Context: an optimization exercise on an open-source flow, tuned for small area. The choices shown serve that exercise and are no tape-out recipe. At most, simulation tests tie the RTL to the original design; equivalence was not proved. Not every run is shown, and edits may drop behaviour that the tests do not exercise. The RTL of runs 4 and 5 was laid out without a check of its function. The flow treats the clock pin as an ideal source, which a real chip does not have.

==> flow/design.v <==
module ksum(
    input  logic [11:0] a,
    input  logic [7:0] w0,
    input  logic [1:0] d0,
    input  logic [7:0] w1,
    input  logic [1:0] d1,
    input  logic [7:0] w2,
    input  logic [1:0] d2,
    input  logic [7:0] w3,
    input  logic [1:0] d3,
    input  logic [7:0] w4,
    input  logic [1:0] d4,
    input  logic [7:0] w5,
    input  logic [1:0] d5,
    input  logic [7:0] w6,
    input  logic [1:0] d6,
    input  logic [7:0] w7,
    input  logic [1:0] d7,
    input  logic [7:0] w8,
    input  logic [1:0] d8,
    output logic [13:0] s);
    wire pp1;
    assign pp1 = w1[0] & d1[0];
    wire pp2;
    assign pp2 = w1[0] & d1[1];
    wire pp3;
    assign pp3 = w1[1] & d1[0];
    wire pp4;
    assign pp4 = w1[1] & d1[1];
    wire pp5;
    assign pp5 = w1[2] & d1[0];
    wire pp6;
    assign pp6 = w1[2] & d1[1];
    wire pp7;
    assign pp7 = w1[3] & d1[0];
    wire pp8;
    assign pp8 = w1[3] & d1[1];
    wire pp9;
    assign pp9 = w1[4] & d1[0];
    wire pp10;
    assign pp10 = w1[4] & d1[1];
    wire pp11;
    assign pp11 = w1[5] & d1[0];
    wire pp12;
    assign pp12 = w1[5] & d1[1];
    wire pp13;
    assign pp13 = w1[6] & d1[0];
    wire pp14;
    assign pp14 = w1[6] & d1[1];
    wire pp15;
    assign pp15 = w1[7] & d1[0];
    wire pp16;
    assign pp16 = w1[7] & d1[1];
    wire pp17;
    assign pp17 = w2[0] & d2[0];
    wire pp18;
    assign pp18 = w2[0] & d2[1];
    wire pp19;
    assign pp19 = w2[1] & d2[0];
    wire pp20;
    assign pp20 = w2[1] & d2[1];
    wire pp21;
    assign pp21 = w2[2] & d2[0];
    wire pp22;
    assign pp22 = w2[2] & d2[1];
    wire pp23;
    assign pp23 = w2[3] & d2[0];
    wire pp24;
    assign pp24 = w2[3] & d2[1];
    wire pp25;
    assign pp25 = w2[4] & d2[0];
    wire pp26;
    assign pp26 = w2[4] & d2[1];
    wire pp27;
    assign pp27 = w2[5] & d2[0];
    wire pp28;
    assign pp28 = w2[5] & d2[1];
    wire pp29;
    assign pp29 = w2[6] & d2[0];
    wire pp30;
    assign pp30 = w2[6] & d2[1];
    wire pp31;
    assign pp31 = w2[7] & d2[0];
    wire pp32;
    assign pp32 = w2[7] & d2[1];
    wire pp33;
    assign pp33 = w4[0] & d4[0];
    wire pp34;
    assign pp34 = w4[0] & d4[1];
    wire pp35;
    assign pp35 = w4[1] & d4[0];
    wire pp36;
    assign pp36 = w4[1] & d4[1];
    wire pp37;
    assign pp37 = w4[2] & d4[0];
    wire pp38;
    assign pp38 = w4[2] & d4[1];
    wire pp39;
    assign pp39 = w4[3] & d4[0];
    wire pp40;
    assign pp40 = w4[3] & d4[1];
    wire pp41;
    assign pp41 = w4[4] & d4[0];
    wire pp42;
    assign pp42 = w4[4] & d4[1];
    wire pp43;
    assign pp43 = w4[5] & d4[0];
    wire pp44;
    assign pp44 = w4[5] & d4[1];
    wire pp45;
    assign pp45 = w4[6] & d4[0];
    wire pp46;
    assign pp46 = w4[6] & d4[1];
    wire pp47;
    assign pp47 = w4[7] & d4[0];
    wire pp48;
    assign pp48 = w4[7] & d4[1];
    wire pp49;
    assign pp49 = w5[0] & d5[0];
    wire pp50;
    assign pp50 = w5[0] & d5[1];
    wire pp51;
    assign pp51 = w5[1] & d5[0];
    wire pp52;
    assign pp52 = w5[1] & d5[1];
    wire pp53;
    assign pp53 = w5[2] & d5[0];
    wire pp54;
    assign pp54 = w5[2] & d5[1];
    wire pp55;
    assign pp55 = w5[3] & d5[0];
    wire pp56;
    assign pp56 = w5[3] & d5[1];
    wire pp57;
    assign pp57 = w5[4] & d5[0];
    wire pp58;
    assign pp58 = w5[4] & d5[1];
    wire pp59;
    assign pp59 = w5[5] & d5[0];
    wire pp60;
    assign pp60 = w5[5] & d5[1];
    wire pp61;
    assign pp61 = w5[6] & d5[0];
    wire pp62;
    assign pp62 = w5[6] & d5[1];
    wire pp63;
    assign pp63 = w5[7] & d5[0];
    wire pp64;
    assign pp64 = w5[7] & d5[1];
    wire pp65;
    assign pp65 = w7[0] & d7[0];
    wire pp66;
    assign pp66 = w7[0] & d7[1];
    wire pp67;
    assign pp67 = w7[1] & d7[0];
    wire pp68;
    assign pp68 = w7[1] & d7[1];
    wire pp69;
    assign pp69 = w7[2] & d7[0];
    wire pp70;
    assign pp70 = w7[2] & d7[1];
    wire pp71;
    assign pp71 = w7[3] & d7[0];
    wire pp72;
    assign pp72 = w7[3] & d7[1];
    wire pp73;
    assign pp73 = w7[4] & d7[0];
    wire pp74;
    assign pp74 = w7[4] & d7[1];
    wire pp75;
    assign pp75 = w7[5] & d7[0];
    wire pp76;
    assign pp76 = w7[5] & d7[1];
    wire pp77;
    assign pp77 = w7[6] & d7[0];
    wire pp78;
    assign pp78 = w7[6] & d7[1];
    wire pp79;
    assign pp79 = w7[7] & d7[0];
    wire pp80;
    assign pp80 = w7[7] & d7[1];
    wire pp81;
    assign pp81 = w8[0] & d8[0];
    wire pp82;
    assign pp82 = w8[0] & d8[1];
    wire pp83;
    assign pp83 = w8[1] & d8[0];
    wire pp84;
    assign pp84 = w8[1] & d8[1];
    wire pp85;
    assign pp85 = w8[2] & d8[0];
    wire pp86;
    assign pp86 = w8[2] & d8[1];
    wire pp87;
    assign pp87 = w8[3] & d8[0];
    wire pp88;
    assign pp88 = w8[3] & d8[1];
    wire pp89;
    assign pp89 = w8[4] & d8[0];
    wire pp90;
    assign pp90 = w8[4] & d8[1];
    wire pp91;
    assign pp91 = w8[5] & d8[0];
    wire pp92;
    assign pp92 = w8[5] & d8[1];
    wire pp93;
    assign pp93 = w8[6] & d8[0];
    wire pp94;
    assign pp94 = w8[6] & d8[1];
    wire pp95;
    assign pp95 = w8[7] & d8[0];
    wire pp96;
    assign pp96 = w8[7] & d8[1];
    wire pp97;
    assign pp97 = w0[0] & d0[0];
    wire pp98;
    assign pp98 = w0[0] & d0[1];
    wire pp99;
    assign pp99 = w0[1] & d0[0];
    wire pp100;
    assign pp100 = w0[1] & d0[1];
    wire pp101;
    assign pp101 = w0[2] & d0[0];
    wire pp102;
    assign pp102 = w0[2] & d0[1];
    wire pp103;
    assign pp103 = w0[3] & d0[0];
    wire pp104;
    assign pp104 = w0[3] & d0[1];
    wire pp105;
    assign pp105 = w0[4] & d0[0];
    wire pp106;
    assign pp106 = w0[4] & d0[1];
    wire pp107;
    assign pp107 = w0[5] & d0[0];
    wire pp108;
    assign pp108 = w0[5] & d0[1];
    wire pp109;
    assign pp109 = w0[6] & d0[0];
    wire pp110;
    assign pp110 = w0[6] & d0[1];
    wire pp111;
    assign pp111 = w0[7] & d0[0];
    wire pp112;
    assign pp112 = w0[7] & d0[1];
    wire pp113;
    assign pp113 = w3[0] & d3[0];
    wire pp114;
    assign pp114 = w3[0] & d3[1];
    wire pp115;
    assign pp115 = w3[1] & d3[0];
    wire pp116;
    assign pp116 = w3[1] & d3[1];
    wire pp117;
    assign pp117 = w3[2] & d3[0];
    wire pp118;
    assign pp118 = w3[2] & d3[1];
    wire pp119;
    assign pp119 = w3[3] & d3[0];
    wire pp120;
    assign pp120 = w3[3] & d3[1];
    wire pp121;
    assign pp121 = w3[4] & d3[0];
    wire pp122;
    assign pp122 = w3[4] & d3[1];
    wire pp123;
    assign pp123 = w3[5] & d3[0];
    wire pp124;
    assign pp124 = w3[5] & d3[1];
    wire pp125;
    assign pp125 = w3[6] & d3[0];
    wire pp126;
    assign pp126 = w3[6] & d3[1];
    wire pp127;
    assign pp127 = w3[7] & d3[0];
    wire pp128;
    assign pp128 = w3[7] & d3[1];
    wire pp129;
    assign pp129 = w6[0] & d6[0];
    wire pp130;
    assign pp130 = w6[0] & d6[1];
    wire pp131;
    assign pp131 = w6[1] & d6[0];
    wire pp132;
    assign pp132 = w6[1] & d6[1];
    wire pp133;
    assign pp133 = w6[2] & d6[0];
    wire pp134;
    assign pp134 = w6[2] & d6[1];
    wire pp135;
    assign pp135 = w6[3] & d6[0];
    wire pp136;
    assign pp136 = w6[3] & d6[1];
    wire pp137;
    assign pp137 = w6[4] & d6[0];
    wire pp138;
    assign pp138 = w6[4] & d6[1];
    wire pp139;
    assign pp139 = w6[5] & d6[0];
    wire pp140;
    assign pp140 = w6[5] & d6[1];
    wire pp141;
    assign pp141 = w6[6] & d6[0];
    wire pp142;
    assign pp142 = w6[6] & d6[1];
    wire pp143;
    assign pp143 = w6[7] & d6[0];
    wire pp144;
    assign pp144 = w6[7] & d6[1];
    wire s145;
    wire c146;
    assign s145 = a[1] ^ pp2 ^ pp3;
    assign c146 = (a[1] & pp2) | (pp3 & (a[1] ^ pp2));
    wire s147;
    wire c148;
    assign s147 = pp18 ^ pp19 ^ pp34;
    assign c148 = (pp18 & pp19) | (pp34 & (pp18 ^ pp19));
    wire s149;
    wire c150;
    assign s149 = pp35 ^ pp50 ^ pp51;
    assign c150 = (pp35 & pp50) | (pp51 & (pp35 ^ pp50));
    wire s151;
    wire c152;
    assign s151 = a[2] ^ pp4 ^ pp5;
    assign c152 = (a[2] & pp4) | (pp5 & (a[2] ^ pp4));
    wire s153;
    wire c154;
    assign s153 = pp20 ^ pp21 ^ pp36;
    assign c154 = (pp20 & pp21) | (pp36 & (pp20 ^ pp21));
    wire s155;
    wire c156;
    assign s155 = pp37 ^ pp52 ^ pp53;
    assign c156 = (pp37 & pp52) | (pp53 & (pp37 ^ pp52));
    wire s157;
    wire c158;
    assign s157 = pp68 ^ pp69 ^ pp84;
    assign c158 = (pp68 & pp69) | (pp84 & (pp68 ^ pp69));
    wire s159;
    wire c160;
    assign s159 = pp85 ^ pp100;
    assign c160 = pp85 & pp100;
    wire s161;
    wire c162;
    assign s161 = a[3] ^ pp6 ^ pp7;
    assign c162 = (a[3] & pp6) | (pp7 & (a[3] ^ pp6));
    wire s163;
    wire c164;
    assign s163 = pp22 ^ pp23 ^ pp38;
    assign c164 = (pp22 & pp23) | (pp38 & (pp22 ^ pp23));
    wire s165;
    wire c166;
    assign s165 = pp39 ^ pp54 ^ pp55;
    assign c166 = (pp39 & pp54) | (pp55 & (pp39 ^ pp54));
    wire s167;
    wire c168;
    assign s167 = pp70 ^ pp71 ^ pp86;
    assign c168 = (pp70 & pp71) | (pp86 & (pp70 ^ pp71));
    wire s169;
    wire c170;
    assign s169 = pp87 ^ pp102 ^ pp103;
    assign c170 = (pp87 & pp102) | (pp103 & (pp87 ^ pp102));
    wire s171;
    wire c172;
    assign s171 = pp118 ^ pp119;
    assign c172 = pp118 & pp119;
    wire s173;
    wire c174;
    assign s173 = a[4] ^ pp8 ^ pp9;
    assign c174 = (a[4] & pp8) | (pp9 & (a[4] ^ pp8));
    wire s175;
    wire c176;
    assign s175 = pp24 ^ pp25 ^ pp40;
    assign c176 = (pp24 & pp25) | (pp40 & (pp24 ^ pp25));
    wire s177;
    wire c178;
    assign s177 = pp41 ^ pp56 ^ pp57;
    assign c178 = (pp41 & pp56) | (pp57 & (pp41 ^ pp56));
    wire s179;
    wire c180;
    assign s179 = pp72 ^ pp73 ^ pp88;
    assign c180 = (pp72 & pp73) | (pp88 & (pp72 ^ pp73));
    wire s181;
    wire c182;
    assign s181 = pp89 ^ pp104 ^ pp105;
    assign c182 = (pp89 & pp104) | (pp105 & (pp89 ^ pp104));
    wire s183;
    wire c184;
    assign s183 = pp120 ^ pp121 ^ pp136;
    assign c184 = (pp120 & pp121) | (pp136 & (pp120 ^ pp121));
    wire s185;
    wire c186;
    assign s185 = a[5] ^ pp10 ^ pp11;
    assign c186 = (a[5] & pp10) | (pp11 & (a[5] ^ pp10));
    wire s187;
    wire c188;
    assign s187 = pp26 ^ pp27 ^ pp42;
    assign c188 = (pp26 & pp27) | (pp42 & (pp26 ^ pp27));
    wire s189;
    wire c190;
    assign s189 = pp43 ^ pp58 ^ pp59;
    assign c190 = (pp43 & pp58) | (pp59 & (pp43 ^ pp58));
    wire s191;
    wire c192;
    assign s191 = pp74 ^ pp75 ^ pp90;
    assign c192 = (pp74 & pp75) | (pp90 & (pp74 ^ pp75));
    wire s193;
    wire c194;
    assign s193 = pp91 ^ pp106 ^ pp107;
    assign c194 = (pp91 & pp106) | (pp107 & (pp91 ^ pp106));
    wire s195;
    wire c196;
    assign s195 = pp122 ^ pp123 ^ pp138;
    assign c196 = (pp122 & pp123) | (pp138 & (pp122 ^ pp123));
    wire s197;
    wire c198;
    assign s197 = a[6] ^ pp12 ^ pp13;
    assign c198 = (a[6] & pp12) | (pp13 & (a[6] ^ pp12));
    wire s199;
    wire c200;
    assign s199 = pp28 ^ pp29 ^ pp44;
    assign c200 = (pp28 & pp29) | (pp44 & (pp28 ^ pp29));
    wire s201;
    wire c202;
    assign s201 = pp45 ^ pp60 ^ pp61;
    assign c202 = (pp45 & pp60) | (pp61 & (pp45 ^ pp60));
    wire s203;
    wire c204;
    assign s203 = pp76 ^ pp77 ^ pp92;
    assign c204 = (pp76 & pp77) | (pp92 & (pp76 ^ pp77));
    wire s205;
    wire c206;
    assign s205 = pp93 ^ pp108 ^ pp109;
    assign c206 = (pp93 & pp108) | (pp109 & (pp93 ^ pp108));
    wire s207;
    wire c208;
    assign s207 = pp124 ^ pp125 ^ pp140;
    assign c208 = (pp124 & pp125) | (pp140 & (pp124 ^ pp125));
    wire s209;
    wire c210;
    assign s209 = a[7] ^ pp14 ^ pp15;
    assign c210 = (a[7] & pp14) | (pp15 & (a[7] ^ pp14));
    wire s211;
    wire c212;
    assign s211 = pp30 ^ pp31 ^ pp46;
    assign c212 = (pp30 & pp31) | (pp46 & (pp30 ^ pp31));
    wire s213;
    wire c214;
    assign s213 = pp47 ^ pp62 ^ pp63;
    assign c214 = (pp47 & pp62) | (pp63 & (pp47 ^ pp62));
    wire s215;
    wire c216;
    assign s215 = pp78 ^ pp79 ^ pp94;
    assign c216 = (pp78 & pp79) | (pp94 & (pp78 ^ pp79));
    wire s217;
    wire c218;
    assign s217 = pp95 ^ pp110 ^ pp111;
    assign c218 = (pp95 & pp110) | (pp111 & (pp95 ^ pp110));
    wire s219;
    wire c220;
    assign s219 = pp126 ^ pp127 ^ pp142;
    assign c220 = (pp126 & pp127) | (pp142 & (pp126 ^ pp127));
    wire s221;
    wire c222;
    assign s221 = a[8] ^ pp16 ^ pp32;
    assign c222 = (a[8] & pp16) | (pp32 & (a[8] ^ pp16));
    wire s223;
    wire c224;
    assign s223 = pp48 ^ pp64;
    assign c224 = pp48 & pp64;
    wire s225;
    wire c226;
    assign s225 = a[0] ^ pp1;
    assign c226 = a[0] & pp1;
    wire s227;
    wire c228;
    assign s227 = pp66 ^ pp67 ^ pp82;
    assign c228 = (pp66 & pp67) | (pp82 & (pp66 ^ pp67));
    wire s229;
    wire c230;
    assign s229 = pp83 ^ pp98 ^ pp99;
    assign c230 = (pp83 & pp98) | (pp99 & (pp83 ^ pp98));
    wire s231;
    wire c232;
    assign s231 = pp114 ^ pp115;
    assign c232 = pp114 & pp115;
    wire s233;
    wire c234;
    assign s233 = pp101 ^ pp116 ^ pp117;
    assign c234 = (pp101 & pp116) | (pp117 & (pp101 ^ pp116));
    wire s235;
    wire c236;
    assign s235 = pp132 ^ pp133 ^ s151;
    assign c236 = (pp132 & pp133) | (s151 & (pp132 ^ pp133));
    wire s237;
    wire c238;
    assign s237 = s153 ^ s155 ^ s157;
    assign c238 = (s153 & s155) | (s157 & (s153 ^ s155));
    wire s239;
    wire c240;
    assign s239 = s159 ^ c146;
    assign c240 = s159 & c146;
    wire s241;
    wire c242;
    assign s241 = pp134 ^ pp135 ^ s161;
    assign c242 = (pp134 & pp135) | (s161 & (pp134 ^ pp135));
    wire s243;
    wire c244;
    assign s243 = s163 ^ s165 ^ s167;
    assign c244 = (s163 & s165) | (s167 & (s163 ^ s165));
    wire s245;
    wire c246;
    assign s245 = s169 ^ s171 ^ c152;
    assign c246 = (s169 & s171) | (c152 & (s169 ^ s171));
    wire s247;
    wire c248;
    assign s247 = c154 ^ c156 ^ c158;
    assign c248 = (c154 & c156) | (c158 & (c154 ^ c156));
    wire s249;
    wire c250;
    assign s249 = pp137 ^ s173 ^ s175;
    assign c250 = (pp137 & s173) | (s175 & (pp137 ^ s173));
    wire s251;
    wire c252;
    assign s251 = s177 ^ s179 ^ s181;
    assign c252 = (s177 & s179) | (s181 & (s177 ^ s179));
    wire s253;
    wire c254;
    assign s253 = s183 ^ c162 ^ c164;
    assign c254 = (s183 & c162) | (c164 & (s183 ^ c162));
    wire s255;
    wire c256;
    assign s255 = c166 ^ c168 ^ c170;
    assign c256 = (c166 & c168) | (c170 & (c166 ^ c168));
    wire s257;
    wire c258;
    assign s257 = pp139 ^ s185 ^ s187;
    assign c258 = (pp139 & s185) | (s187 & (pp139 ^ s185));
    wire s259;
    wire c260;
    assign s259 = s189 ^ s191 ^ s193;
    assign c260 = (s189 & s191) | (s193 & (s189 ^ s191));
    wire s261;
    wire c262;
    assign s261 = s195 ^ c174 ^ c176;
    assign c262 = (s195 & c174) | (c176 & (s195 ^ c174));
    wire s263;
    wire c264;
    assign s263 = c178 ^ c180 ^ c182;
    assign c264 = (c178 & c180) | (c182 & (c178 ^ c180));
    wire s265;
    wire c266;
    assign s265 = pp141 ^ s197 ^ s199;
    assign c266 = (pp141 & s197) | (s199 & (pp141 ^ s197));
    wire s267;
    wire c268;
    assign s267 = s201 ^ s203 ^ s205;
    assign c268 = (s201 & s203) | (s205 & (s201 ^ s203));
    wire s269;
    wire c270;
    assign s269 = s207 ^ c186 ^ c188;
    assign c270 = (s207 & c186) | (c188 & (s207 ^ c186));
    wire s271;
    wire c272;
    assign s271 = c190 ^ c192 ^ c194;
    assign c272 = (c190 & c192) | (c194 & (c190 ^ c192));
    wire s273;
    wire c274;
    assign s273 = pp143 ^ s209 ^ s211;
    assign c274 = (pp143 & s209) | (s211 & (pp143 ^ s209));
    wire s275;
    wire c276;
    assign s275 = s213 ^ s215 ^ s217;
    assign c276 = (s213 & s215) | (s217 & (s213 ^ s215));
    wire s277;
    wire c278;
    assign s277 = s219 ^ c198 ^ c200;
    assign c278 = (s219 & c198) | (c200 & (s219 ^ c198));
    wire s279;
    wire c280;
    assign s279 = c202 ^ c204 ^ c206;
    assign c280 = (c202 & c204) | (c206 & (c202 ^ c204));
    wire s281;
    wire c282;
    assign s281 = pp80 ^ pp96 ^ pp112;
    assign c282 = (pp80 & pp96) | (pp112 & (pp80 ^ pp96));
    wire s283;
    wire c284;
    assign s283 = pp128 ^ pp144 ^ s221;
    assign c284 = (pp128 & pp144) | (s221 & (pp128 ^ pp144));
    wire s285;
    wire c286;
    assign s285 = s223 ^ c210 ^ c212;
    assign c286 = (s223 & c210) | (c212 & (s223 ^ c210));
    wire s287;
    wire c288;
    assign s287 = c214 ^ c216 ^ c218;
    assign c288 = (c214 & c216) | (c218 & (c214 ^ c216));
    wire s289;
    wire c290;
    assign s289 = pp17 ^ pp33 ^ pp49;
    assign c290 = (pp17 & pp33) | (pp49 & (pp17 ^ pp33));
    wire s291;
    wire c292;
    assign s291 = pp65 ^ pp81;
    assign c292 = pp65 & pp81;
    wire s293;
    wire c294;
    assign s293 = pp130 ^ pp131 ^ s145;
    assign c294 = (pp130 & pp131) | (s145 & (pp130 ^ pp131));
    wire s295;
    wire c296;
    assign s295 = s147 ^ s149 ^ s227;
    assign c296 = (s147 & s149) | (s227 & (s147 ^ s149));
    wire s297;
    wire c298;
    assign s297 = s229 ^ s231;
    assign c298 = s229 & s231;
    wire s299;
    wire c300;
    assign s299 = c148 ^ c150 ^ s233;
    assign c300 = (c148 & c150) | (s233 & (c148 ^ c150));
    wire s301;
    wire c302;
    assign s301 = s235 ^ s237 ^ s239;
    assign c302 = (s235 & s237) | (s239 & (s235 ^ s237));
    wire s303;
    wire c304;
    assign s303 = c228 ^ c230 ^ c232;
    assign c304 = (c228 & c230) | (c232 & (c228 ^ c230));
    wire s305;
    wire c306;
    assign s305 = c160 ^ s241 ^ s243;
    assign c306 = (c160 & s241) | (s243 & (c160 ^ s241));
    wire s307;
    wire c308;
    assign s307 = s245 ^ s247 ^ c234;
    assign c308 = (s245 & s247) | (c234 & (s245 ^ s247));
    wire s309;
    wire c310;
    assign s309 = c236 ^ c238 ^ c240;
    assign c310 = (c236 & c238) | (c240 & (c236 ^ c238));
    wire s311;
    wire c312;
    assign s311 = c172 ^ s249 ^ s251;
    assign c312 = (c172 & s249) | (s251 & (c172 ^ s249));
    wire s313;
    wire c314;
    assign s313 = s253 ^ s255 ^ c242;
    assign c314 = (s253 & s255) | (c242 & (s253 ^ s255));
    wire s315;
    wire c316;
    assign s315 = c244 ^ c246 ^ c248;
    assign c316 = (c244 & c246) | (c248 & (c244 ^ c246));
    wire s317;
    wire c318;
    assign s317 = c184 ^ s257 ^ s259;
    assign c318 = (c184 & s257) | (s259 & (c184 ^ s257));
    wire s319;
    wire c320;
    assign s319 = s261 ^ s263 ^ c250;
    assign c320 = (s261 & s263) | (c250 & (s261 ^ s263));
    wire s321;
    wire c322;
    assign s321 = c252 ^ c254 ^ c256;
    assign c322 = (c252 & c254) | (c256 & (c252 ^ c254));
    wire s323;
    wire c324;
    assign s323 = c196 ^ s265 ^ s267;
    assign c324 = (c196 & s265) | (s267 & (c196 ^ s265));
    wire s325;
    wire c326;
    assign s325 = s269 ^ s271 ^ c258;
    assign c326 = (s269 & s271) | (c258 & (s269 ^ s271));
    wire s327;
    wire c328;
    assign s327 = c260 ^ c262 ^ c264;
    assign c328 = (c260 & c262) | (c264 & (c260 ^ c262));
    wire s329;
    wire c330;
    assign s329 = c208 ^ s273 ^ s275;
    assign c330 = (c208 & s273) | (s275 & (c208 ^ s273));
    wire s331;
    wire c332;
    assign s331 = s277 ^ s279 ^ c266;
    assign c332 = (s277 & s279) | (c266 & (s277 ^ s279));
    wire s333;
    wire c334;
    assign s333 = c268 ^ c270 ^ c272;
    assign c334 = (c268 & c270) | (c272 & (c268 ^ c270));
    wire s335;
    wire c336;
    assign s335 = c220 ^ s281 ^ s283;
    assign c336 = (c220 & s281) | (s283 & (c220 ^ s281));
    wire s337;
    wire c338;
    assign s337 = s285 ^ s287 ^ c274;
    assign c338 = (s285 & s287) | (c274 & (s285 ^ s287));
    wire s339;
    wire c340;
    assign s339 = c276 ^ c278 ^ c280;
    assign c340 = (c276 & c278) | (c280 & (c276 ^ c278));
    wire s341;
    wire c342;
    assign s341 = a[9] ^ c222 ^ c224;
    assign c342 = (a[9] & c222) | (c224 & (a[9] ^ c222));
    wire s343;
    wire c344;
    assign s343 = c282 ^ c284 ^ c286;
    assign c344 = (c282 & c284) | (c286 & (c282 ^ c284));
    wire s345;
    wire c346;
    assign s345 = pp97 ^ pp113 ^ pp129;
    assign c346 = (pp97 & pp113) | (pp129 & (pp97 ^ pp113));
    wire s347;
    wire c348;
    assign s347 = c226 ^ s293 ^ s295;
    assign c348 = (c226 & s293) | (s295 & (c226 ^ s293));
    wire s349;
    wire c350;
    assign s349 = s297 ^ c290;
    assign c350 = s297 & c290;
    wire s351;
    wire c352;
    assign s351 = s299 ^ s301 ^ s303;
    assign c352 = (s299 & s301) | (s303 & (s299 ^ s301));
    wire s353;
    wire c354;
    assign s353 = c294 ^ c296 ^ c298;
    assign c354 = (c294 & c296) | (c298 & (c294 ^ c296));
    wire s355;
    wire c356;
    assign s355 = s305 ^ s307 ^ s309;
    assign c356 = (s305 & s307) | (s309 & (s305 ^ s307));
    wire s357;
    wire c358;
    assign s357 = c300 ^ c302 ^ c304;
    assign c358 = (c300 & c302) | (c304 & (c300 ^ c302));
    wire s359;
    wire c360;
    assign s359 = s311 ^ s313 ^ s315;
    assign c360 = (s311 & s313) | (s315 & (s311 ^ s313));
    wire s361;
    wire c362;
    assign s361 = c306 ^ c308 ^ c310;
    assign c362 = (c306 & c308) | (c310 & (c306 ^ c308));
    wire s363;
    wire c364;
    assign s363 = s317 ^ s319 ^ s321;
    assign c364 = (s317 & s319) | (s321 & (s317 ^ s319));
    wire s365;
    wire c366;
    assign s365 = c312 ^ c314 ^ c316;
    assign c366 = (c312 & c314) | (c316 & (c312 ^ c314));
    wire s367;
    wire c368;
    assign s367 = s323 ^ s325 ^ s327;
    assign c368 = (s323 & s325) | (s327 & (s323 ^ s325));
    wire s369;
    wire c370;
    assign s369 = c318 ^ c320 ^ c322;
    assign c370 = (c318 & c320) | (c322 & (c318 ^ c320));
    wire s371;
    wire c372;
    assign s371 = s329 ^ s331 ^ s333;
    assign c372 = (s329 & s331) | (s333 & (s329 ^ s331));
    wire s373;
    wire c374;
    assign s373 = c324 ^ c326 ^ c328;
    assign c374 = (c324 & c326) | (c328 & (c324 ^ c326));
    wire s375;
    wire c376;
    assign s375 = s335 ^ s337 ^ s339;
    assign c376 = (s335 & s337) | (s339 & (s335 ^ s337));
    wire s377;
    wire c378;
    assign s377 = c330 ^ c332 ^ c334;
    assign c378 = (c330 & c332) | (c334 & (c330 ^ c332));
    wire s379;
    wire c380;
    assign s379 = c288 ^ s341 ^ s343;
    assign c380 = (c288 & s341) | (s343 & (c288 ^ s341));
    wire s381;
    wire c382;
    assign s381 = c336 ^ c338 ^ c340;
    assign c382 = (c336 & c338) | (c340 & (c336 ^ c338));
    wire s383;
    wire c384;
    assign s383 = a[10] ^ c342;
    assign c384 = a[10] & c342;
    wire s385;
    wire c386;
    assign s385 = s225 ^ s289;
    assign c386 = s225 & s289;
    wire s387;
    wire c388;
    assign s387 = c292 ^ s347 ^ s349;
    assign c388 = (c292 & s347) | (s349 & (c292 ^ s347));
    wire s389;
    wire c390;
    assign s389 = s351 ^ s353 ^ c348;
    assign c390 = (s351 & s353) | (c348 & (s351 ^ s353));
    wire s391;
    wire c392;
    assign s391 = s355 ^ s357 ^ c352;
    assign c392 = (s355 & s357) | (c352 & (s355 ^ s357));
    wire s393;
    wire c394;
    assign s393 = s359 ^ s361 ^ c356;
    assign c394 = (s359 & s361) | (c356 & (s359 ^ s361));
    wire s395;
    wire c396;
    assign s395 = s363 ^ s365 ^ c360;
    assign c396 = (s363 & s365) | (c360 & (s363 ^ s365));
    wire s397;
    wire c398;
    assign s397 = s367 ^ s369 ^ c364;
    assign c398 = (s367 & s369) | (c364 & (s367 ^ s369));
    wire s399;
    wire c400;
    assign s399 = s371 ^ s373 ^ c368;
    assign c400 = (s371 & s373) | (c368 & (s371 ^ s373));
    wire s401;
    wire c402;
    assign s401 = s375 ^ s377 ^ c372;
    assign c402 = (s375 & s377) | (c372 & (s375 ^ s377));
    wire s403;
    wire c404;
    assign s403 = s379 ^ s381 ^ c376;
    assign c404 = (s379 & s381) | (c376 & (s379 ^ s381));
    wire s405;
    wire c406;
    assign s405 = c344 ^ s383 ^ c380;
    assign c406 = (c344 & s383) | (c380 & (c344 ^ s383));
    wire s407;
    wire c408;
    assign s407 = s291 ^ s345;
    assign c408 = s291 & s345;
    wire s409;
    wire c410;
    assign s409 = c346 ^ s387 ^ c386;
    assign c410 = (c346 & s387) | (c386 & (c346 ^ s387));
    wire s411;
    wire c412;
    assign s411 = c350 ^ s389 ^ c388;
    assign c412 = (c350 & s389) | (c388 & (c350 ^ s389));
    wire s413;
    wire c414;
    assign s413 = c354 ^ s391 ^ c390;
    assign c414 = (c354 & s391) | (c390 & (c354 ^ s391));
    wire s415;
    wire c416;
    assign s415 = c358 ^ s393 ^ c392;
    assign c416 = (c358 & s393) | (c392 & (c358 ^ s393));
    wire s417;
    wire c418;
    assign s417 = c362 ^ s395 ^ c394;
    assign c418 = (c362 & s395) | (c394 & (c362 ^ s395));
    wire s419;
    wire c420;
    assign s419 = c366 ^ s397 ^ c396;
    assign c420 = (c366 & s397) | (c396 & (c366 ^ s397));
    wire s421;
    wire c422;
    assign s421 = c370 ^ s399 ^ c398;
    assign c422 = (c370 & s399) | (c398 & (c370 ^ s399));
    wire s423;
    wire c424;
    assign s423 = c374 ^ s401 ^ c400;
    assign c424 = (c374 & s401) | (c400 & (c374 ^ s401));
    wire s425;
    wire c426;
    assign s425 = c378 ^ s403 ^ c402;
    assign c426 = (c378 & s403) | (c402 & (c378 ^ s403));
    wire s427;
    wire c428;
    assign s427 = c382 ^ s405 ^ c404;
    assign c428 = (c382 & s405) | (c404 & (c382 ^ s405));
    wire s429;
    wire c430;
    assign s429 = a[11] ^ c384 ^ c406;
    assign c430 = (a[11] & c384) | (c406 & (a[11] ^ c384));
    wire s431;
    wire c432;
    assign s431 = s385 ^ s407;
    assign c432 = s385 & s407;
    wire s433;
    wire c434;
    assign s433 = s409 ^ c408 ^ c432;
    assign c434 = (s409 & c408) | (c432 & (s409 ^ c408));
    wire s435;
    wire c436;
    assign s435 = s411 ^ c410 ^ c434;
    assign c436 = (s411 & c410) | (c434 & (s411 ^ c410));
    wire s437;
    wire c438;
    assign s437 = s413 ^ c412 ^ c436;
    assign c438 = (s413 & c412) | (c436 & (s413 ^ c412));
    wire s439;
    wire c440;
    assign s439 = s415 ^ c414 ^ c438;
    assign c440 = (s415 & c414) | (c438 & (s415 ^ c414));
    wire s441;
    wire c442;
    assign s441 = s417 ^ c416 ^ c440;
    assign c442 = (s417 & c416) | (c440 & (s417 ^ c416));
    wire s443;
    wire c444;
    assign s443 = s419 ^ c418 ^ c442;
    assign c444 = (s419 & c418) | (c442 & (s419 ^ c418));
    wire s445;
    wire c446;
    assign s445 = s421 ^ c420 ^ c444;
    assign c446 = (s421 & c420) | (c444 & (s421 ^ c420));
    wire s447;
    wire c448;
    assign s447 = s423 ^ c422 ^ c446;
    assign c448 = (s423 & c422) | (c446 & (s423 ^ c422));
    wire s449;
    wire c450;
    assign s449 = s425 ^ c424 ^ c448;
    assign c450 = (s425 & c424) | (c448 & (s425 ^ c424));
    wire s451;
    wire c452;
    assign s451 = s427 ^ c426 ^ c450;
    assign c452 = (s427 & c426) | (c450 & (s427 ^ c426));
    wire s453;
    wire c454;
    assign s453 = s429 ^ c428 ^ c452;
    assign c454 = (s429 & c428) | (c452 & (s429 ^ c428));
    wire s455;
    wire c456;
    assign s455 = c430 ^ c454;
    assign c456 = c430 & c454;
    assign s = {c456, s455, s453, s451, s449, s447, s445, s443, s441, s439, s437, s435, s433, s431};
endmodule
module apb_convolver(
    input  logic                      HCLK,
    input  logic                      HRESETn,
    input  logic               [11:0] PADDR,
    input  logic               [31:0] PWDATA,
    input  logic                      PWRITE,
    input  logic                      PSEL,
    input  logic                      PENABLE,
    output logic               [31:0] PRDATA,
    output logic                      PREADY,
    output logic                      PSLVERR,
    output logic               [3:0]  irq_o,
    output logic                      mem_wen_n,
    output logic               [10:0] mem_addr,
    output logic               [31:0] mem_wdata,
    input  logic               [31:0] mem_rdata
    );
    logic [2:0] rel_addr;
    assign rel_addr = PADDR[4:2];
    assign PREADY  = 1'b1;
    assign PSLVERR = 1'b0;
    assign irq_o   = 4'b0;
    logic wensel, shift, setup_in, display, clc, addr_increment;
    assign wensel         = PWRITE & PENABLE & PSEL;
    assign shift          = wensel & (rel_addr == 3'd3);
    assign setup_in       = PSEL & ~PENABLE & PWRITE & (rel_addr == 3'd3);
    assign display        = wensel & (rel_addr == 3'd4) &  PWDATA[0];
    assign clc            = wensel & (rel_addr == 3'd4) & ~PWDATA[0];
    assign addr_increment = ~PWRITE & PENABLE & PSEL & rel_addr[2];
    localparam logic [1:0] RESET = 2'd0, CALC = 2'd1, DISPLAY = 2'd2;
    logic [1:0]  state, next_state;
    logic [10:0] address, next_address;
    logic [4:0]  counter, next_counter;
    logic        WRITEn;
    logic [31:0] qw1, qw2, qw3, q_inp, h1, h2, q_out;
    logic        q_0, q_1, q_2, q_3, q_4, pa;
    always_ff @(posedge HCLK, negedge HRESETn)
        if (~HRESETn) begin
            q_out <= '0;
            q_0 <= 1'b0; q_1 <= 1'b0; q_2 <= 1'b0; q_3 <= 1'b0; q_4 <= 1'b0; pa <= 1'b0;
        end else begin
            if (q_4) q_out <= mem_rdata;
            q_0 <= shift;
            q_1 <= q_0;
            q_2 <= q_1 && (counter >= 5'd3) && (counter <= 5'd28);
            q_3 <= rel_addr[2];
            q_4 <= q_3;
            pa  <= setup_in;
        end
    always_comb begin
        case (rel_addr)
            3'd0: PRDATA = qw1;
            3'd1: PRDATA = qw2;
            3'd2: PRDATA = qw3;
            3'd3: PRDATA = q_inp;
            3'd5: PRDATA = q_out;
            default: PRDATA = 32'b0;
        endcase
    end
    logic stale;
    always_ff @(posedge HCLK, negedge HRESETn)
        if (~HRESETn) stale <= 1'b1;
        else          stale <= 1'b0;
    logic [31:0] wdata;
    assign wdata = PWDATA & {32{~stale}};
    logic [31:0] qw1n, qw2n, qw3n;
    assign qw1 = ~qw1n;
    assign qw2 = ~qw2n;
    assign qw3 = ~qw3n;
    always_ff @(posedge HCLK) begin
        if (stale || (wensel && rel_addr == 3'd0)) qw1n <= ~wdata;
        if (stale || (wensel && rel_addr == 3'd1)) qw2n <= ~wdata;
        if (stale || (wensel && rel_addr == 3'd2)) qw3n <= ~wdata;
        if (stale || shift)                        q_inp <= wdata;
    end
    always_ff @(posedge HCLK)
        if (shift) begin
            h1 <= q_inp;
            h2 <= h1;
        end
    always_ff @(posedge HCLK, negedge HRESETn)
        if (~HRESETn) begin
            state   <= RESET;
            address <= '0;
            counter <= '0;
        end else begin
            state   <= next_state;
            address <= next_address;
            counter <= next_counter;
        end
    always_comb begin
        WRITEn       = 1'b1;
        next_address = address;
        next_counter = counter;
        next_state   = state;
        case (state)
            RESET: begin
                WRITEn = 1'b0;
                next_address = address + 1'b1;
                if (address == 11'd338) begin
                    next_state   = CALC;
                    next_address = '0;
                end
            end
            CALC: begin
                WRITEn = ~q_2;
                if (q_2)
                    next_address = address + 1'b1;
                else if (shift)
                    next_counter = (counter == 5'd28) ? 5'd1 : counter + 1'b1;
                else if (display) begin
                    next_address = '0;
                    next_state   = DISPLAY;
                    next_counter = '0;
                end
            end
            DISPLAY: begin
                if (addr_increment)
                    next_address = address + 1'b1;
                else if (clc) begin
                    next_address = '0;
                    next_state   = CALC;
                end
            end
            default: ;
        endcase
    end
    assign mem_wen_n = WRITEn;
    assign mem_addr  = address;
    logic ph0;
    assign ph0 = ~(pa | q_0 | q_1 | stale);
    logic [1:0] dC [4], dB [4], dA [4];    
    always_comb
        for (int k = 0; k < 4; k++) begin
            dC[k] = ({2{ph0}} & PWDATA[8*k+0 +: 2]) | ({2{pa}} & PWDATA[8*k+2 +: 2])
                  | ({2{q_0}} & q_inp[8*k+4 +: 2])  | ({2{q_1}} & q_inp[8*k+6 +: 2]);
            dB[k] = ({2{ph0}} & q_inp[8*k+0 +: 2])  | ({2{pa}} & q_inp[8*k+2 +: 2])
                  | ({2{q_0}} & h1[8*k+4 +: 2])     | ({2{q_1}} & h1[8*k+6 +: 2]);
            dA[k] = ({2{ph0}} & h1[8*k+0 +: 2])     | ({2{pa}} & h1[8*k+2 +: 2])
                  | ({2{q_0}} & h2[8*k+4 +: 2])     | ({2{q_1}} & h2[8*k+6 +: 2]);
        end
    logic [13:0] acc_up, acc_lo, nx_up, nx_lo;
    logic [1:0]  sv_up, sv_lo;
    logic [11:0] fb_up, fb_lo;
    assign fb_up = ph0 ? 12'd0 : acc_up[13:2];
    assign fb_lo = ph0 ? 12'd0 : acc_lo[13:2];
    ksum k_up (.a(fb_up), .s(nx_up),
        .w0(qw1[7:0]), .d0(dC[3]), .w1(qw1[15:8]), .d1(dB[3]), .w2(qw1[23:16]), .d2(dA[3]),
        .w3(qw2[7:0]), .d3(dC[2]), .w4(qw2[15:8]), .d4(dB[2]), .w5(qw2[23:16]), .d5(dA[2]),
        .w6(qw3[7:0]), .d6(dC[1]), .w7(qw3[15:8]), .d7(dB[1]), .w8(qw3[23:16]), .d8(dA[1]));
    ksum k_lo (.a(fb_lo), .s(nx_lo),
        .w0(qw1[7:0]), .d0(dC[2]), .w1(qw1[15:8]), .d1(dB[2]), .w2(qw1[23:16]), .d2(dA[2]),
        .w3(qw2[7:0]), .d3(dC[1]), .w4(qw2[15:8]), .d4(dB[1]), .w5(qw2[23:16]), .d5(dA[1]),
        .w6(qw3[7:0]), .d6(dC[0]), .w7(qw3[15:8]), .d7(dB[0]), .w8(qw3[23:16]), .d8(dA[0]));
    always_ff @(posedge HCLK, negedge HRESETn)
        if (~HRESETn) begin
            acc_up <= '0; acc_lo <= '0; sv_up <= '0; sv_lo <= '0;
        end else begin
            acc_up <= nx_up;
            acc_lo <= nx_lo;
            sv_up  <= acc_up[1:0];
            sv_lo  <= acc_lo[1:0];
        end
    assign mem_wdata = {acc_up, sv_up, acc_lo, sv_lo};
endmodule
==> flow/flow/run.sh <==
#!/bin/bash
# Own layout flow, built on the standard ORFS flow (standard.sh):
#  1. the standard synthesis (standard.sh synth, synth_recipe.tcl), with only the ABC
#     mapping script replaced by flow/abc.script (area-oriented mapping); the registers are
#     mapped before ABC runs, so they are the standard synthesis's registers;
#  2. flow/polarity.py rewrites the synthesised netlist's inverters: full adders are
#     self-dual and many gates have a complementary cell, so it picks their polarities to
#     need fewer inverters (registers and the logic function are unchanged);
#  3. the standard floorplan and placement, with port buffers of sky130_fd_sc_hd__buf_1
#     (instead of clkdlybuf4s50_1);
#  5. the rest of the standard flow.
# Each tool's full output goes to a log file of its own in the work folder (flow_*.log);
# ORFS's per-step logs are under orfs/logs/.
set -euo pipefail
RES=orfs/results/${FLOW_PLATFORM}/apb_convolver/base
LIB=${FLOW_HOME}/platforms/${FLOW_PLATFORM}/lib/sky130_fd_sc_hd__tt_025C_1v80.lib
BP="BUFFER_PORTS_ARGS=-buffer_cell sky130_fd_sc_hd__buf_1"

# synthesis: the standard synthesis script, with only its ABC mapping script replaced
# by flow/abc.script (area-oriented mapping); registers are mapped before ABC runs, so they
# are the standard synthesis's registers.
sed "s#log_cmd abc {\*}\$abc_args#lset abc_args [expr {[lsearch \$abc_args -script] + 1}] $PWD/flow/abc.script\n  log_cmd abc {*}\$abc_args#" \
  ${FLOW_HOME}/scripts/synth.tcl > synth_own.tcl
sed "s#source \$::env(SCRIPTS_DIR)/synth.tcl#source $PWD/synth_own.tcl#" synth_recipe.tcl > synth_recipe_own.tcl
bash standard.sh "SYNTH_SCRIPT=$PWD/synth_recipe_own.tcl" synth > flow_synth.log 2>&1
cp ${RES}/1_2_yosys.v ${RES}/1_2_yosys.standard.v
python3 flow/polarity.py ${RES}/1_2_yosys.standard.v ${RES}/1_2_yosys.pol.v ${LIB} > flow_polarity.log 2>&1
cp ${RES}/1_2_yosys.pol.v ${RES}/1_2_yosys.v
rm -f ${RES}/1_synth.odb ${RES}/1_synth.sdc

bash standard.sh "$BP" place > flow_place.log 2>&1

BASE="-sink_clustering_enable -repair_clock_nets -dont_use_dummy_load"
TRIALS=(
  "-buf_list sky130_fd_sc_hd__clkbuf_4 -sink_clustering_size 8 -sink_clustering_max_diameter 80"
  "-buf_list sky130_fd_sc_hd__clkbuf_4 -sink_clustering_size 10 -sink_clustering_max_diameter 60"
  "-buf_list sky130_fd_sc_hd__clkbuf_4 -sink_clustering_size 8 -sink_clustering_max_diameter 60"
  "-buf_list sky130_fd_sc_hd__clkbuf_8 -sink_clustering_size 14 -sink_clustering_max_diameter 60"
  "-buf_list sky130_fd_sc_hd__clkbuf_4 -sink_clustering_size 10 -sink_clustering_max_diameter 35"
  "-buf_list sky130_fd_sc_hd__clkbuf_8 -sink_clustering_size 10 -sink_clustering_max_diameter 60"
)
best_args="$BASE -buf_list sky130_fd_sc_hd__clkbuf_4"
best_area=1e9
: > flow_cts_trials.log
for i in "${!TRIALS[@]}"; do
  args="$BASE ${TRIALS[$i]}"
  line=$(CTS_TRY_ARGS="$args" CTS_TRY_ODB=${RES}/3_place.odb CTS_TRY_SDC=${RES}/3_place.sdc \
         openroad -no_init -exit flow/cts_trial.tcl 2>&1 | tee -a flow_cts_trials.log | grep CTS_TRIAL || true)
  echo "trial $i: $args -> $line" >> flow_cts_trials.log
  area=$(echo "$line" | awk '{print $3}'); slew=$(echo "$line" | awk '{print $5}')
  if [[ -n "$area" && -n "$slew" ]] && awk -v s="$slew" -v a="$area" -v b="$best_area" 'BEGIN{exit !(s < 0.108 && a < b)}'; then
    best_area=$area; best_args="$args"
  fi
done
echo "chosen: $best_args (clock cells $best_area um2)" >> flow_cts_trials.log

bash standard.sh "$BP" "CTS_ARGS=$best_args" finish > flow_layout.log 2>&1
==> flow/flow/abc.script <==
strash
ifraig
dch -f
amap -m -F 4 -A 8
topo
==> flow/flow/cts_trial.tcl <==
# Trial clock tree on the placed design: prints the clock cells' area and the largest
# slew at a register clock pin. Reads CTS_TRY_ARGS, CTS_TRY_ODB, CTS_TRY_SDC from the environment.
set P $::env(FLOW_HOME)/platforms/$::env(FLOW_PLATFORM)
read_lef $P/lef/sky130_fd_sc_hd.tlef
read_lef $P/lef/sky130_fd_sc_hd_merged.lef
read_liberty $P/lib/sky130_fd_sc_hd__tt_025C_1v80.lib
read_db $::env(CTS_TRY_ODB)
read_sdc $::env(CTS_TRY_SDC)
source $P/setRC.tcl
clock_tree_synthesis {*}$::env(CTS_TRY_ARGS)
set_propagated_clock [all_clocks]
estimate_parasitics -placement
set a 0
foreach inst [get_cells *] {
  set m [get_property $inst ref_name]
  if {[string match "*clkbuf*" $m] || [string match "*clkinv*" $m]} {
    set a [expr {$a + [get_property [get_lib_cells */$m] area]}]
  }
}
set mx 0
foreach pin [get_pins -hierarchical */CLK] {
  set s [get_property $pin slew_max]
  if {$s > $mx} { set mx $s }
}
puts "CTS_TRIAL area $a slew $mx"
==> flow/flow/polarity.py <==
#!/usr/bin/env python3
"""Inverter-polarity optimisation of a flat sky130hd gate netlist written by Yosys.

Two kinds of cell may change the polarity of what they drive:
  - a full adder (fa) is self-dual, FA(~a,~b,~c) = (~sum, ~cout), so it may be
    "flipped": fed the complements of its inputs it drives the complements of
    its outputs;
  - a simple gate may be swapped for its complementary cell (nand2 <-> and2,
    xnor2 <-> xor2, a21oi <-> a21o, mux2i <-> mux2, ...), which has the same
    inputs and drives the complement of the output.
All of the netlist's inverters (except any that drive an output port) are
removed, a polarity is chosen for every such cell by simulated annealing to
minimise (inverter area + swapped-cell area change), and one inverter is put
back for every signal whose complement is still needed. The function of every
output and register input is unchanged; registers are untouched.

usage: polarity2.py IN.v OUT.v [LIBERTY]
"""
import re, sys, random, math
from collections import defaultdict

P = "sky130_fd_sc_hd__"
INV = P + "inv_1"
LIB = sys.argv[3] if len(sys.argv) > 3 else \
    "/OpenROAD-flow-scripts/flow/platforms/sky130hd/lib/sky130_fd_sc_hd__tt_025C_1v80.lib"
PAIRS = [("nand2_1", "Y", "and2_1", "X"), ("nand2_1", "Y", "and2_0", "X"),
         ("nor2_1", "Y", "or2_1", "X"), ("nor2_1", "Y", "or2_0", "X"),
         ("nand3_1", "Y", "and3_1", "X"), ("nor3_1", "Y", "or3_1", "X"),
         ("nand4_1", "Y", "and4_1", "X"), ("nor4_1", "Y", "or4_1", "X"),
         ("xnor2_1", "Y", "xor2_1", "X"),
         ("a21oi_1", "Y", "a21o_1", "X"), ("o21ai_0", "Y", "o21a_1", "X"),
         ("o21ai_1", "Y", "o21a_1", "X"),
         ("a22oi_1", "Y", "a22o_1", "X"), ("o22ai_1", "Y", "o22a_1", "X"),
         ("a211oi_1", "Y", "a211o_1", "X"), ("o211ai_1", "Y", "o211a_1", "X"),
         ("a31oi_1", "Y", "a31o_1", "X"), ("o31ai_1", "Y", "o31a_1", "X"),
         ("a2bb2oi_1", "Y", "a2bb2o_1", "X"), ("o2bb2ai_1", "Y", "o2bb2a_1", "X"),
         ("a21boi_0", "Y", "a21bo_1", "X"), ("o21bai_1", "Y", "o21ba_1", "X"),
         ("mux2i_1", "Y", "mux2_1", "X")]
SWAP = {}
for a, pa, b, pb in PAIRS:
    SWAP.setdefault(P + a, (P + b, pa, pb))
    SWAP.setdefault(P + b, (P + a, pb, pa))
AREA = {}
_n = None
for l in open(LIB):
    mm = re.match(r'\s*cell\s*\(\s*"?(\w+)"?\s*\)', l)
    if mm:
        _n = mm.group(1)
    mm = re.match(r'\s*area\s*:\s*([\d.]+)', l)
    if mm and _n:
        AREA[_n] = float(mm.group(1)); _n = None
INV_AREA = AREA[INV]

src = open(sys.argv[1]).read()
m = re.search(r"^module\s+(\w+)\s*\((.*?)\);", src, re.S | re.M)
head_end = m.end()
endm = src.rindex("endmodule")
body = src[head_end:endm]
inst_re = re.compile(r"^\s*(sky130_fd_sc_hd__\w+)\s+(\S+)\s*\((.*?)\);\s*$", re.S | re.M)
pin_re = re.compile(r"\.(\w+)\(\s*(.*?)\s*\)\s*(?:,|$)", re.S)
cells = []
for im in inst_re.finditer(body):
    cells.append([im.group(1), im.group(2), [(p, n.strip()) for p, n in pin_re.findall(im.group(3))]])
first_inst = inst_re.search(body).start()
decls = body[:first_inst]
assert inst_re.sub("", body[first_inst:]).strip() == ""
port_dir = {}
for d, rng, names in re.findall(r"^\s*(input|output|inout)\s+(\[[^\]]*\])?\s*([^;]+);", decls, re.M):
    for n in names.split(","):
        port_dir[n.strip()] = d
def port_kind(net):
    return port_dir.get(net.split("[")[0].strip())

OUTPINS = {"X", "Y", "Q", "Q_N", "SUM", "COUT", "HI", "LO", "GCLK"}
def is_const(n):
    return n == "" or n.startswith("1'b") or n.startswith("'")

inv_of = {}
n_inv = 0
for c in cells:
    if c[0].startswith(P + "inv_") or c[0].startswith(P + "clkinv_"):
        n_inv += 1
        pins = dict(c[2])
        if port_kind(pins["Y"]) != "output":
            inv_of[pins["Y"]] = pins["A"]
def root(net):
    par = 0
    while net in inv_of:
        net = inv_of[net]; par ^= 1
    return net, par
def removed(c):
    return (c[0].startswith(P + "inv_") or c[0].startswith(P + "clkinv_")) and dict(c[2])["Y"] in inv_of

# nodes: fa cells (flip inputs and outputs) and swappable gates (flip output)
is_fa = {}
node_out = {}      # cell idx -> list of output nets
drv_node = {}      # net -> cell idx whose polarity sets it
swap_gain = {}     # cell idx -> area change when flipped
for i, c in enumerate(cells):
    typ = c[0]
    if typ.startswith(P + "fa_"):
        outs = [n for p, n in c[2] if p in ("SUM", "COUT")]
        if any(port_kind(n) == "output" for n in outs):
            continue
        is_fa[i] = True
        node_out[i] = outs
        swap_gain[i] = 0.0
    elif typ in SWAP:
        outs = [n for p, n in c[2] if p in OUTPINS]
        if len(outs) != 1 or port_kind(outs[0]) == "output":
            continue
        is_fa[i] = False
        node_out[i] = outs
        swap_gain[i] = AREA[SWAP[typ][0]] - AREA[typ]
    else:
        continue
    for n in node_out[i]:
        drv_node[n] = i
nodes = list(node_out)

uses = defaultdict(list)    # root -> [(cell idx, parity)]
in_roots = defaultdict(set)
for i, c in enumerate(cells):
    if removed(c):
        continue
    for p, n in c[2]:
        if p in OUTPINS or is_const(n):
            continue
        r, par = root(n)
        uses[r].append((i, par))
        if is_fa.get(i):
            in_roots[i].add(r)
flip = defaultdict(int)
def need(r):
    ph = flip[drv_node[r]] if r in drv_node else 0
    for i, par in uses[r]:
        if par ^ (flip[i] if is_fa.get(i) else 0) ^ ph:
            return 1
    return 0
touch = {i: set(node_out[i]) | in_roots[i] for i in nodes}
def local(i):
    return sum(need(r) for r in touch[i]) * INV_AREA + (swap_gain[i] if flip[i] else 0.0)
cost = sum(need(r) for r in uses) * INV_AREA
start = cost
random.seed(1)
best = cost; best_flip = dict(flip)
T = 2.0
steps = 200 * len(nodes)
for s in range(steps):
    T = 2.0 * (1 - s / steps) + 0.01
    i = random.choice(nodes)
    c0 = local(i)
    flip[i] ^= 1
    d = local(i) - c0
    if d <= 0 or random.random() < math.exp(-d / T):
        cost += d
        if cost < best - 1e-9:
            best = cost; best_flip = dict(flip)
    else:
        flip[i] ^= 1
flip = defaultdict(int, best_flip)
improved = True
while improved:
    improved = False
    for i in nodes:
        c0 = local(i); flip[i] ^= 1
        if local(i) < c0 - 1e-9:
            improved = True
        else:
            flip[i] ^= 1
ninv = sum(need(r) for r in uses)
dswap = sum(swap_gain[i] for i in nodes if flip[i])
sys.stderr.write(f"polarity: {n_inv} inverters in, {ninv} out; {sum(1 for i in nodes if flip[i] and is_fa[i])} fa flipped, "
                 f"{sum(1 for i in nodes if flip[i] and not is_fa[i])} gates swapped (area {dswap:+.1f}); "
                 f"net area change {(ninv - n_inv) * INV_AREA + dswap:+.1f} um2\n")

newdecl, inv_net = [], {}
def comp_net(r):
    if r not in inv_net:
        nn = f"_pol{len(inv_net) + 1}_"
        inv_net[r] = nn
        newdecl.append(f"  wire {nn};\n")
    return inv_net[r]
out_cells = []
for i, c in enumerate(cells):
    if removed(c):
        continue
    typ, name, pl = c
    if flip[i] and not is_fa.get(i, True):
        newtyp, oldpin, newpin = SWAP[typ]
        typ = newtyp
        pl = [(newpin if p == oldpin else p, n) for p, n in pl]
    npl = []
    for p, n in pl:
        if p in OUTPINS or is_const(n):
            npl.append((p, n)); continue
        r, par = root(n)
        ph = flip[drv_node[r]] if r in drv_node else 0
        q = par ^ (flip[i] if is_fa.get(i) else 0) ^ ph
        npl.append((p, comp_net(r) if q else r))
    out_cells.append((typ, name, npl))
for k, (r, nn) in enumerate(inv_net.items()):
    ph = flip[drv_node[r]] if r in drv_node else 0
    out_cells.append((INV, f"_polinv{k + 1}_", [("A", r), ("Y", nn)]))
def esc(n):
    return n + " " if n.startswith("\\") else n
def fmt(c):
    typ, name, pl = c
    return f"  {typ} {esc(name)} (\n" + ",\n".join(f"    .{p}({esc(n)})" for p, n in pl) + "\n  );\n"
open(sys.argv[2], "w").write(src[:head_end] + decls + "".join(newdecl) + "".join(fmt(c) for c in out_cells) + src[endm:])
==> flow/standard.sh <==
#!/bin/bash
# synth_recipe.tcl (not shown) runs the flow's synth.tcl, then flattens the netlist and writes it again
# the make line also repeats each setting of config.mk as NAME=value (left out here)
make -C /OpenROAD-flow-scripts/flow DESIGN_CONFIG=/design/flow/config.mk WORK_HOME=/design/flow/orfs CLKGATE_MAP_FILE= SYNTH_SCRIPT=/design/flow/synth_recipe.tcl "${@:-finish}"
==> flow/config.mk <==
export PLATFORM = sky130hd
export DESIGN_NAME = apb_convolver
export DESIGN_NICKNAME = apb_convolver
export VERILOG_FILES = /design/flow/design.v
export SDC_FILE = /design/flow/constraint.sdc
export NUM_CORES = 4
export LEC_CHECK = 0
export ABC_AREA = 1
export CAP_MARGIN = 20
export CORE_MARGIN = 2
export CORE_UTILIZATION = 50
export SLEW_MARGIN = 20
==> flow/constraint.sdc <==
create_clock -name core_clock -period 10.0 [get_ports {HCLK}]
set_input_delay 2.0000 -clock core_clock [delete_from_list [all_inputs] [get_ports {HCLK}]]
set_output_delay 2.0000 -clock core_clock [all_outputs]
set_load 0.01 [all_outputs]
==> flow_metrics.env, run 1 <==
export IMPL_critPathBufInv=2
export IMPL_io_pins=163
export IMPL_die_w_microns=189
export IMPL_period_share=0.971
export IMPL_busiest_layer="met2"
export IMPL_cp_common_cell="fa_1"
export IMPL_nets=1925
export IMPL_numClockSinks=265
export IMPL_critPathKind="reg -> reg"
export IMPL_grt_max_degree=59
export IMPL_grt_pass1_vias=12400
export IMPL_startpoint_type="flip-flop"
export IMPL_finalSetupTns_ns=0
export IMPL_fin_ws_ns=0.295
export IMPL_post_dp_cell_area_sq_um=18800
export IMPL_cts_buffers_inserted=39
export IMPL_synthToLayoutAreaGrowth_pct=11.3
export IMPL_grt_util_met3=0.0441
export IMPL_synth_cells=1274
export IMPL_critPathMaxStageDelay_ns=0.97
export IMPL_critPathCaptureType="flip-flop"
export IMPL_cp_top_family="adder cells"
export IMPL_place_inst=1931
export IMPL_drive_gt1_frac=0.0729
export IMPL_cts_tree="done"
export IMPL_wl_per_cell_microns=24.6
export IMPL_ant_nets=0
export IMPL_slew_viol_final=0
export IMPL_die_area_sq_um=35900
export IMPL_final_cell_area_sq_um=19100
export IMPL_relSlewSlack=0.295
export IMPL_status="no timing/DRC/antenna violations"
export IMPL_fmax_ghz=0.103
export IMPL_final_cell_mix="311 x nor2_1, 284 x fa_1, 176 x edfxtp_1"
export IMPL_rows=67
export IMPL_min_delay_path_class="reg -> reg"
export IMPL_highest_signal_layer="met4"
export IMPL_final_util=0.568
export IMPL_grt_overflow=0
export IMPL_place_congestion=0.919
export IMPL_ys_warn_count=7
export IMPL_grt_first_pass_wirelength_microns=73800
export IMPL_drt_initial_drc_count=1163
export IMPL_clock_latency_ns=0.66
export IMPL_pre_cts_slack_ns=-0.232
export IMPL_use_met1=0.389
export IMPL_clk_pin_slew_worst_paths_ns=0.09
export IMPL_start_util=0.510
export IMPL_crit_fanout=22
export IMPL_cp_slowest_cell="dfrtp_1"
export IMPL_dp_hpwl_microns=36700
export IMPL_mostFrequentLayoutCell="nor2_1"
export IMPL_avgSynthCellArea_sq_um=13.5
export IMPL_dr_wl_met2_microns=23300
export IMPL_rsz0062_at_grt="false"
export IMPL_post_cts_resized=0
export IMPL_crit_path_cell_trace="nor4_4, buf_4, a21boi_0, buf_4, nor2_1, fa_1, fa_1, fa_1, fa_1, fa_1, fa_1, fa_1, fa_1, fa_1, fa_1, fa_1, fa_1, fa_1, fa_1, fa_1, fa_1, ha_1"
export IMPL_cp_data_required_time_ns=10.55
export IMPL_holdWs_ns=0.363
export IMPL_port_buffers=147
export IMPL_core_sq_um=33700
export IMPL_cp_arrival_ns=10.25
[run 1: path summary, 6_finish.rpt]
path | to | start | slack [ns] | cells past startpoint
max in group asynchronous | address[2]$_DFFE_PN0P_ | HRESETn | 7.46 | 2
worst min register to register | q_4$_DFF_PN0_ | q_3$_DFF_PN0_ | 0.36 | 0
min in group asynchronous | acc_lo[2]$_DFF_PN0_ | HRESETn | 1.28 | 1
worst max-delay path | acc_up[12]$_DFF_PN0_ | pa$_DFF_PN0_ | 0.29 | 22
worst max register to register | acc_up[12]$_DFF_PN0_ | pa$_DFF_PN0_ | 0.29 | 22
worst min-delay path | q_4$_DFF_PN0_ | q_3$_DFF_PN0_ | 0.36 | 0
[run 1: state kept, by name (all words and copies together), names as in the netlist, 2 cells and up]
name	flops
acc_lo	14
acc_up	14
address	11
counter	5
h1	32
h2	16
q_inp	32
q_out	32
qw1n	32
qw2n	32
qw3n	32
state	2
sv_lo	2
sv_up	2
[run 1: final cells by class]
type	count	area [sq um]	area share
Tap cell	448	561	0.0293
Multi-Input combinational cell	938	9440	0.494
Clock buffer	39	293	0.0153
Sequential cell	265	7510	0.393
Timing Repair Buffer	210	1050	0.0551
Antenna cell	1	2.50	0.000131
Inverter	70	263	0.0137
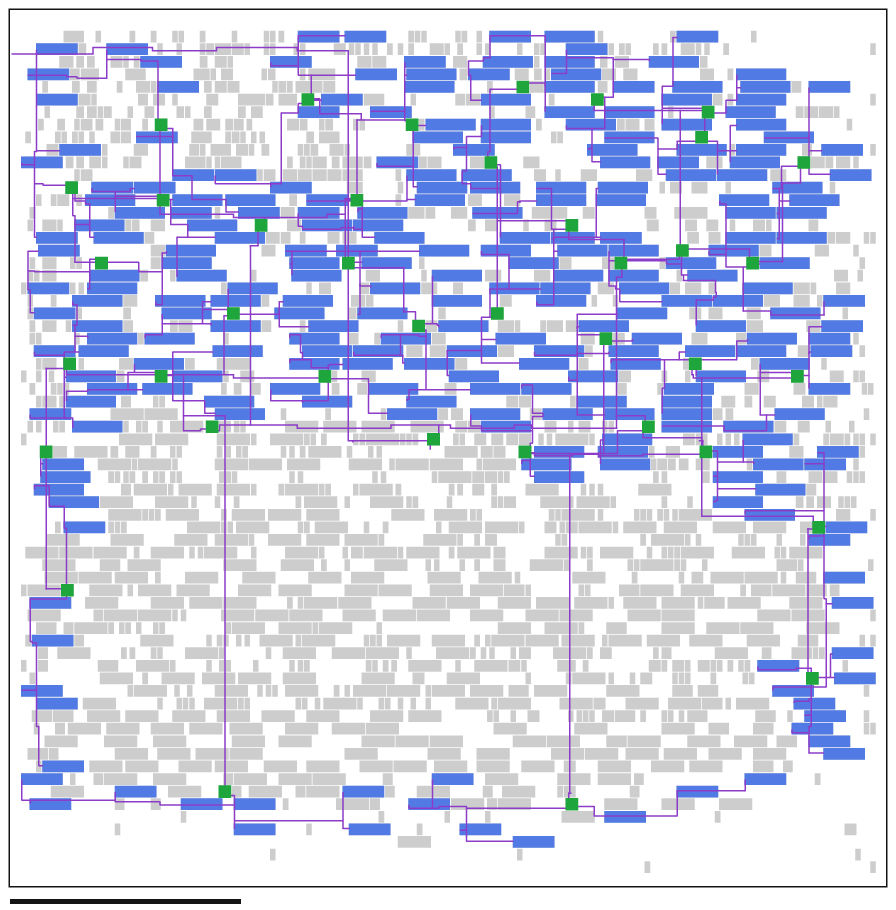
run_1/clock_wires.png
Scale bar: 50 microns.
legend:
  blue:
    item: flip-flops
    count: 265
  green:
    item: clock-net drivers
    count: 39
  purple:
    item: clock wires
    length: 3490 microns
routed clock nets: 40
flops lie: all over the die

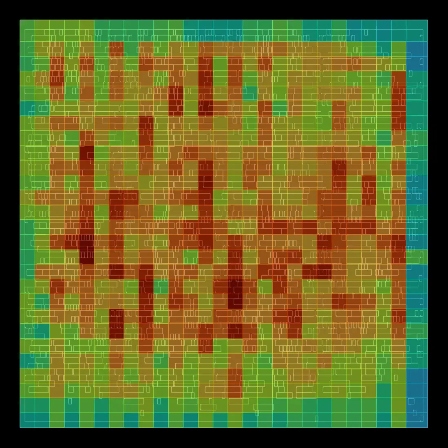
run_1/congestion_map.png
met2 global-route usage: 0.450
GR Util All Layers: 0.281

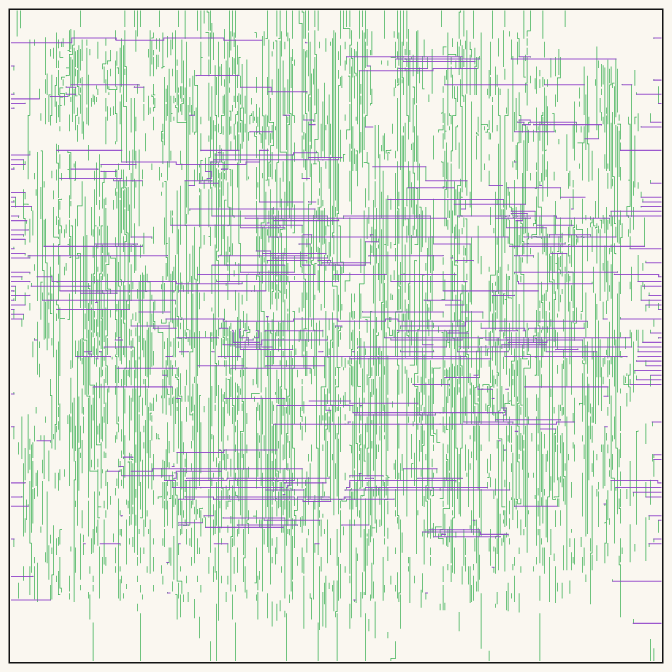
run_1/layers.png
Two of the layers only.
legend:
  green:
    layer: M2
    wire_length: 23.3 mm
  purple:
    layer: M3
    wire_length: 4320 microns

## Run 2: what changed since run 1
--- a/flow/design.v
+++ b/flow/design.v
@@ -962,11 +962,6 @@
     assign display        = wensel & (rel_addr == 3'd4) &  PWDATA[0];
     assign clc            = wensel & (rel_addr == 3'd4) & ~PWDATA[0];
     assign addr_increment = ~PWRITE & PENABLE & PSEL & rel_addr[2];
-    localparam logic [1:0] RESET = 2'd0, CALC = 2'd1, DISPLAY = 2'd2;
-    logic [1:0]  state, next_state;
-    logic [10:0] address, next_address;
-    logic [4:0]  counter, next_counter;
-    logic        WRITEn;
     logic [31:0] qw1, qw2, qw3, q_inp, h1, h2, q_out;
     logic        q_0, q_1, q_2, q_3, q_4, pa;
     always_ff @(posedge HCLK, negedge HRESETn)
@@ -1013,6 +1008,11 @@
             h1 <= q_inp;
             h2 <= h1;
         end
+    localparam logic [1:0] RESET = 2'd0, CALC = 2'd1, DISPLAY = 2'd2;
+    logic [1:0]  state, next_state;
+    logic [10:0] address, next_address;
+    logic [4:0]  counter, next_counter;
+    logic        WRITEn;
     always_ff @(posedge HCLK, negedge HRESETn)
         if (~HRESETn) begin
             state   <= RESET;
--- a/flow/config.mk
+++ b/flow/config.mk
@@ -8,5 +8,5 @@
 export ABC_AREA = 1
 export CAP_MARGIN = 20
 export CORE_MARGIN = 2
-export CORE_UTILIZATION = 50
+export CORE_UTILIZATION = 60
 export SLEW_MARGIN = 20
==> run 2 against run 1 <==
Net effect:
- first-iteration DRC count is 17% higher
- final cell count is 3.8% lower
- fmax is 1.8% higher
- non-clock buffer count is 4 lower
- clock-buffer cell count is 1 higher
- wire length is 2.1% lower
- synthesized cell count is 0.16% lower
- global-route usage is 4.9 points higher
- largest cell class unchanged
- flip-flop and latch count stayed put
- final area is 0.44% lower
==> flow_metrics.env, run 2 <==
export IMPL_final_cell_area_sq_um=19000
export IMPL_critPathMaxStageDelay_ns=0.58
export IMPL_n_fill_cell=2095
export IMPL_grt_first_pass_wirelength_microns=73300
export IMPL_start_util=0.613
export IMPL_final_cell_mix="308 x nor2_1, 284 x fa_1, 176 x edfxtp_1"
export IMPL_critPathKind="in -> reg"
export IMPL_die_area_sq_um=30000
export IMPL_cp_arrival_ns=10.07
export IMPL_slew_viol_final=0
export IMPL_port_buffers=147
export IMPL_status="no timing/DRC/antenna violations"
export IMPL_place_inst=1855
export IMPL_ys_warn_count=7
export IMPL_core_sq_um=28000
export IMPL_cp_top_family="adder cells"
export IMPL_post_cts_resized=0
export IMPL_startpoint_type="primary input"
export IMPL_numClockSinks=265
export IMPL_grt_pass1_vias=12400
export IMPL_post_dp_cell_area_sq_um=18700
export IMPL_fmax_ghz=0.105
export IMPL_cp_common_cell="fa_1"
export IMPL_grt_max_degree=54
export IMPL_finalSetupTns_ns=0
export IMPL_min_delay_path_class="reg -> reg"
export IMPL_crit_fanout=12
export IMPL_drive_gt1_frac=0.0719
export IMPL_rsz0062_at_grt="false"
export IMPL_drt_initial_drc_count=1359
export IMPL_clock_latency_ns=0.67
export IMPL_dp_hpwl_microns=35400
export IMPL_clk_pin_slew_worst_paths_ns=0.09
export IMPL_synth_cells=1272
export IMPL_crit_path_cell_trace="buf_1, a222oi_1, buf_4, o21a_1, buf_4, nor2_1, ha_1, fa_1, fa_1, fa_1, fa_1, fa_1, fa_1, fa_1, fa_1, fa_1, fa_1, fa_1, fa_1, fa_1, fa_1, ha_1"
export IMPL_pre_cts_slack_ns=-0.219
export IMPL_cp_slowest_cell="fa_1"
export IMPL_ant_nets=0
export IMPL_cts_tree="done"
export IMPL_nets=1920
export IMPL_cp_data_required_time_ns=10.54
export IMPL_antenna_found_initial=1
export IMPL_critPathCaptureType="flip-flop"
export IMPL_fin_ws_ns=0.471
export IMPL_critPathBufInv=3
export IMPL_holdWs_ns=0.357
export IMPL_cts_buffers_inserted=40
export IMPL_avgSynthCellArea_sq_um=13.5
export IMPL_relSlewSlack=0.205
export IMPL_rows=61
export IMPL_mostFrequentLayoutCell="nor2_1"
export IMPL_io_pins=163
run 2: final timing paths:
kind	start	to	slack (ns)	cells past startpoint
worst max-delay path	PWDATA[11]	acc_lo[12]$_DFF_PN0_	0.47	22
worst min-delay path	q_3$_DFF_PN0_	q_4$_DFF_PN0_	0.36	0
worst max register to register	q_0$_DFF_PN0_	acc_lo[12]$_DFF_PN0_	0.50	21
worst min register to register	q_3$_DFF_PN0_	q_4$_DFF_PN0_	0.36	0
max in group asynchronous	HRESETn	state[1]$_DFFE_PN0P_	7.50	2
min in group asynchronous	HRESETn	acc_lo[0]$_DFF_PN0_	1.33	1
run 2: per-layer routing:
layer,vias to the layer above,track usage,wire (microns)
met5,-,0,0
met4,0,0.130,2150
met3,129,0.0500,4560
met2,754,0.531,23100
met1,6108,0.462,17800
li1,4970,-,-
run 2: area by class of cell:
class	count	area (sq um)	share of cell area
tap	378	473	0.0248
inverter	70	263	0.0138
antenna	1	2.50	0.000131
multi-input combinational	936	9450	0.496
clock buffer	40	300	0.0158
sequential	265	7510	0.395
timing repair buffer	206	1040	0.0548
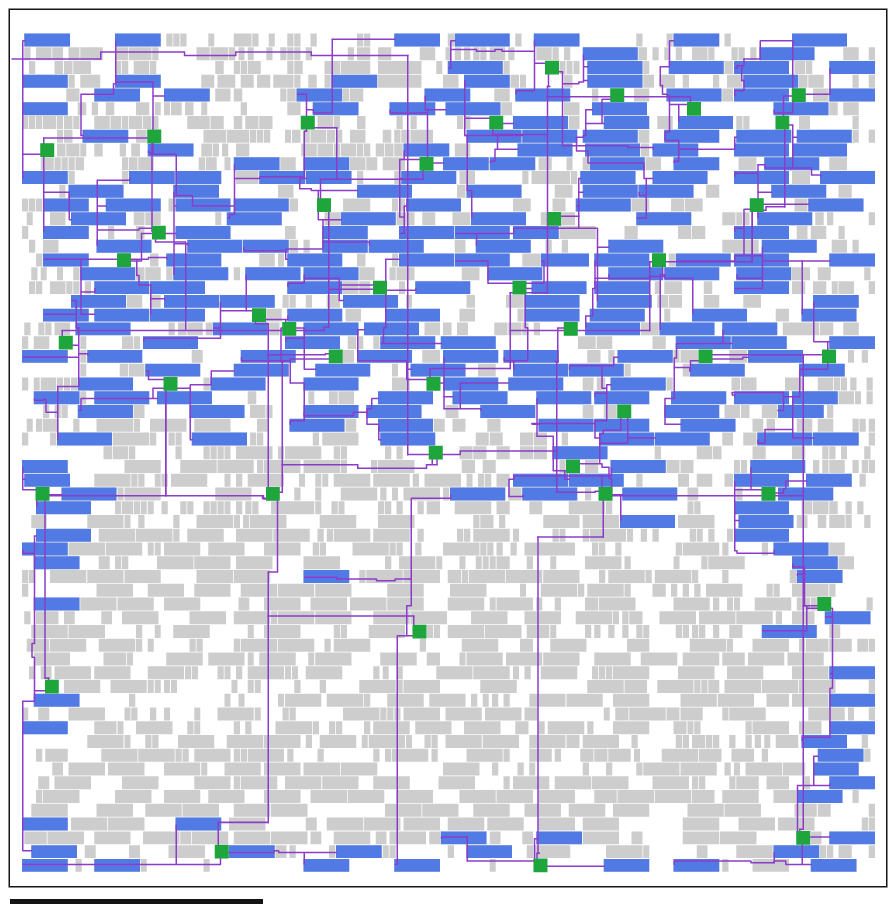
run_2/clock_wires.png
Scale bar: 50 microns.
legend:
  green:
    item: clock-net drivers
    count: 40
  purple:
    item: clock wires
    length: 3490 microns
  blue:
    item: flip-flops
    count: 265
flops lie: all over the die

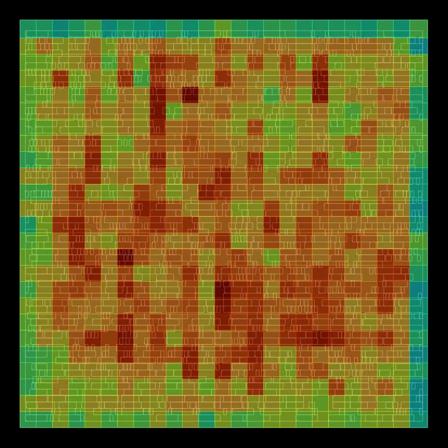
run_2/congestion_map.png
wire per inst: 25.1 microns
met2 global-route usage: 0.531
GR Util All Layers: 0.330
Util after Layout: 0.680

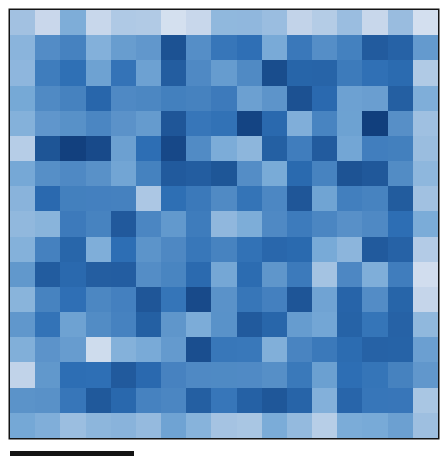
run_2/util_map.png
Scale bar: 50 microns. 17 x 17 tiles, from white (low) to dark blue (high), 0 to 100% covered.
fullest tile: 94%
tiles over 75% full: 24%
mean over tiles: 62%

## Run 3: what changed since run 2
--- a/flow/design.v
+++ b/flow/design.v
@@ -962,6 +962,11 @@
     assign display        = wensel & (rel_addr == 3'd4) &  PWDATA[0];
     assign clc            = wensel & (rel_addr == 3'd4) & ~PWDATA[0];
     assign addr_increment = ~PWRITE & PENABLE & PSEL & rel_addr[2];
+    localparam logic [1:0] RESET = 2'd0, CALC = 2'd1, DISPLAY = 2'd2;
+    logic [1:0]  state, next_state;
+    logic [10:0] address, next_address;
+    logic [4:0]  counter, next_counter;
+    logic        WRITEn;
     logic [31:0] qw1, qw2, qw3, q_inp, h1, h2, q_out;
     logic        q_0, q_1, q_2, q_3, q_4, pa;
     always_ff @(posedge HCLK, negedge HRESETn)
@@ -1008,11 +1013,6 @@
             h1 <= q_inp;
             h2 <= h1;
         end
-    localparam logic [1:0] RESET = 2'd0, CALC = 2'd1, DISPLAY = 2'd2;
-    logic [1:0]  state, next_state;
-    logic [10:0] address, next_address;
-    logic [4:0]  counter, next_counter;
-    logic        WRITEn;
     always_ff @(posedge HCLK, negedge HRESETn)
         if (~HRESETn) begin
             state   <= RESET;
==> run 3 against run 2 <==
Net effect:
- still clean
- first-iteration DRC count shrank 5.9%
- non-clock buffer count stayed put
- wire length increased by 0.79%
==> flow_metrics.env, run 3 <==
export IMPL_track_usage=0.333
export IMPL_core_sq_um=28000
export IMPL_drive_gt1_frac=0.0711
export IMPL_numClockSinks=265
export IMPL_rows=61
export IMPL_wirelength_microns=47900
export IMPL_grt_pass1_vias=12300
export IMPL_drt_initial_drc_count=1279
export IMPL_mostFrequentLayoutCell="nor2_1"
export IMPL_clock_latency_ns=0.66
export IMPL_dr_pass1_iters=9
export IMPL_finalSetupTns_ns=0
export IMPL_reg2reg_slack_ns=0.60
export IMPL_reg2reg_to="acc_lo[12]$_DFF_PN0_"
export IMPL_cp_arrival_ns=9.97
export IMPL_pre_cts_slack_ns=-0.160
export IMPL_status="no timing/DRC/antenna violations"
export IMPL_start_util=0.613
export IMPL_multi_input_area_sq_um=9440
export IMPL_post_cts_resized=0
export IMPL_critPathCaptureType="flip-flop"
export IMPL_grt_max_degree=52
export IMPL_hp_start="acc_up[1]$_DFF_PN0_"
export IMPL_startpoint_type="primary input"
export IMPL_nets=1922
export IMPL_dp_hpwl_microns=35800
export IMPL_port_buffers=147
export IMPL_fmax_ghz=0.106
export IMPL_ant_nets=0
export IMPL_ys_warn_count=7
export IMPL_avgSynthCellArea_sq_um=13.5
export IMPL_slew_viol_final=0
export IMPL_rsz0062_at_grt="false"
export IMPL_drc=0
export IMPL_io_pins=163
export IMPL_wl_per_cell_microns=25.3
export IMPL_final_cell_mix="311 x nor2_1, 284 x fa_1, 176 x edfxtp_1"
export IMPL_grt_first_pass_wirelength_microns=73100
export IMPL_clk_pin_slew_worst_paths_ns=0.09
export IMPL_reg2regPathDepth=21
export IMPL_crit_fanout=4
export IMPL_r2r_start="stale$_DFF_PN1_"
export IMPL_synth_cells=1274
export IMPL_cts_tree="done"
export IMPL_place_inst=1857
export IMPL_die_area_sq_um=30000
export IMPL_n_fill_cell=2161
export IMPL_relSlewSlack=0.501
export IMPL_hold_end="sv_up[1]$_DFF_PN0_"
export IMPL_fin_ws_ns=0.571
export IMPL_seq_area_sq_um=7510
export IMPL_crit_start="PWDATA[18]"
export IMPL_holdPathStages=0
export IMPL_min_delay_path_class="reg -> reg"
export IMPL_cp_data_required_time_ns=10.54
export IMPL_critPathKind="in -> reg"
export IMPL_crit_path_end="acc_lo[12]$_DFF_PN0_"
-- run 3: layer usage --
metal	share of wire	GRT usage	vias up
met3	0.088	0.0484	125
li1	-	-	4958
met5	0.00015	0	-
met4	0.053	0.154	2
met2	0.48	0.527	724
met1	0.38	0.464	6121
-- run 3: critical path, stage by stage --
cell	delay (ns)
buf_1	0.10
a222oi_1	0.43
o21a_1	0.34
nor2_1	0.09
fa_1	0.51
fa_1	0.53
fa_1	0.57
fa_1	0.45
fa_1	0.59
fa_1	0.45
fa_1	0.45
fa_1	0.40
fa_1	0.40
fa_1	0.41
fa_1	0.41
fa_1	0.40
fa_1	0.40
fa_1	0.39
fa_1	0.37
ha_1	0.27
-- run 3: layout make-up --
class | instances | share of cell area
clock buffers | 40 | 0.0158
multi-input cells | 938 | 0.496
diodes | 1 | 0.000132
well taps | 378 | 0.0249
repair buffers | 206 | 0.0542
flip-flops and latches | 265 | 0.395
inverters | 70 | 0.0138
-- run 3: through the flow --
step                hold WS (ns)  area (sq um)
floorplan                  0.331         17200
global placement           0.333         18700
detailed placement         0.361         18700
CTS                        0.377         19000
global route               0.392         19000
finish                     0.373         19000
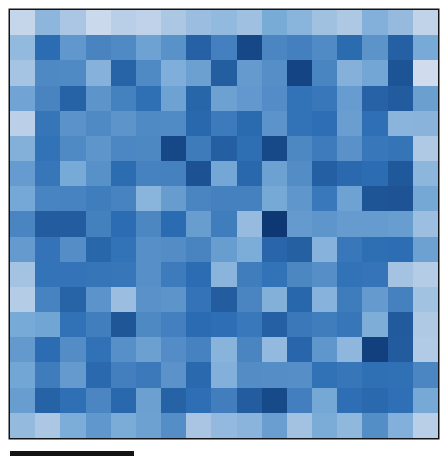
run_3/util_map.png
Scale bar: 50 microns. 17 x 17 tiles, from white (low) to dark blue (high), 0 to 100% covered.
tiles over 75% full: 20%
mean over tiles: 62%
fullest tile: 97%

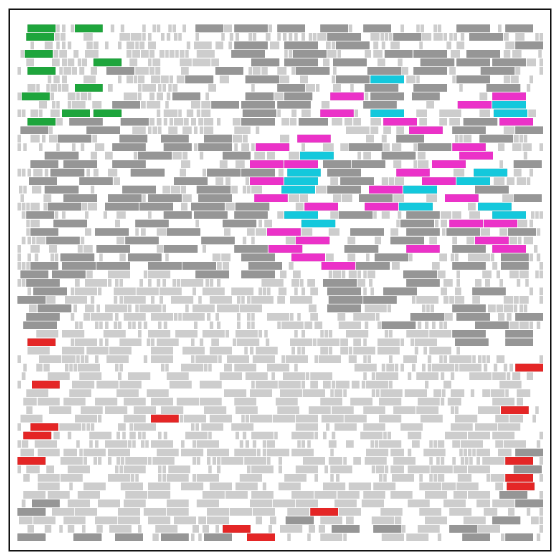
run_3/ff_map.png
Other sequential cells in the stronger grey, the rest of the logic in the fainter grey.
legend:
  magenta:
    netlist_name: h1
    sequential_cells: 32
  cyan:
    netlist_name: h2
    sequential_cells: 16
  red:
    netlist_name: acc_up
    sequential_cells: 14
  green:
    netlist_name: address
    sequential_cells: 11
    where: top left
not coloured: 192

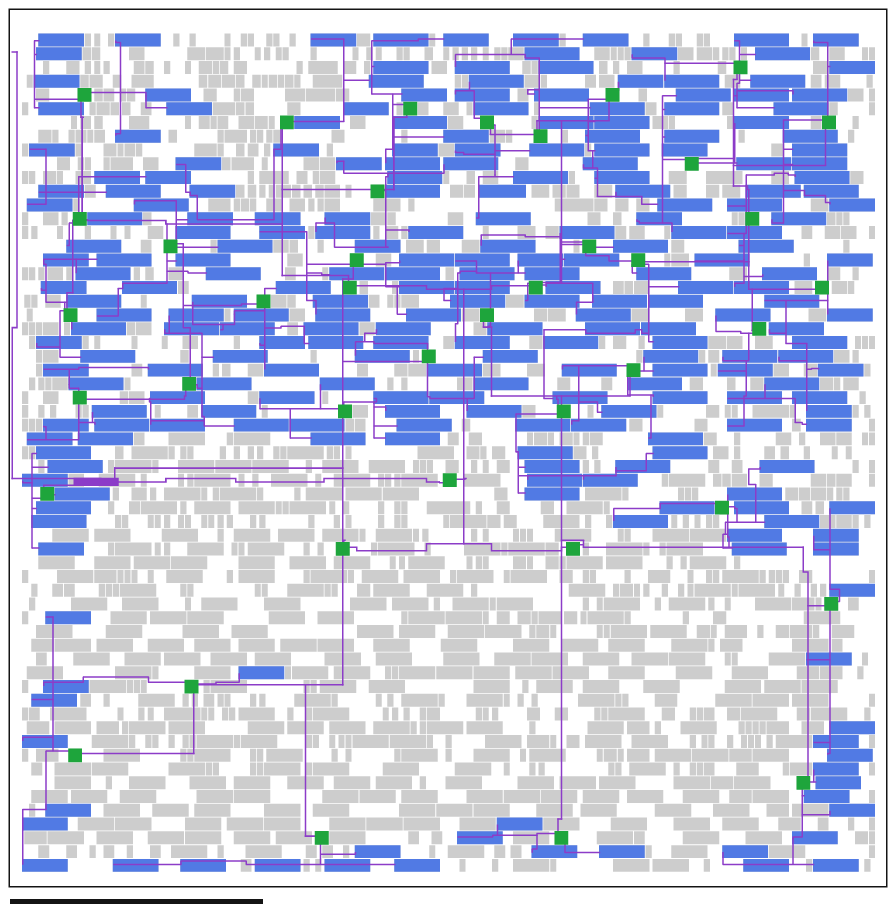
run_3/clock_wires.png
Scale bar: 50 microns.
legend:
  green:
    item: clock-net drivers
    count: 40
  blue:
    item: flip-flops
    count: 265
  purple:
    item: clock wires
    length: 3400 microns
routed clock nets: 41

run_3/congestion_map.png
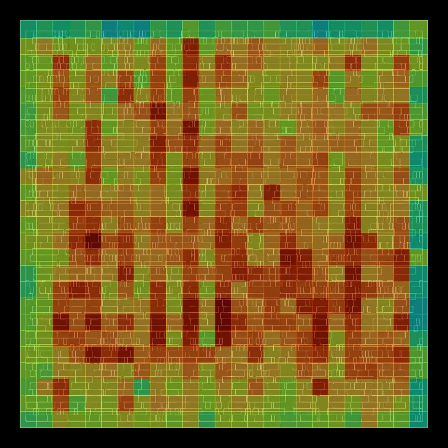

## Run 4: what changed since run 3
--- a/flow/design.v
+++ b/flow/design.v
@@ -962,17 +962,12 @@
     assign display        = wensel & (rel_addr == 3'd4) &  PWDATA[0];
     assign clc            = wensel & (rel_addr == 3'd4) & ~PWDATA[0];
     assign addr_increment = ~PWRITE & PENABLE & PSEL & rel_addr[2];
-    localparam logic [1:0] RESET = 2'd0, CALC = 2'd1, DISPLAY = 2'd2;
-    logic [1:0]  state, next_state;
-    logic [10:0] address, next_address;
-    logic [4:0]  counter, next_counter;
-    logic        WRITEn;
     logic [31:0] qw1, qw2, qw3, q_inp, h1, h2, q_out;
-    logic        q_0, q_1, q_2, q_3, q_4, pa;
+    logic        q_0, q_1, q_2, q_3, q_4, pa, ph0;
     always_ff @(posedge HCLK, negedge HRESETn)
         if (~HRESETn) begin
             q_out <= '0;
-            q_0 <= 1'b0; q_1 <= 1'b0; q_2 <= 1'b0; q_3 <= 1'b0; q_4 <= 1'b0; pa <= 1'b0;
+            q_0 <= 1'b0; q_1 <= 1'b0; q_2 <= 1'b0; q_3 <= 1'b0; q_4 <= 1'b0; pa <= 1'b0; ph0 <= 1'b0;
         end else begin
             if (q_4) q_out <= mem_rdata;
             q_0 <= shift;
@@ -981,6 +976,7 @@
             q_3 <= rel_addr[2];
             q_4 <= q_3;
             pa  <= setup_in;
+            ph0 <= ~(setup_in | shift | q_0);    
         end
     always_comb begin
         case (rel_addr)
@@ -1013,6 +1009,11 @@
             h1 <= q_inp;
             h2 <= h1;
         end
+    localparam logic [1:0] RESET = 2'd0, CALC = 2'd1, DISPLAY = 2'd2;
+    logic [1:0]  state, next_state;
+    logic [10:0] address, next_address;
+    logic [4:0]  counter, next_counter;
+    logic        WRITEn;
     always_ff @(posedge HCLK, negedge HRESETn)
         if (~HRESETn) begin
             state   <= RESET;
@@ -1062,8 +1063,6 @@
     end
     assign mem_wen_n = WRITEn;
     assign mem_addr  = address;
-    logic ph0;
-    assign ph0 = ~(pa | q_0 | q_1 | stale);
     logic [1:0] dC [4], dB [4], dA [4];    
     always_comb
         for (int k = 0; k < 4; k++) begin
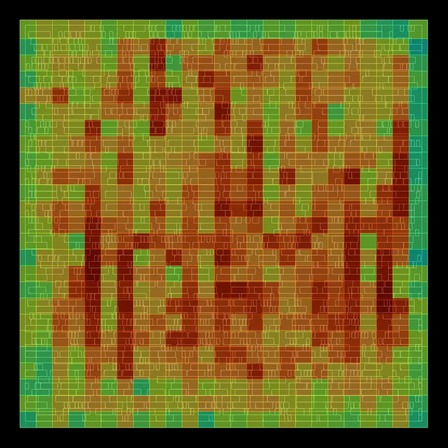
run_4/congestion_map.png
Top Usage Layer GRT: met2
met3 Resource Use GR: 0.0621
Util after Layout: 0.672
met2 global-route usage: 0.534
wire per inst: 25.1 microns

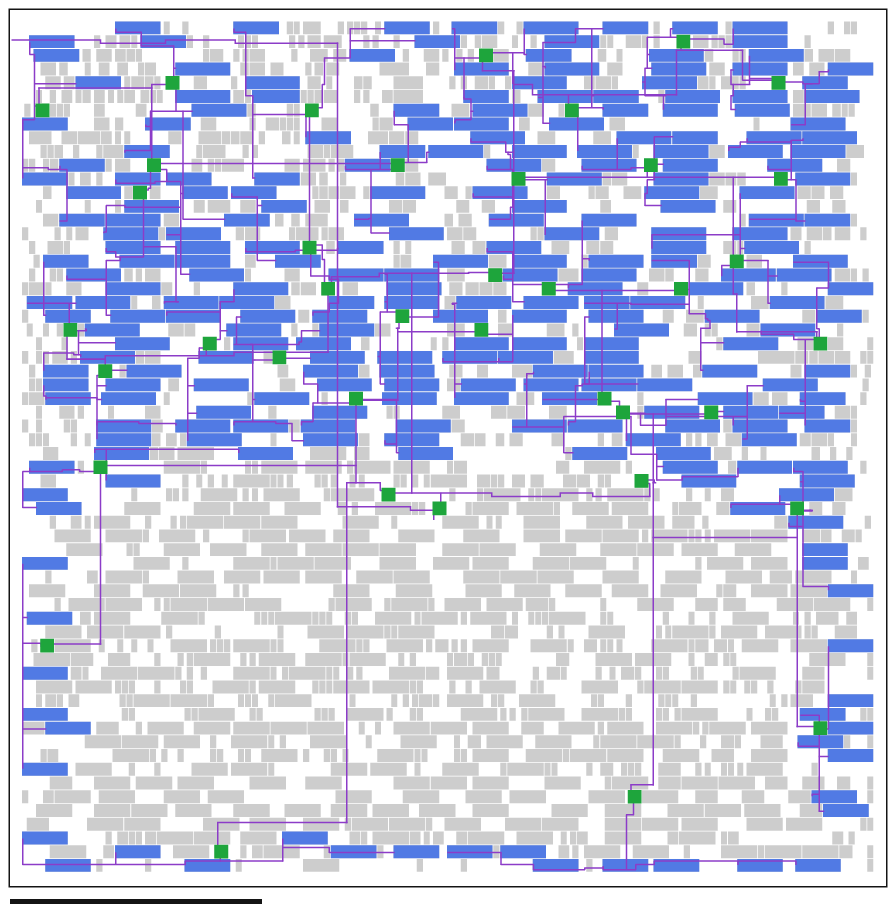
run_4/clock_wires.png
Scale bar: 50 microns.
legend:
  purple:
    item: clock wires
    length: 3320 microns
  green:
    item: clock-net drivers
    count: 39
  blue:
    item: flip-flops
    count: 266
routed clock nets: 40

==> run 4 against run 3 <==
Net effect:
- synthesized cell count is 0.86% higher
- final area increased by 0.61%
- worst hold slack worse by 0.0065 ns
- critical endpoint is now acc_up[12]$_DFF_PN0_
- critical path type unchanged
==> flow_metrics.env, run 4 <==
export IMPL_status="no timing/DRC/antenna violations"
export IMPL_crit_start="PWDATA[24]"
export IMPL_crit_path_cell_trace="buf_1, a222oi_1, a21boi_0, buf_4, nor2_1, fa_1, fa_1, fa_1, fa_1, fa_1, fa_1, fa_1, fa_1, fa_1, fa_1, fa_1, fa_1, fa_1, fa_1, fa_1, ha_1"
export IMPL_ys_warn_count=7
export IMPL_nWellTaps=384
export IMPL_start_util=0.606
export IMPL_cts_buffers_inserted=39
export IMPL_mostFrequentLayoutCell="nor2_1"
export IMPL_slew_viol_final=0
export IMPL_drc=0
export IMPL_place_inst=1881
export IMPL_core_sq_um=28500
export IMPL_largest_class="multi-input combinational cells"
export IMPL_critPathCaptureType="flip-flop"
export IMPL_seq_area_sq_um=7540
export IMPL_dieHeight_microns=174
export IMPL_die_area_sq_um=30100
export IMPL_drive_gt1_frac=0.0762
export IMPL_post_cts_resized=0
export IMPL_io_pins=163
export IMPL_clock_latency_ns=0.66
export IMPL_cp_slowest_cell="fa_1"
export IMPL_drt_initial_drc_count=1367
export IMPL_numClockSinks=266
export IMPL_port_buffers=147
export IMPL_antenna_cells=1
export IMPL_fmax_ghz=0.106
export IMPL_final_cell_mix="299 x nor2_1, 284 x fa_1, 176 x edfxtp_1"
export IMPL_post_dp_cell_area_sq_um=18800
export IMPL_nets=1939
export IMPL_multi_input_area_share=0.494
export IMPL_n_all_inverters=80
export IMPL_grt_pass1_vias=12500
export IMPL_dr_pass1_iters=5
export IMPL_min_delay_path_class="reg -> reg"
export IMPL_wirelength_microns=48100
export IMPL_multi_input_area_sq_um=9450
export IMPL_place_congestion=0.944
export IMPL_rows=62
export IMPL_viasPerCell=6.24
export IMPL_flops_and_latches=266
export IMPL_relSlewSlack=0.352
export IMPL_n_fill_cell=2253
export IMPL_cp_common_cell="fa_1"
export IMPL_grt_max_degree=57
export IMPL_cts_setup_buffers=0
export IMPL_cts_tree="done"
export IMPL_finalSetupTns_ns=0
export IMPL_crit_fanout=4
export IMPL_fin_ws_ns=0.525
export IMPL_dr_total_vias=12000
export IMPL_startpoint_type="primary input"
export IMPL_period_share=0.947
export IMPL_fin_cells=1921
export IMPL_critPathMaxStageDelay_ns=0.59
export IMPL_pre_cts_slack_ns=-0.199
export IMPL_nonClkBufAreaFrac=0.0562
export IMPL_grt_first_pass_wirelength_microns=74100
export IMPL_clk_pin_slew_worst_paths_ns=0.10
export IMPL_seq_cell_share=0.394
export IMPL_track_usage=0.337
export IMPL_hp_start="q_3$_DFF_PN0_"
export IMPL_final_cell_area_sq_um=19100
export IMPL_antenna_found_initial=1
export IMPL_skew_ns=0.0308
export IMPL_grt_overflow=0
export IMPL_ant_nets=0
export IMPL_final_clk_cell_share=0.0153
export IMPL_avgSynthCellArea_sq_um=13.4
export IMPL_cp_arrival_ns=10.00
export IMPL_multi_input_gates=938
export IMPL_clkbuf_count=39
export IMPL_rsz0062_at_grt="false"
export IMPL_synth_cells=1285
export IMPL_critPathKind="in -> reg"
export IMPL_syn_area_sq_um=17200
export IMPL_worstMarginPinSlew_ns=0.970
export IMPL_dp_hpwl_microns=35500
export IMPL_finalSetupViolCount=0
export IMPL_r2r_start="q_0$_DFF_PN0_"
export IMPL_max_cap_violations=0
export IMPL_buffers=213
export IMPL_cp_data_required_time_ns=10.52
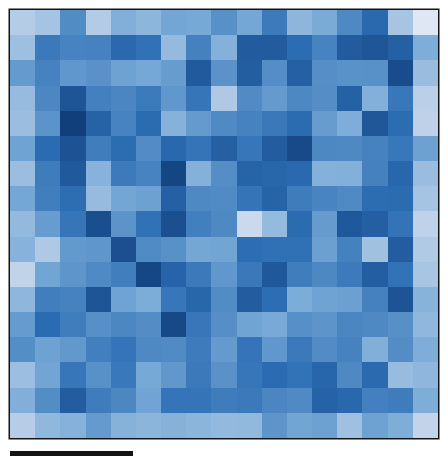
run_4/util_map.png
Scale bar: 50 microns. 17 x 17 tiles, from white (low) to dark blue (high), 0 to 100% covered.
tiles over 75% full: 22%
fullest tile: 94%
mean over tiles: 62%

## run 4: per-stage QoR
step / hold WS [ns]
2_1_floorplan: 0.331
3_3_place_gp: 0.333
3_5_place_dp: 0.340
4_1_cts: 0.364
5_1_grt: 0.390
6_report: 0.367
## run 4: worst max-delay path, delay by kind of cell
kind,cells,cell delay (ns)
AOI/OAI and AO/OA,2,0.61
adders and majority gates,16,7.03
buffers and inverters,2,0.28
and+or+nand+nor,1,0.06
## run 4: worst paths after layout
path                                           to  slack (ns)  depth (start not counted)
setup reg to reg             acc_up[12]$_DFF_PN0_        0.59                         22
min in group asynchronous     acc_lo[2]$_DFF_PN0_        1.31                          1
setup / recovery             acc_up[12]$_DFF_PN0_        0.53                         21
max in group asynchronous  address[8]$_DFFE_PN0P_        7.47                          2
hold / removal                      q_4$_DFF_PN0_        0.37                          0
hold reg to reg                     q_4$_DFF_PN0_        0.37                          0
## run 4: layer usage
metal  GRT usage  wire length, microns  share of wire
met1       0.468                 18100           0.38
met2       0.534                 22600           0.47
met3      0.0621                  4970           0.10
met4       0.144                  2480          0.052
met5           0                     0              0
run_4/layers.png
Two of the layers only.
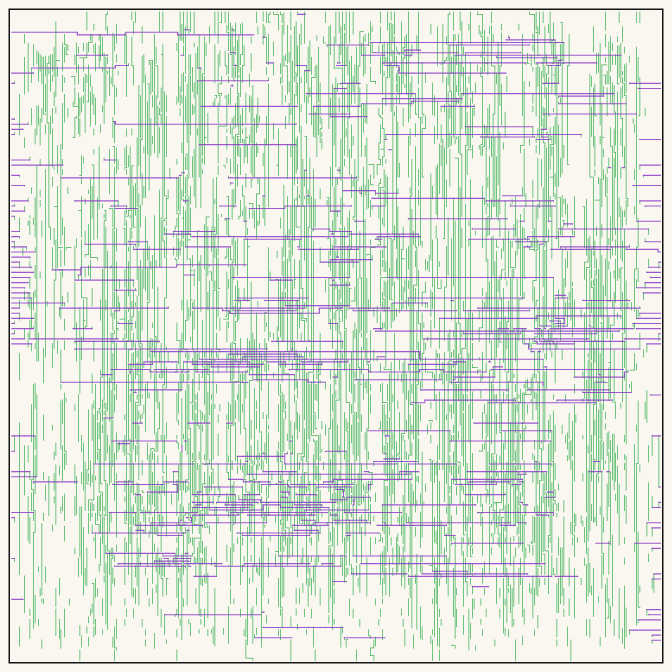

## Run 5: what changed since run 4
--- a/flow/design.v
+++ b/flow/design.v
@@ -963,13 +963,13 @@
     assign clc            = wensel & (rel_addr == 3'd4) & ~PWDATA[0];
     assign addr_increment = ~PWRITE & PENABLE & PSEL & rel_addr[2];
     logic [31:0] qw1, qw2, qw3, q_inp, h1, h2, q_out;
-    logic        q_0, q_1, q_2, q_3, q_4, pa, ph0;
+    logic        q_0, q_1, q_2, q_3, q_4, pa, qv, ph0;
     always_ff @(posedge HCLK, negedge HRESETn)
         if (~HRESETn) begin
-            q_out <= '0;
+            qv    <= 1'b0;
             q_0 <= 1'b0; q_1 <= 1'b0; q_2 <= 1'b0; q_3 <= 1'b0; q_4 <= 1'b0; pa <= 1'b0; ph0 <= 1'b0;
         end else begin
-            if (q_4) q_out <= mem_rdata;
+            if (q_4) qv <= 1'b1;
             q_0 <= shift;
             q_1 <= q_0;
             q_2 <= q_1 && (counter >= 5'd3) && (counter <= 5'd28);
@@ -984,7 +984,7 @@
             3'd1: PRDATA = qw2;
             3'd2: PRDATA = qw3;
             3'd3: PRDATA = q_inp;
-            3'd5: PRDATA = q_out;
+            3'd5: PRDATA = qv ? q_out : 32'b0;
             default: PRDATA = 32'b0;
         endcase
     end
@@ -1005,6 +1005,8 @@
         if (stale || shift)                        q_inp <= wdata;
     end
     always_ff @(posedge HCLK)
+        if (q_4) q_out <= mem_rdata;
+    always_ff @(posedge HCLK)
         if (shift) begin
             h1 <= q_inp;
             h2 <= h1;
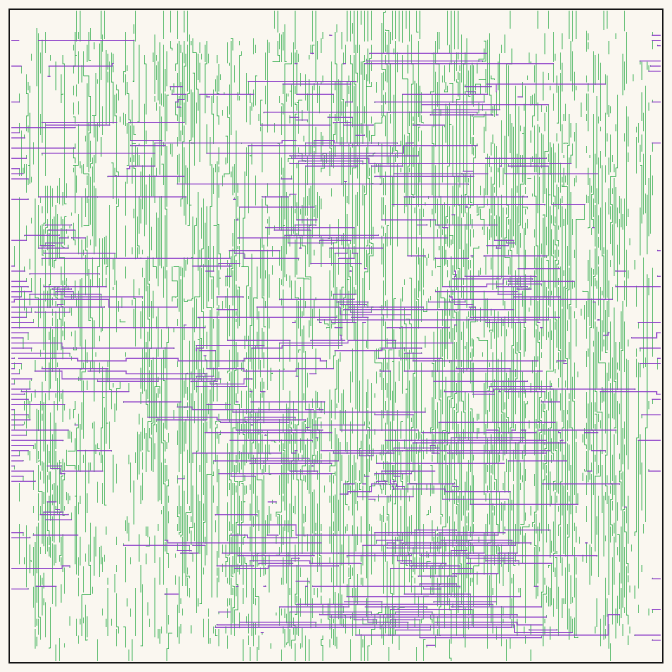
run_5/layers.png
Two of the layers only.
legend:
  green:
    layer: M2
    wire_length: 23.3 mm
  purple:
    layer: M3
    wire_length: 6230 microns

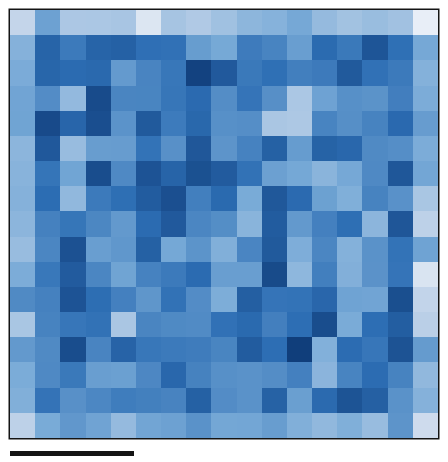
run_5/util_map.png
Scale bar: 50 microns. 17 x 17 tiles, from white (low) to dark blue (high), 0 to 100% covered.
mean over tiles: 62%
tiles over 75% full: 24%
fullest tile: 95%

==> run 5 against run 4 <==
Net effect:
- die area fell by 0.62%
- flip-flop and latch count increased by 1
- highest routed layer unchanged
- register-to-register slack got worse by 0.29 ns
- setup slack worse by 0.23 ns
- clock skew is 0.050 ns higher
==> flow_metrics.env, run 5 <==
export IMPL_wirelength_microns=51000
export IMPL_rows=61
export IMPL_grt_overflow=0
export IMPL_final_cell_mix="305 x nor2_1, 284 x fa_1, 208 x edfxtp_1"
export IMPL_ys_warn_count=7
export IMPL_synth_cells=1251
export IMPL_track_usage=0.356
export IMPL_place_congestion=0.969
export IMPL_cts_tree="done"
export IMPL_wl_per_cell_microns=26.9
export IMPL_mostFrequentLayoutCell="nor2_1"
export IMPL_io_pins=163
export IMPL_dp_hpwl_microns=38300
export IMPL_status="no timing/DRC/antenna violations"
export IMPL_period_share=0.970
export IMPL_crit_start="pa$_DFF_PN0_"
export IMPL_reg2reg_to="acc_lo[12]$_DFF_PN0_"
export IMPL_postCtsHoldBufs=0
export IMPL_viasPerCell=6.28
export IMPL_startpoint_type="flip-flop"
export IMPL_hp_start="q_3$_DFF_PN0_"
export IMPL_reg2regPathDepth=22
export IMPL_finalSetupTns_ns=0
export IMPL_busiest_layer="met2"
export IMPL_cp_arrival_ns=10.24
export IMPL_critPathKind="reg -> reg"
export IMPL_relSlewSlack=0.278
export IMPL_die_area_sq_um=29900
export IMPL_final_cell_area_sq_um=19100
export IMPL_max_cap_violations=0
export IMPL_crit_path_end="acc_lo[12]$_DFF_PN0_"
export IMPL_critPathCaptureType="flip-flop"
export IMPL_grt_first_pass_wirelength_microns=77900
export IMPL_post_cts_resized=0
export IMPL_clk_pin_slew_worst_paths_ns=0.09
export IMPL_numClockSinks=267
export IMPL_min_delay_path_class="reg -> reg"
export IMPL_fmax_ghz=0.103
export IMPL_drt_initial_drc_count=1521
export IMPL_slew_viol_final=0
export IMPL_dr_pass1_iters=9
export IMPL_pre_cts_slack_ns=-0.399
export IMPL_die_w_microns=173
export IMPL_drive_gt1_frac=0.0844
export IMPL_avgSynthCellArea_sq_um=13.7
export IMPL_port_buffers=147
export IMPL_final_util=0.685
export IMPL_drc=0
export IMPL_holdWs_ns=0.355
export IMPL_fin_cells=1897
export IMPL_cts_buffers_inserted=40
export IMPL_cts_setup_buffers=0
export IMPL_dieHeight_microns=173
export IMPL_post_dp_cell_area_sq_um=18800
export IMPL_core_sq_um=27900
export IMPL_grt_pass1_vias=12800
export IMPL_fin_ws_ns=0.298
export IMPL_ant_nets=0
export IMPL_start_util=0.613
export IMPL_final_hold_violation_count=0
export IMPL_gr_usage_met2=0.544
export IMPL_nets=1919
export IMPL_grt_util_met3=0.106
export IMPL_r2r_start="pa$_DFF_PN0_"
export IMPL_finalSetupViolCount=0
export IMPL_skew_ns=0.0810
export IMPL_holdPathStages=0
export IMPL_hold_end="q_4$_DFF_PN0_"
export IMPL_syn_area_sq_um=17100
export IMPL_grt_max_degree=52
export IMPL_antenna_found_initial=3
export IMPL_reg2reg_slack_ns=0.30
export IMPL_cp_data_required_time_ns=10.54
export IMPL_rsz0062_at_grt="false"
export IMPL_crit_fanout=20
export IMPL_synthToLayoutAreaGrowth_pct=11.7
export IMPL_dr_total_vias=11900
export IMPL_place_inst=1854
export IMPL_use_met1=0.483
export IMPL_clock_latency_ns=0.69
export IMPL_min_period_ns=9.70
export IMPL_worstMarginPinSlew_ns=1.08
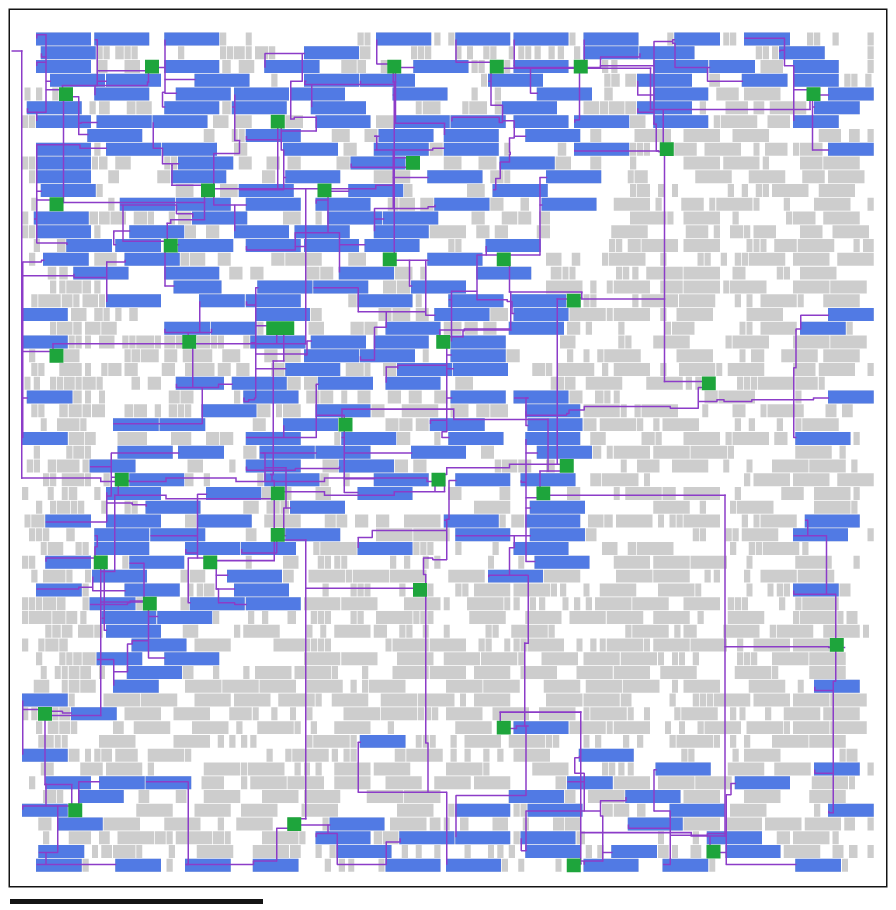
run_5/clock_wires.png
Scale bar: 50 microns.
legend:
  green:
    item: clock-net drivers
    count: 40
  blue:
    item: flip-flops
    count: 267
  purple:
    item: clock wires
    length: 3590 microns
flops lie: all over the die

run 5: critical path, cell delays in order (launching register included):
cell      delay [ns]
dfrtp_1         0.70
buf_4           0.30
a222oi_1        0.31
a21boi_0        0.37
buf_4           0.22
nor2_1          0.06
fa_1            0.55
fa_1            0.44
fa_1            0.56
fa_1            0.45
fa_1            0.59
fa_1            0.45
fa_1            0.46
fa_1            0.42
fa_1            0.45
fa_1            0.42
fa_1            0.40
fa_1            0.39
fa_1            0.53
fa_1            0.45
fa_1            0.39
fa_1            0.38
ha_1            0.28
run 5: per-layer routing:
metal  part of all wire  up-vias
li1                   -     4896
met4              0.049        0
met1               0.37     6089
met5                  0        -
met2               0.46      780
met3               0.12      153
run 5: final cells by class:
cell class	count	area [sq um]
inverter	76	285
clock buffer	40	300
sequential	267	7720
multi-input combinational	907	9150
antenna	3	7.51
fill	2121	8790
timing repair buffer	226	1200
tap	378	473
## Run 6: what changed since run 5
--- a/flow/design.v
+++ b/flow/design.v
@@ -963,11 +963,11 @@
     assign clc            = wensel & (rel_addr == 3'd4) & ~PWDATA[0];
     assign addr_increment = ~PWRITE & PENABLE & PSEL & rel_addr[2];
     logic [31:0] qw1, qw2, qw3, q_inp, h1, h2, q_out;
-    logic        q_0, q_1, q_2, q_3, q_4, pa, qv, ph0;
+    logic        q_0, q_1, q_2, q_3, q_4, pa, qv;
     always_ff @(posedge HCLK, negedge HRESETn)
         if (~HRESETn) begin
             qv    <= 1'b0;
-            q_0 <= 1'b0; q_1 <= 1'b0; q_2 <= 1'b0; q_3 <= 1'b0; q_4 <= 1'b0; pa <= 1'b0; ph0 <= 1'b0;
+            q_0 <= 1'b0; q_1 <= 1'b0; q_2 <= 1'b0; q_3 <= 1'b0; q_4 <= 1'b0; pa <= 1'b0;
         end else begin
             if (q_4) qv <= 1'b1;
             q_0 <= shift;
@@ -976,7 +976,6 @@
             q_3 <= rel_addr[2];
             q_4 <= q_3;
             pa  <= setup_in;
-            ph0 <= ~(setup_in | shift | q_0);    
         end
     always_comb begin
         case (rel_addr)
@@ -1065,6 +1064,8 @@
     end
     assign mem_wen_n = WRITEn;
     assign mem_addr  = address;
+    logic ph0;
+    assign ph0 = ~(pa | q_0 | q_1 | stale);
     logic [1:0] dC [4], dB [4], dA [4];    
     always_comb
         for (int k = 0; k < 4; k++) begin
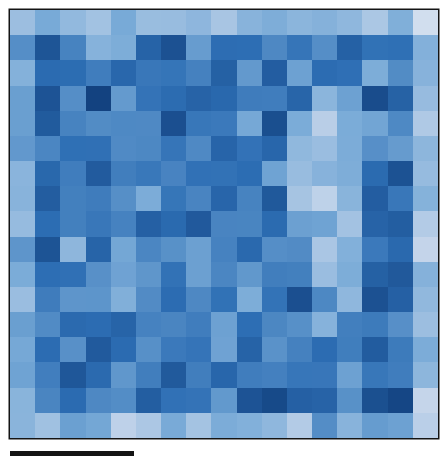
run_6/util_map.png
Scale bar: 50 microns. 17 x 17 tiles, from white (low) to dark blue (high), 0 to 100% covered.
tiles over 75% full: 25%
mean over tiles: 62%
fullest tile: 93%

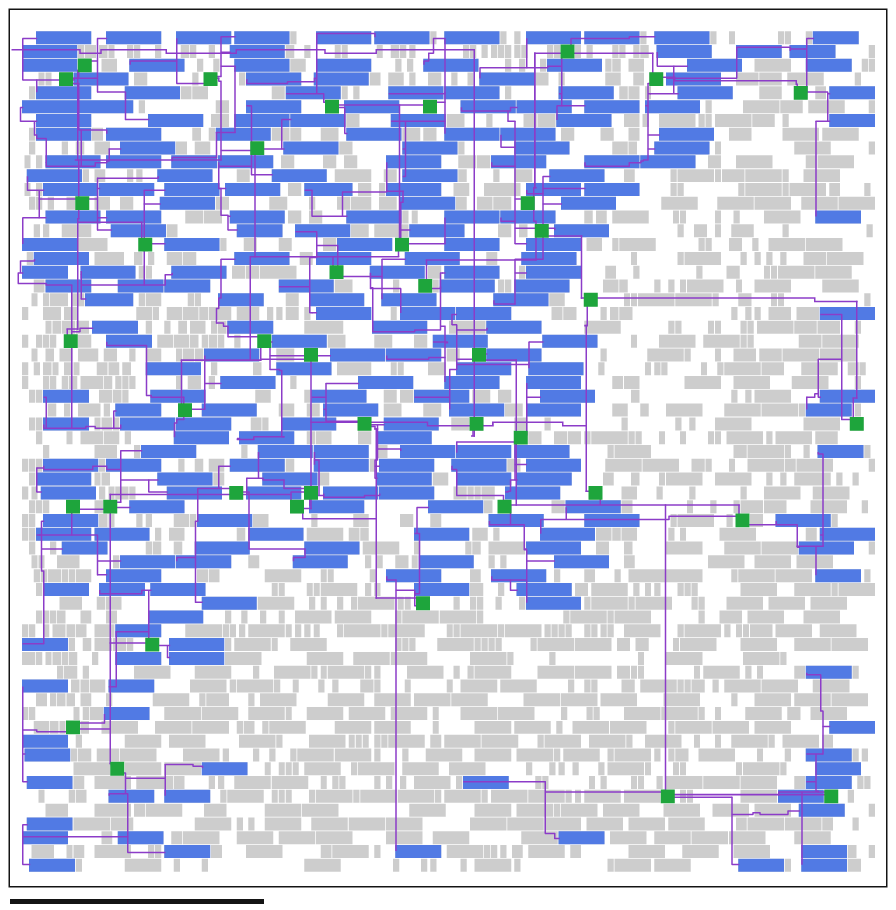
run_6/clock_wires.png
Scale bar: 50 microns.
legend:
  green:
    item: clock-net drivers
    count: 40
  purple:
    item: clock wires
    length: 3400 microns
  blue:
    item: flip-flops
    count: 266
routed clock nets: 41
flops lie: all over the die

==> run 6 against run 5 <==
Net effect:
- critical path depth shrank 1
- core utilization decreased by 0.30 points
- flip-flop and latch count shrank 1
- die area down 0.31%
- fmax is 0.50% lower
- sequential share of layout area is essentially flat
- setup slack got worse by 0.049 ns
- clock skew rose by 0.018 ns
- largest cell class unchanged
==> flow_metrics.env, run 6 <==
export IMPL_status="no timing/DRC/antenna violations"
export IMPL_cts_tree="done"
export IMPL_ant_nets=0
export IMPL_dr_pass1_iters=8
export IMPL_dr_wl_met2_microns=24500
export IMPL_post_cts_resized=1
export IMPL_numClockSinks=266
export IMPL_start_util=0.612
export IMPL_port_buffers=147
export IMPL_grt_pass1_vias=12300
export IMPL_dp_hpwl_microns=38900
export IMPL_relSlewSlack=0.359
export IMPL_clk_pin_slew_worst_paths_ns=0.09
export IMPL_dr_total_vias=11900
export IMPL_flops_and_latches=266
export IMPL_critPathCaptureType="flip-flop"
export IMPL_slew_viol_final=0
export IMPL_cp_top_family="adder cells"
export IMPL_postCtsHoldBufs=0
export IMPL_clock_latency_ns=0.69
export IMPL_holdWs_ns=0.375
export IMPL_fmax_ghz=0.103
export IMPL_die_w_microns=173
export IMPL_largest_class="multi-input combinational cells"
export IMPL_place_inst=1833
export IMPL_n_all_inverters=68
export IMPL_multi_input_area_share=0.483
export IMPL_nets=1898
export IMPL_drt_initial_drc_count=1454
export IMPL_fin_cells=1874
export IMPL_buffers=214
export IMPL_n_fill_cell=2144
export IMPL_crit_path_cell_trace="buf_4, a222oi_1, a21boi_1, nor2_1, fa_1, fa_1, fa_1, fa_1, fa_1, fa_1, fa_1, fa_1, fa_1, fa_1, fa_1, fa_1, fa_1, fa_1, fa_1, fa_1, ha_1"
export IMPL_cp_slowest_cell="a21boi_1"
export IMPL_core_sq_um=27900
export IMPL_min_delay_path_class="reg -> reg"
export IMPL_ys_warn_count=7
export IMPL_mostFrequentLayoutCell="nor2_1"
export IMPL_multi_input_gates=907
export IMPL_period_share=0.975
export IMPL_final_clk_cell_share=0.0158
export IMPL_synth_cells=1242
export IMPL_rows=61
export IMPL_nonClkBufAreaFrac=0.0593
export IMPL_viasPerCell=6.37
export IMPL_crit_fanout=20
export IMPL_worstMarginPinSlew_ns=0.962
export IMPL_skew_ns=0.0990
export IMPL_place_congestion=0.963
export IMPL_wl_met3_microns=4960
export IMPL_antenna_found_initial=1
export IMPL_critPathBufInv=1
export IMPL_die_area_sq_um=29800
export IMPL_cp_common_cell="fa_1"
export IMPL_finalSetupViolCount=0
export IMPL_seq_area_sq_um=7700
export IMPL_grt_first_pass_wirelength_microns=77700
export IMPL_drc=0
export IMPL_seq_cell_share=0.404
export IMPL_max_cap_violations=0
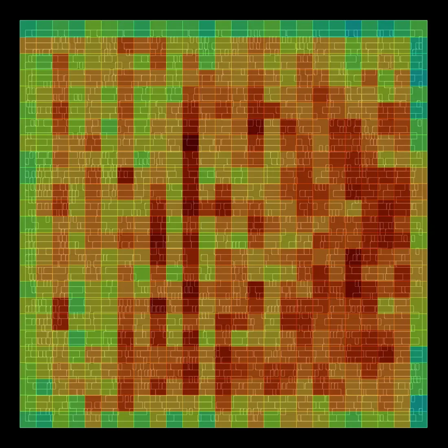
run_6/congestion_map.png
wire per inst: 27.5 microns
GR Util All Layers: 0.357

==> run 6: per-stage QoR <==
step	setup slack (ns)	setup TNS, ns	area [sq um]	util
2_1_floorplan	0.207	0	17100	-
3_3_place_gp	-0.302	-0.792	18700	0.671
3_5_place_dp	-0.311	-0.947	18700	0.671
4_1_cts	0.201	0	19000	0.681
5_1_grt	0.00745	0	19100	0.682
6_report	0.249	0	19100	0.682
==> run 6: per-layer routing <==
metal	GRT usage	vias up
li1	-	4860
met1	0.507	6168
met2	0.566	782
met3	0.0631	128
met4	0.133	0
met5	0	-
==> run 6: path summary, 6_finish.rpt <==
path,startpoint,endpoint,cells after the start
setup / recovery,q_0$_DFF_PN0_,acc_up[12]$_DFF_PN0_,21
hold / removal,q_3$_DFF_PN0_,q_4$_DFF_PN0_,0
setup reg to reg,q_0$_DFF_PN0_,acc_up[12]$_DFF_PN0_,21
hold reg to reg,q_3$_DFF_PN0_,q_4$_DFF_PN0_,0
max in group asynchronous,HRESETn,address[9]$_DFFE_PN0P_,2
min in group asynchronous,HRESETn,counter[4]$_DFFE_PN0P_,2

## what the ideal ports hide
Ports are ideal in the flow. The routed layouts listed here were re-timed in OpenROAD.
Step 1 sets driving cells, clkbuf_16 on the clock port and buf_2 on the other inputs (assumed; they add their load-dependent delay and slew).
Step 2 also shifts input and output timing later by t, the mid clock arrival at the registers, as if the neighbouring blocks saw the same clock.
Three values: ideal ports, drivers, drivers and shift; two values: the first two.
run | shift t [ns] | slack for setup (ns) | latest minus earliest clock arrival (ns)
run 1 | 0.696 | 0.295 / 0.295 / -0.182 | 0.082 / 0.082
run 2 | 0.701 | 0.471 / 0.471 / -0.230 | 0.052 / 0.052
run 3 | 0.689 | 0.571 / 0.589 / -0.099 | 0.045 / 0.045
run 4 | 0.698 | 0.525 / 0.551 / -0.146 | 0.031 / 0.031
run 5 | 0.694 | 0.298 / 0.298 / -0.355 | 0.081 / 0.081
run 6 | 0.694 | 0.249 / 0.249 / -0.319 | 0.101 / 0.101
Met with ideal ports but missed after step 2: setup timing in every run listed. The setup slack of run 2, which loses most, moves by 0.000 ns with the drivers and by -0.701 ns with both steps.
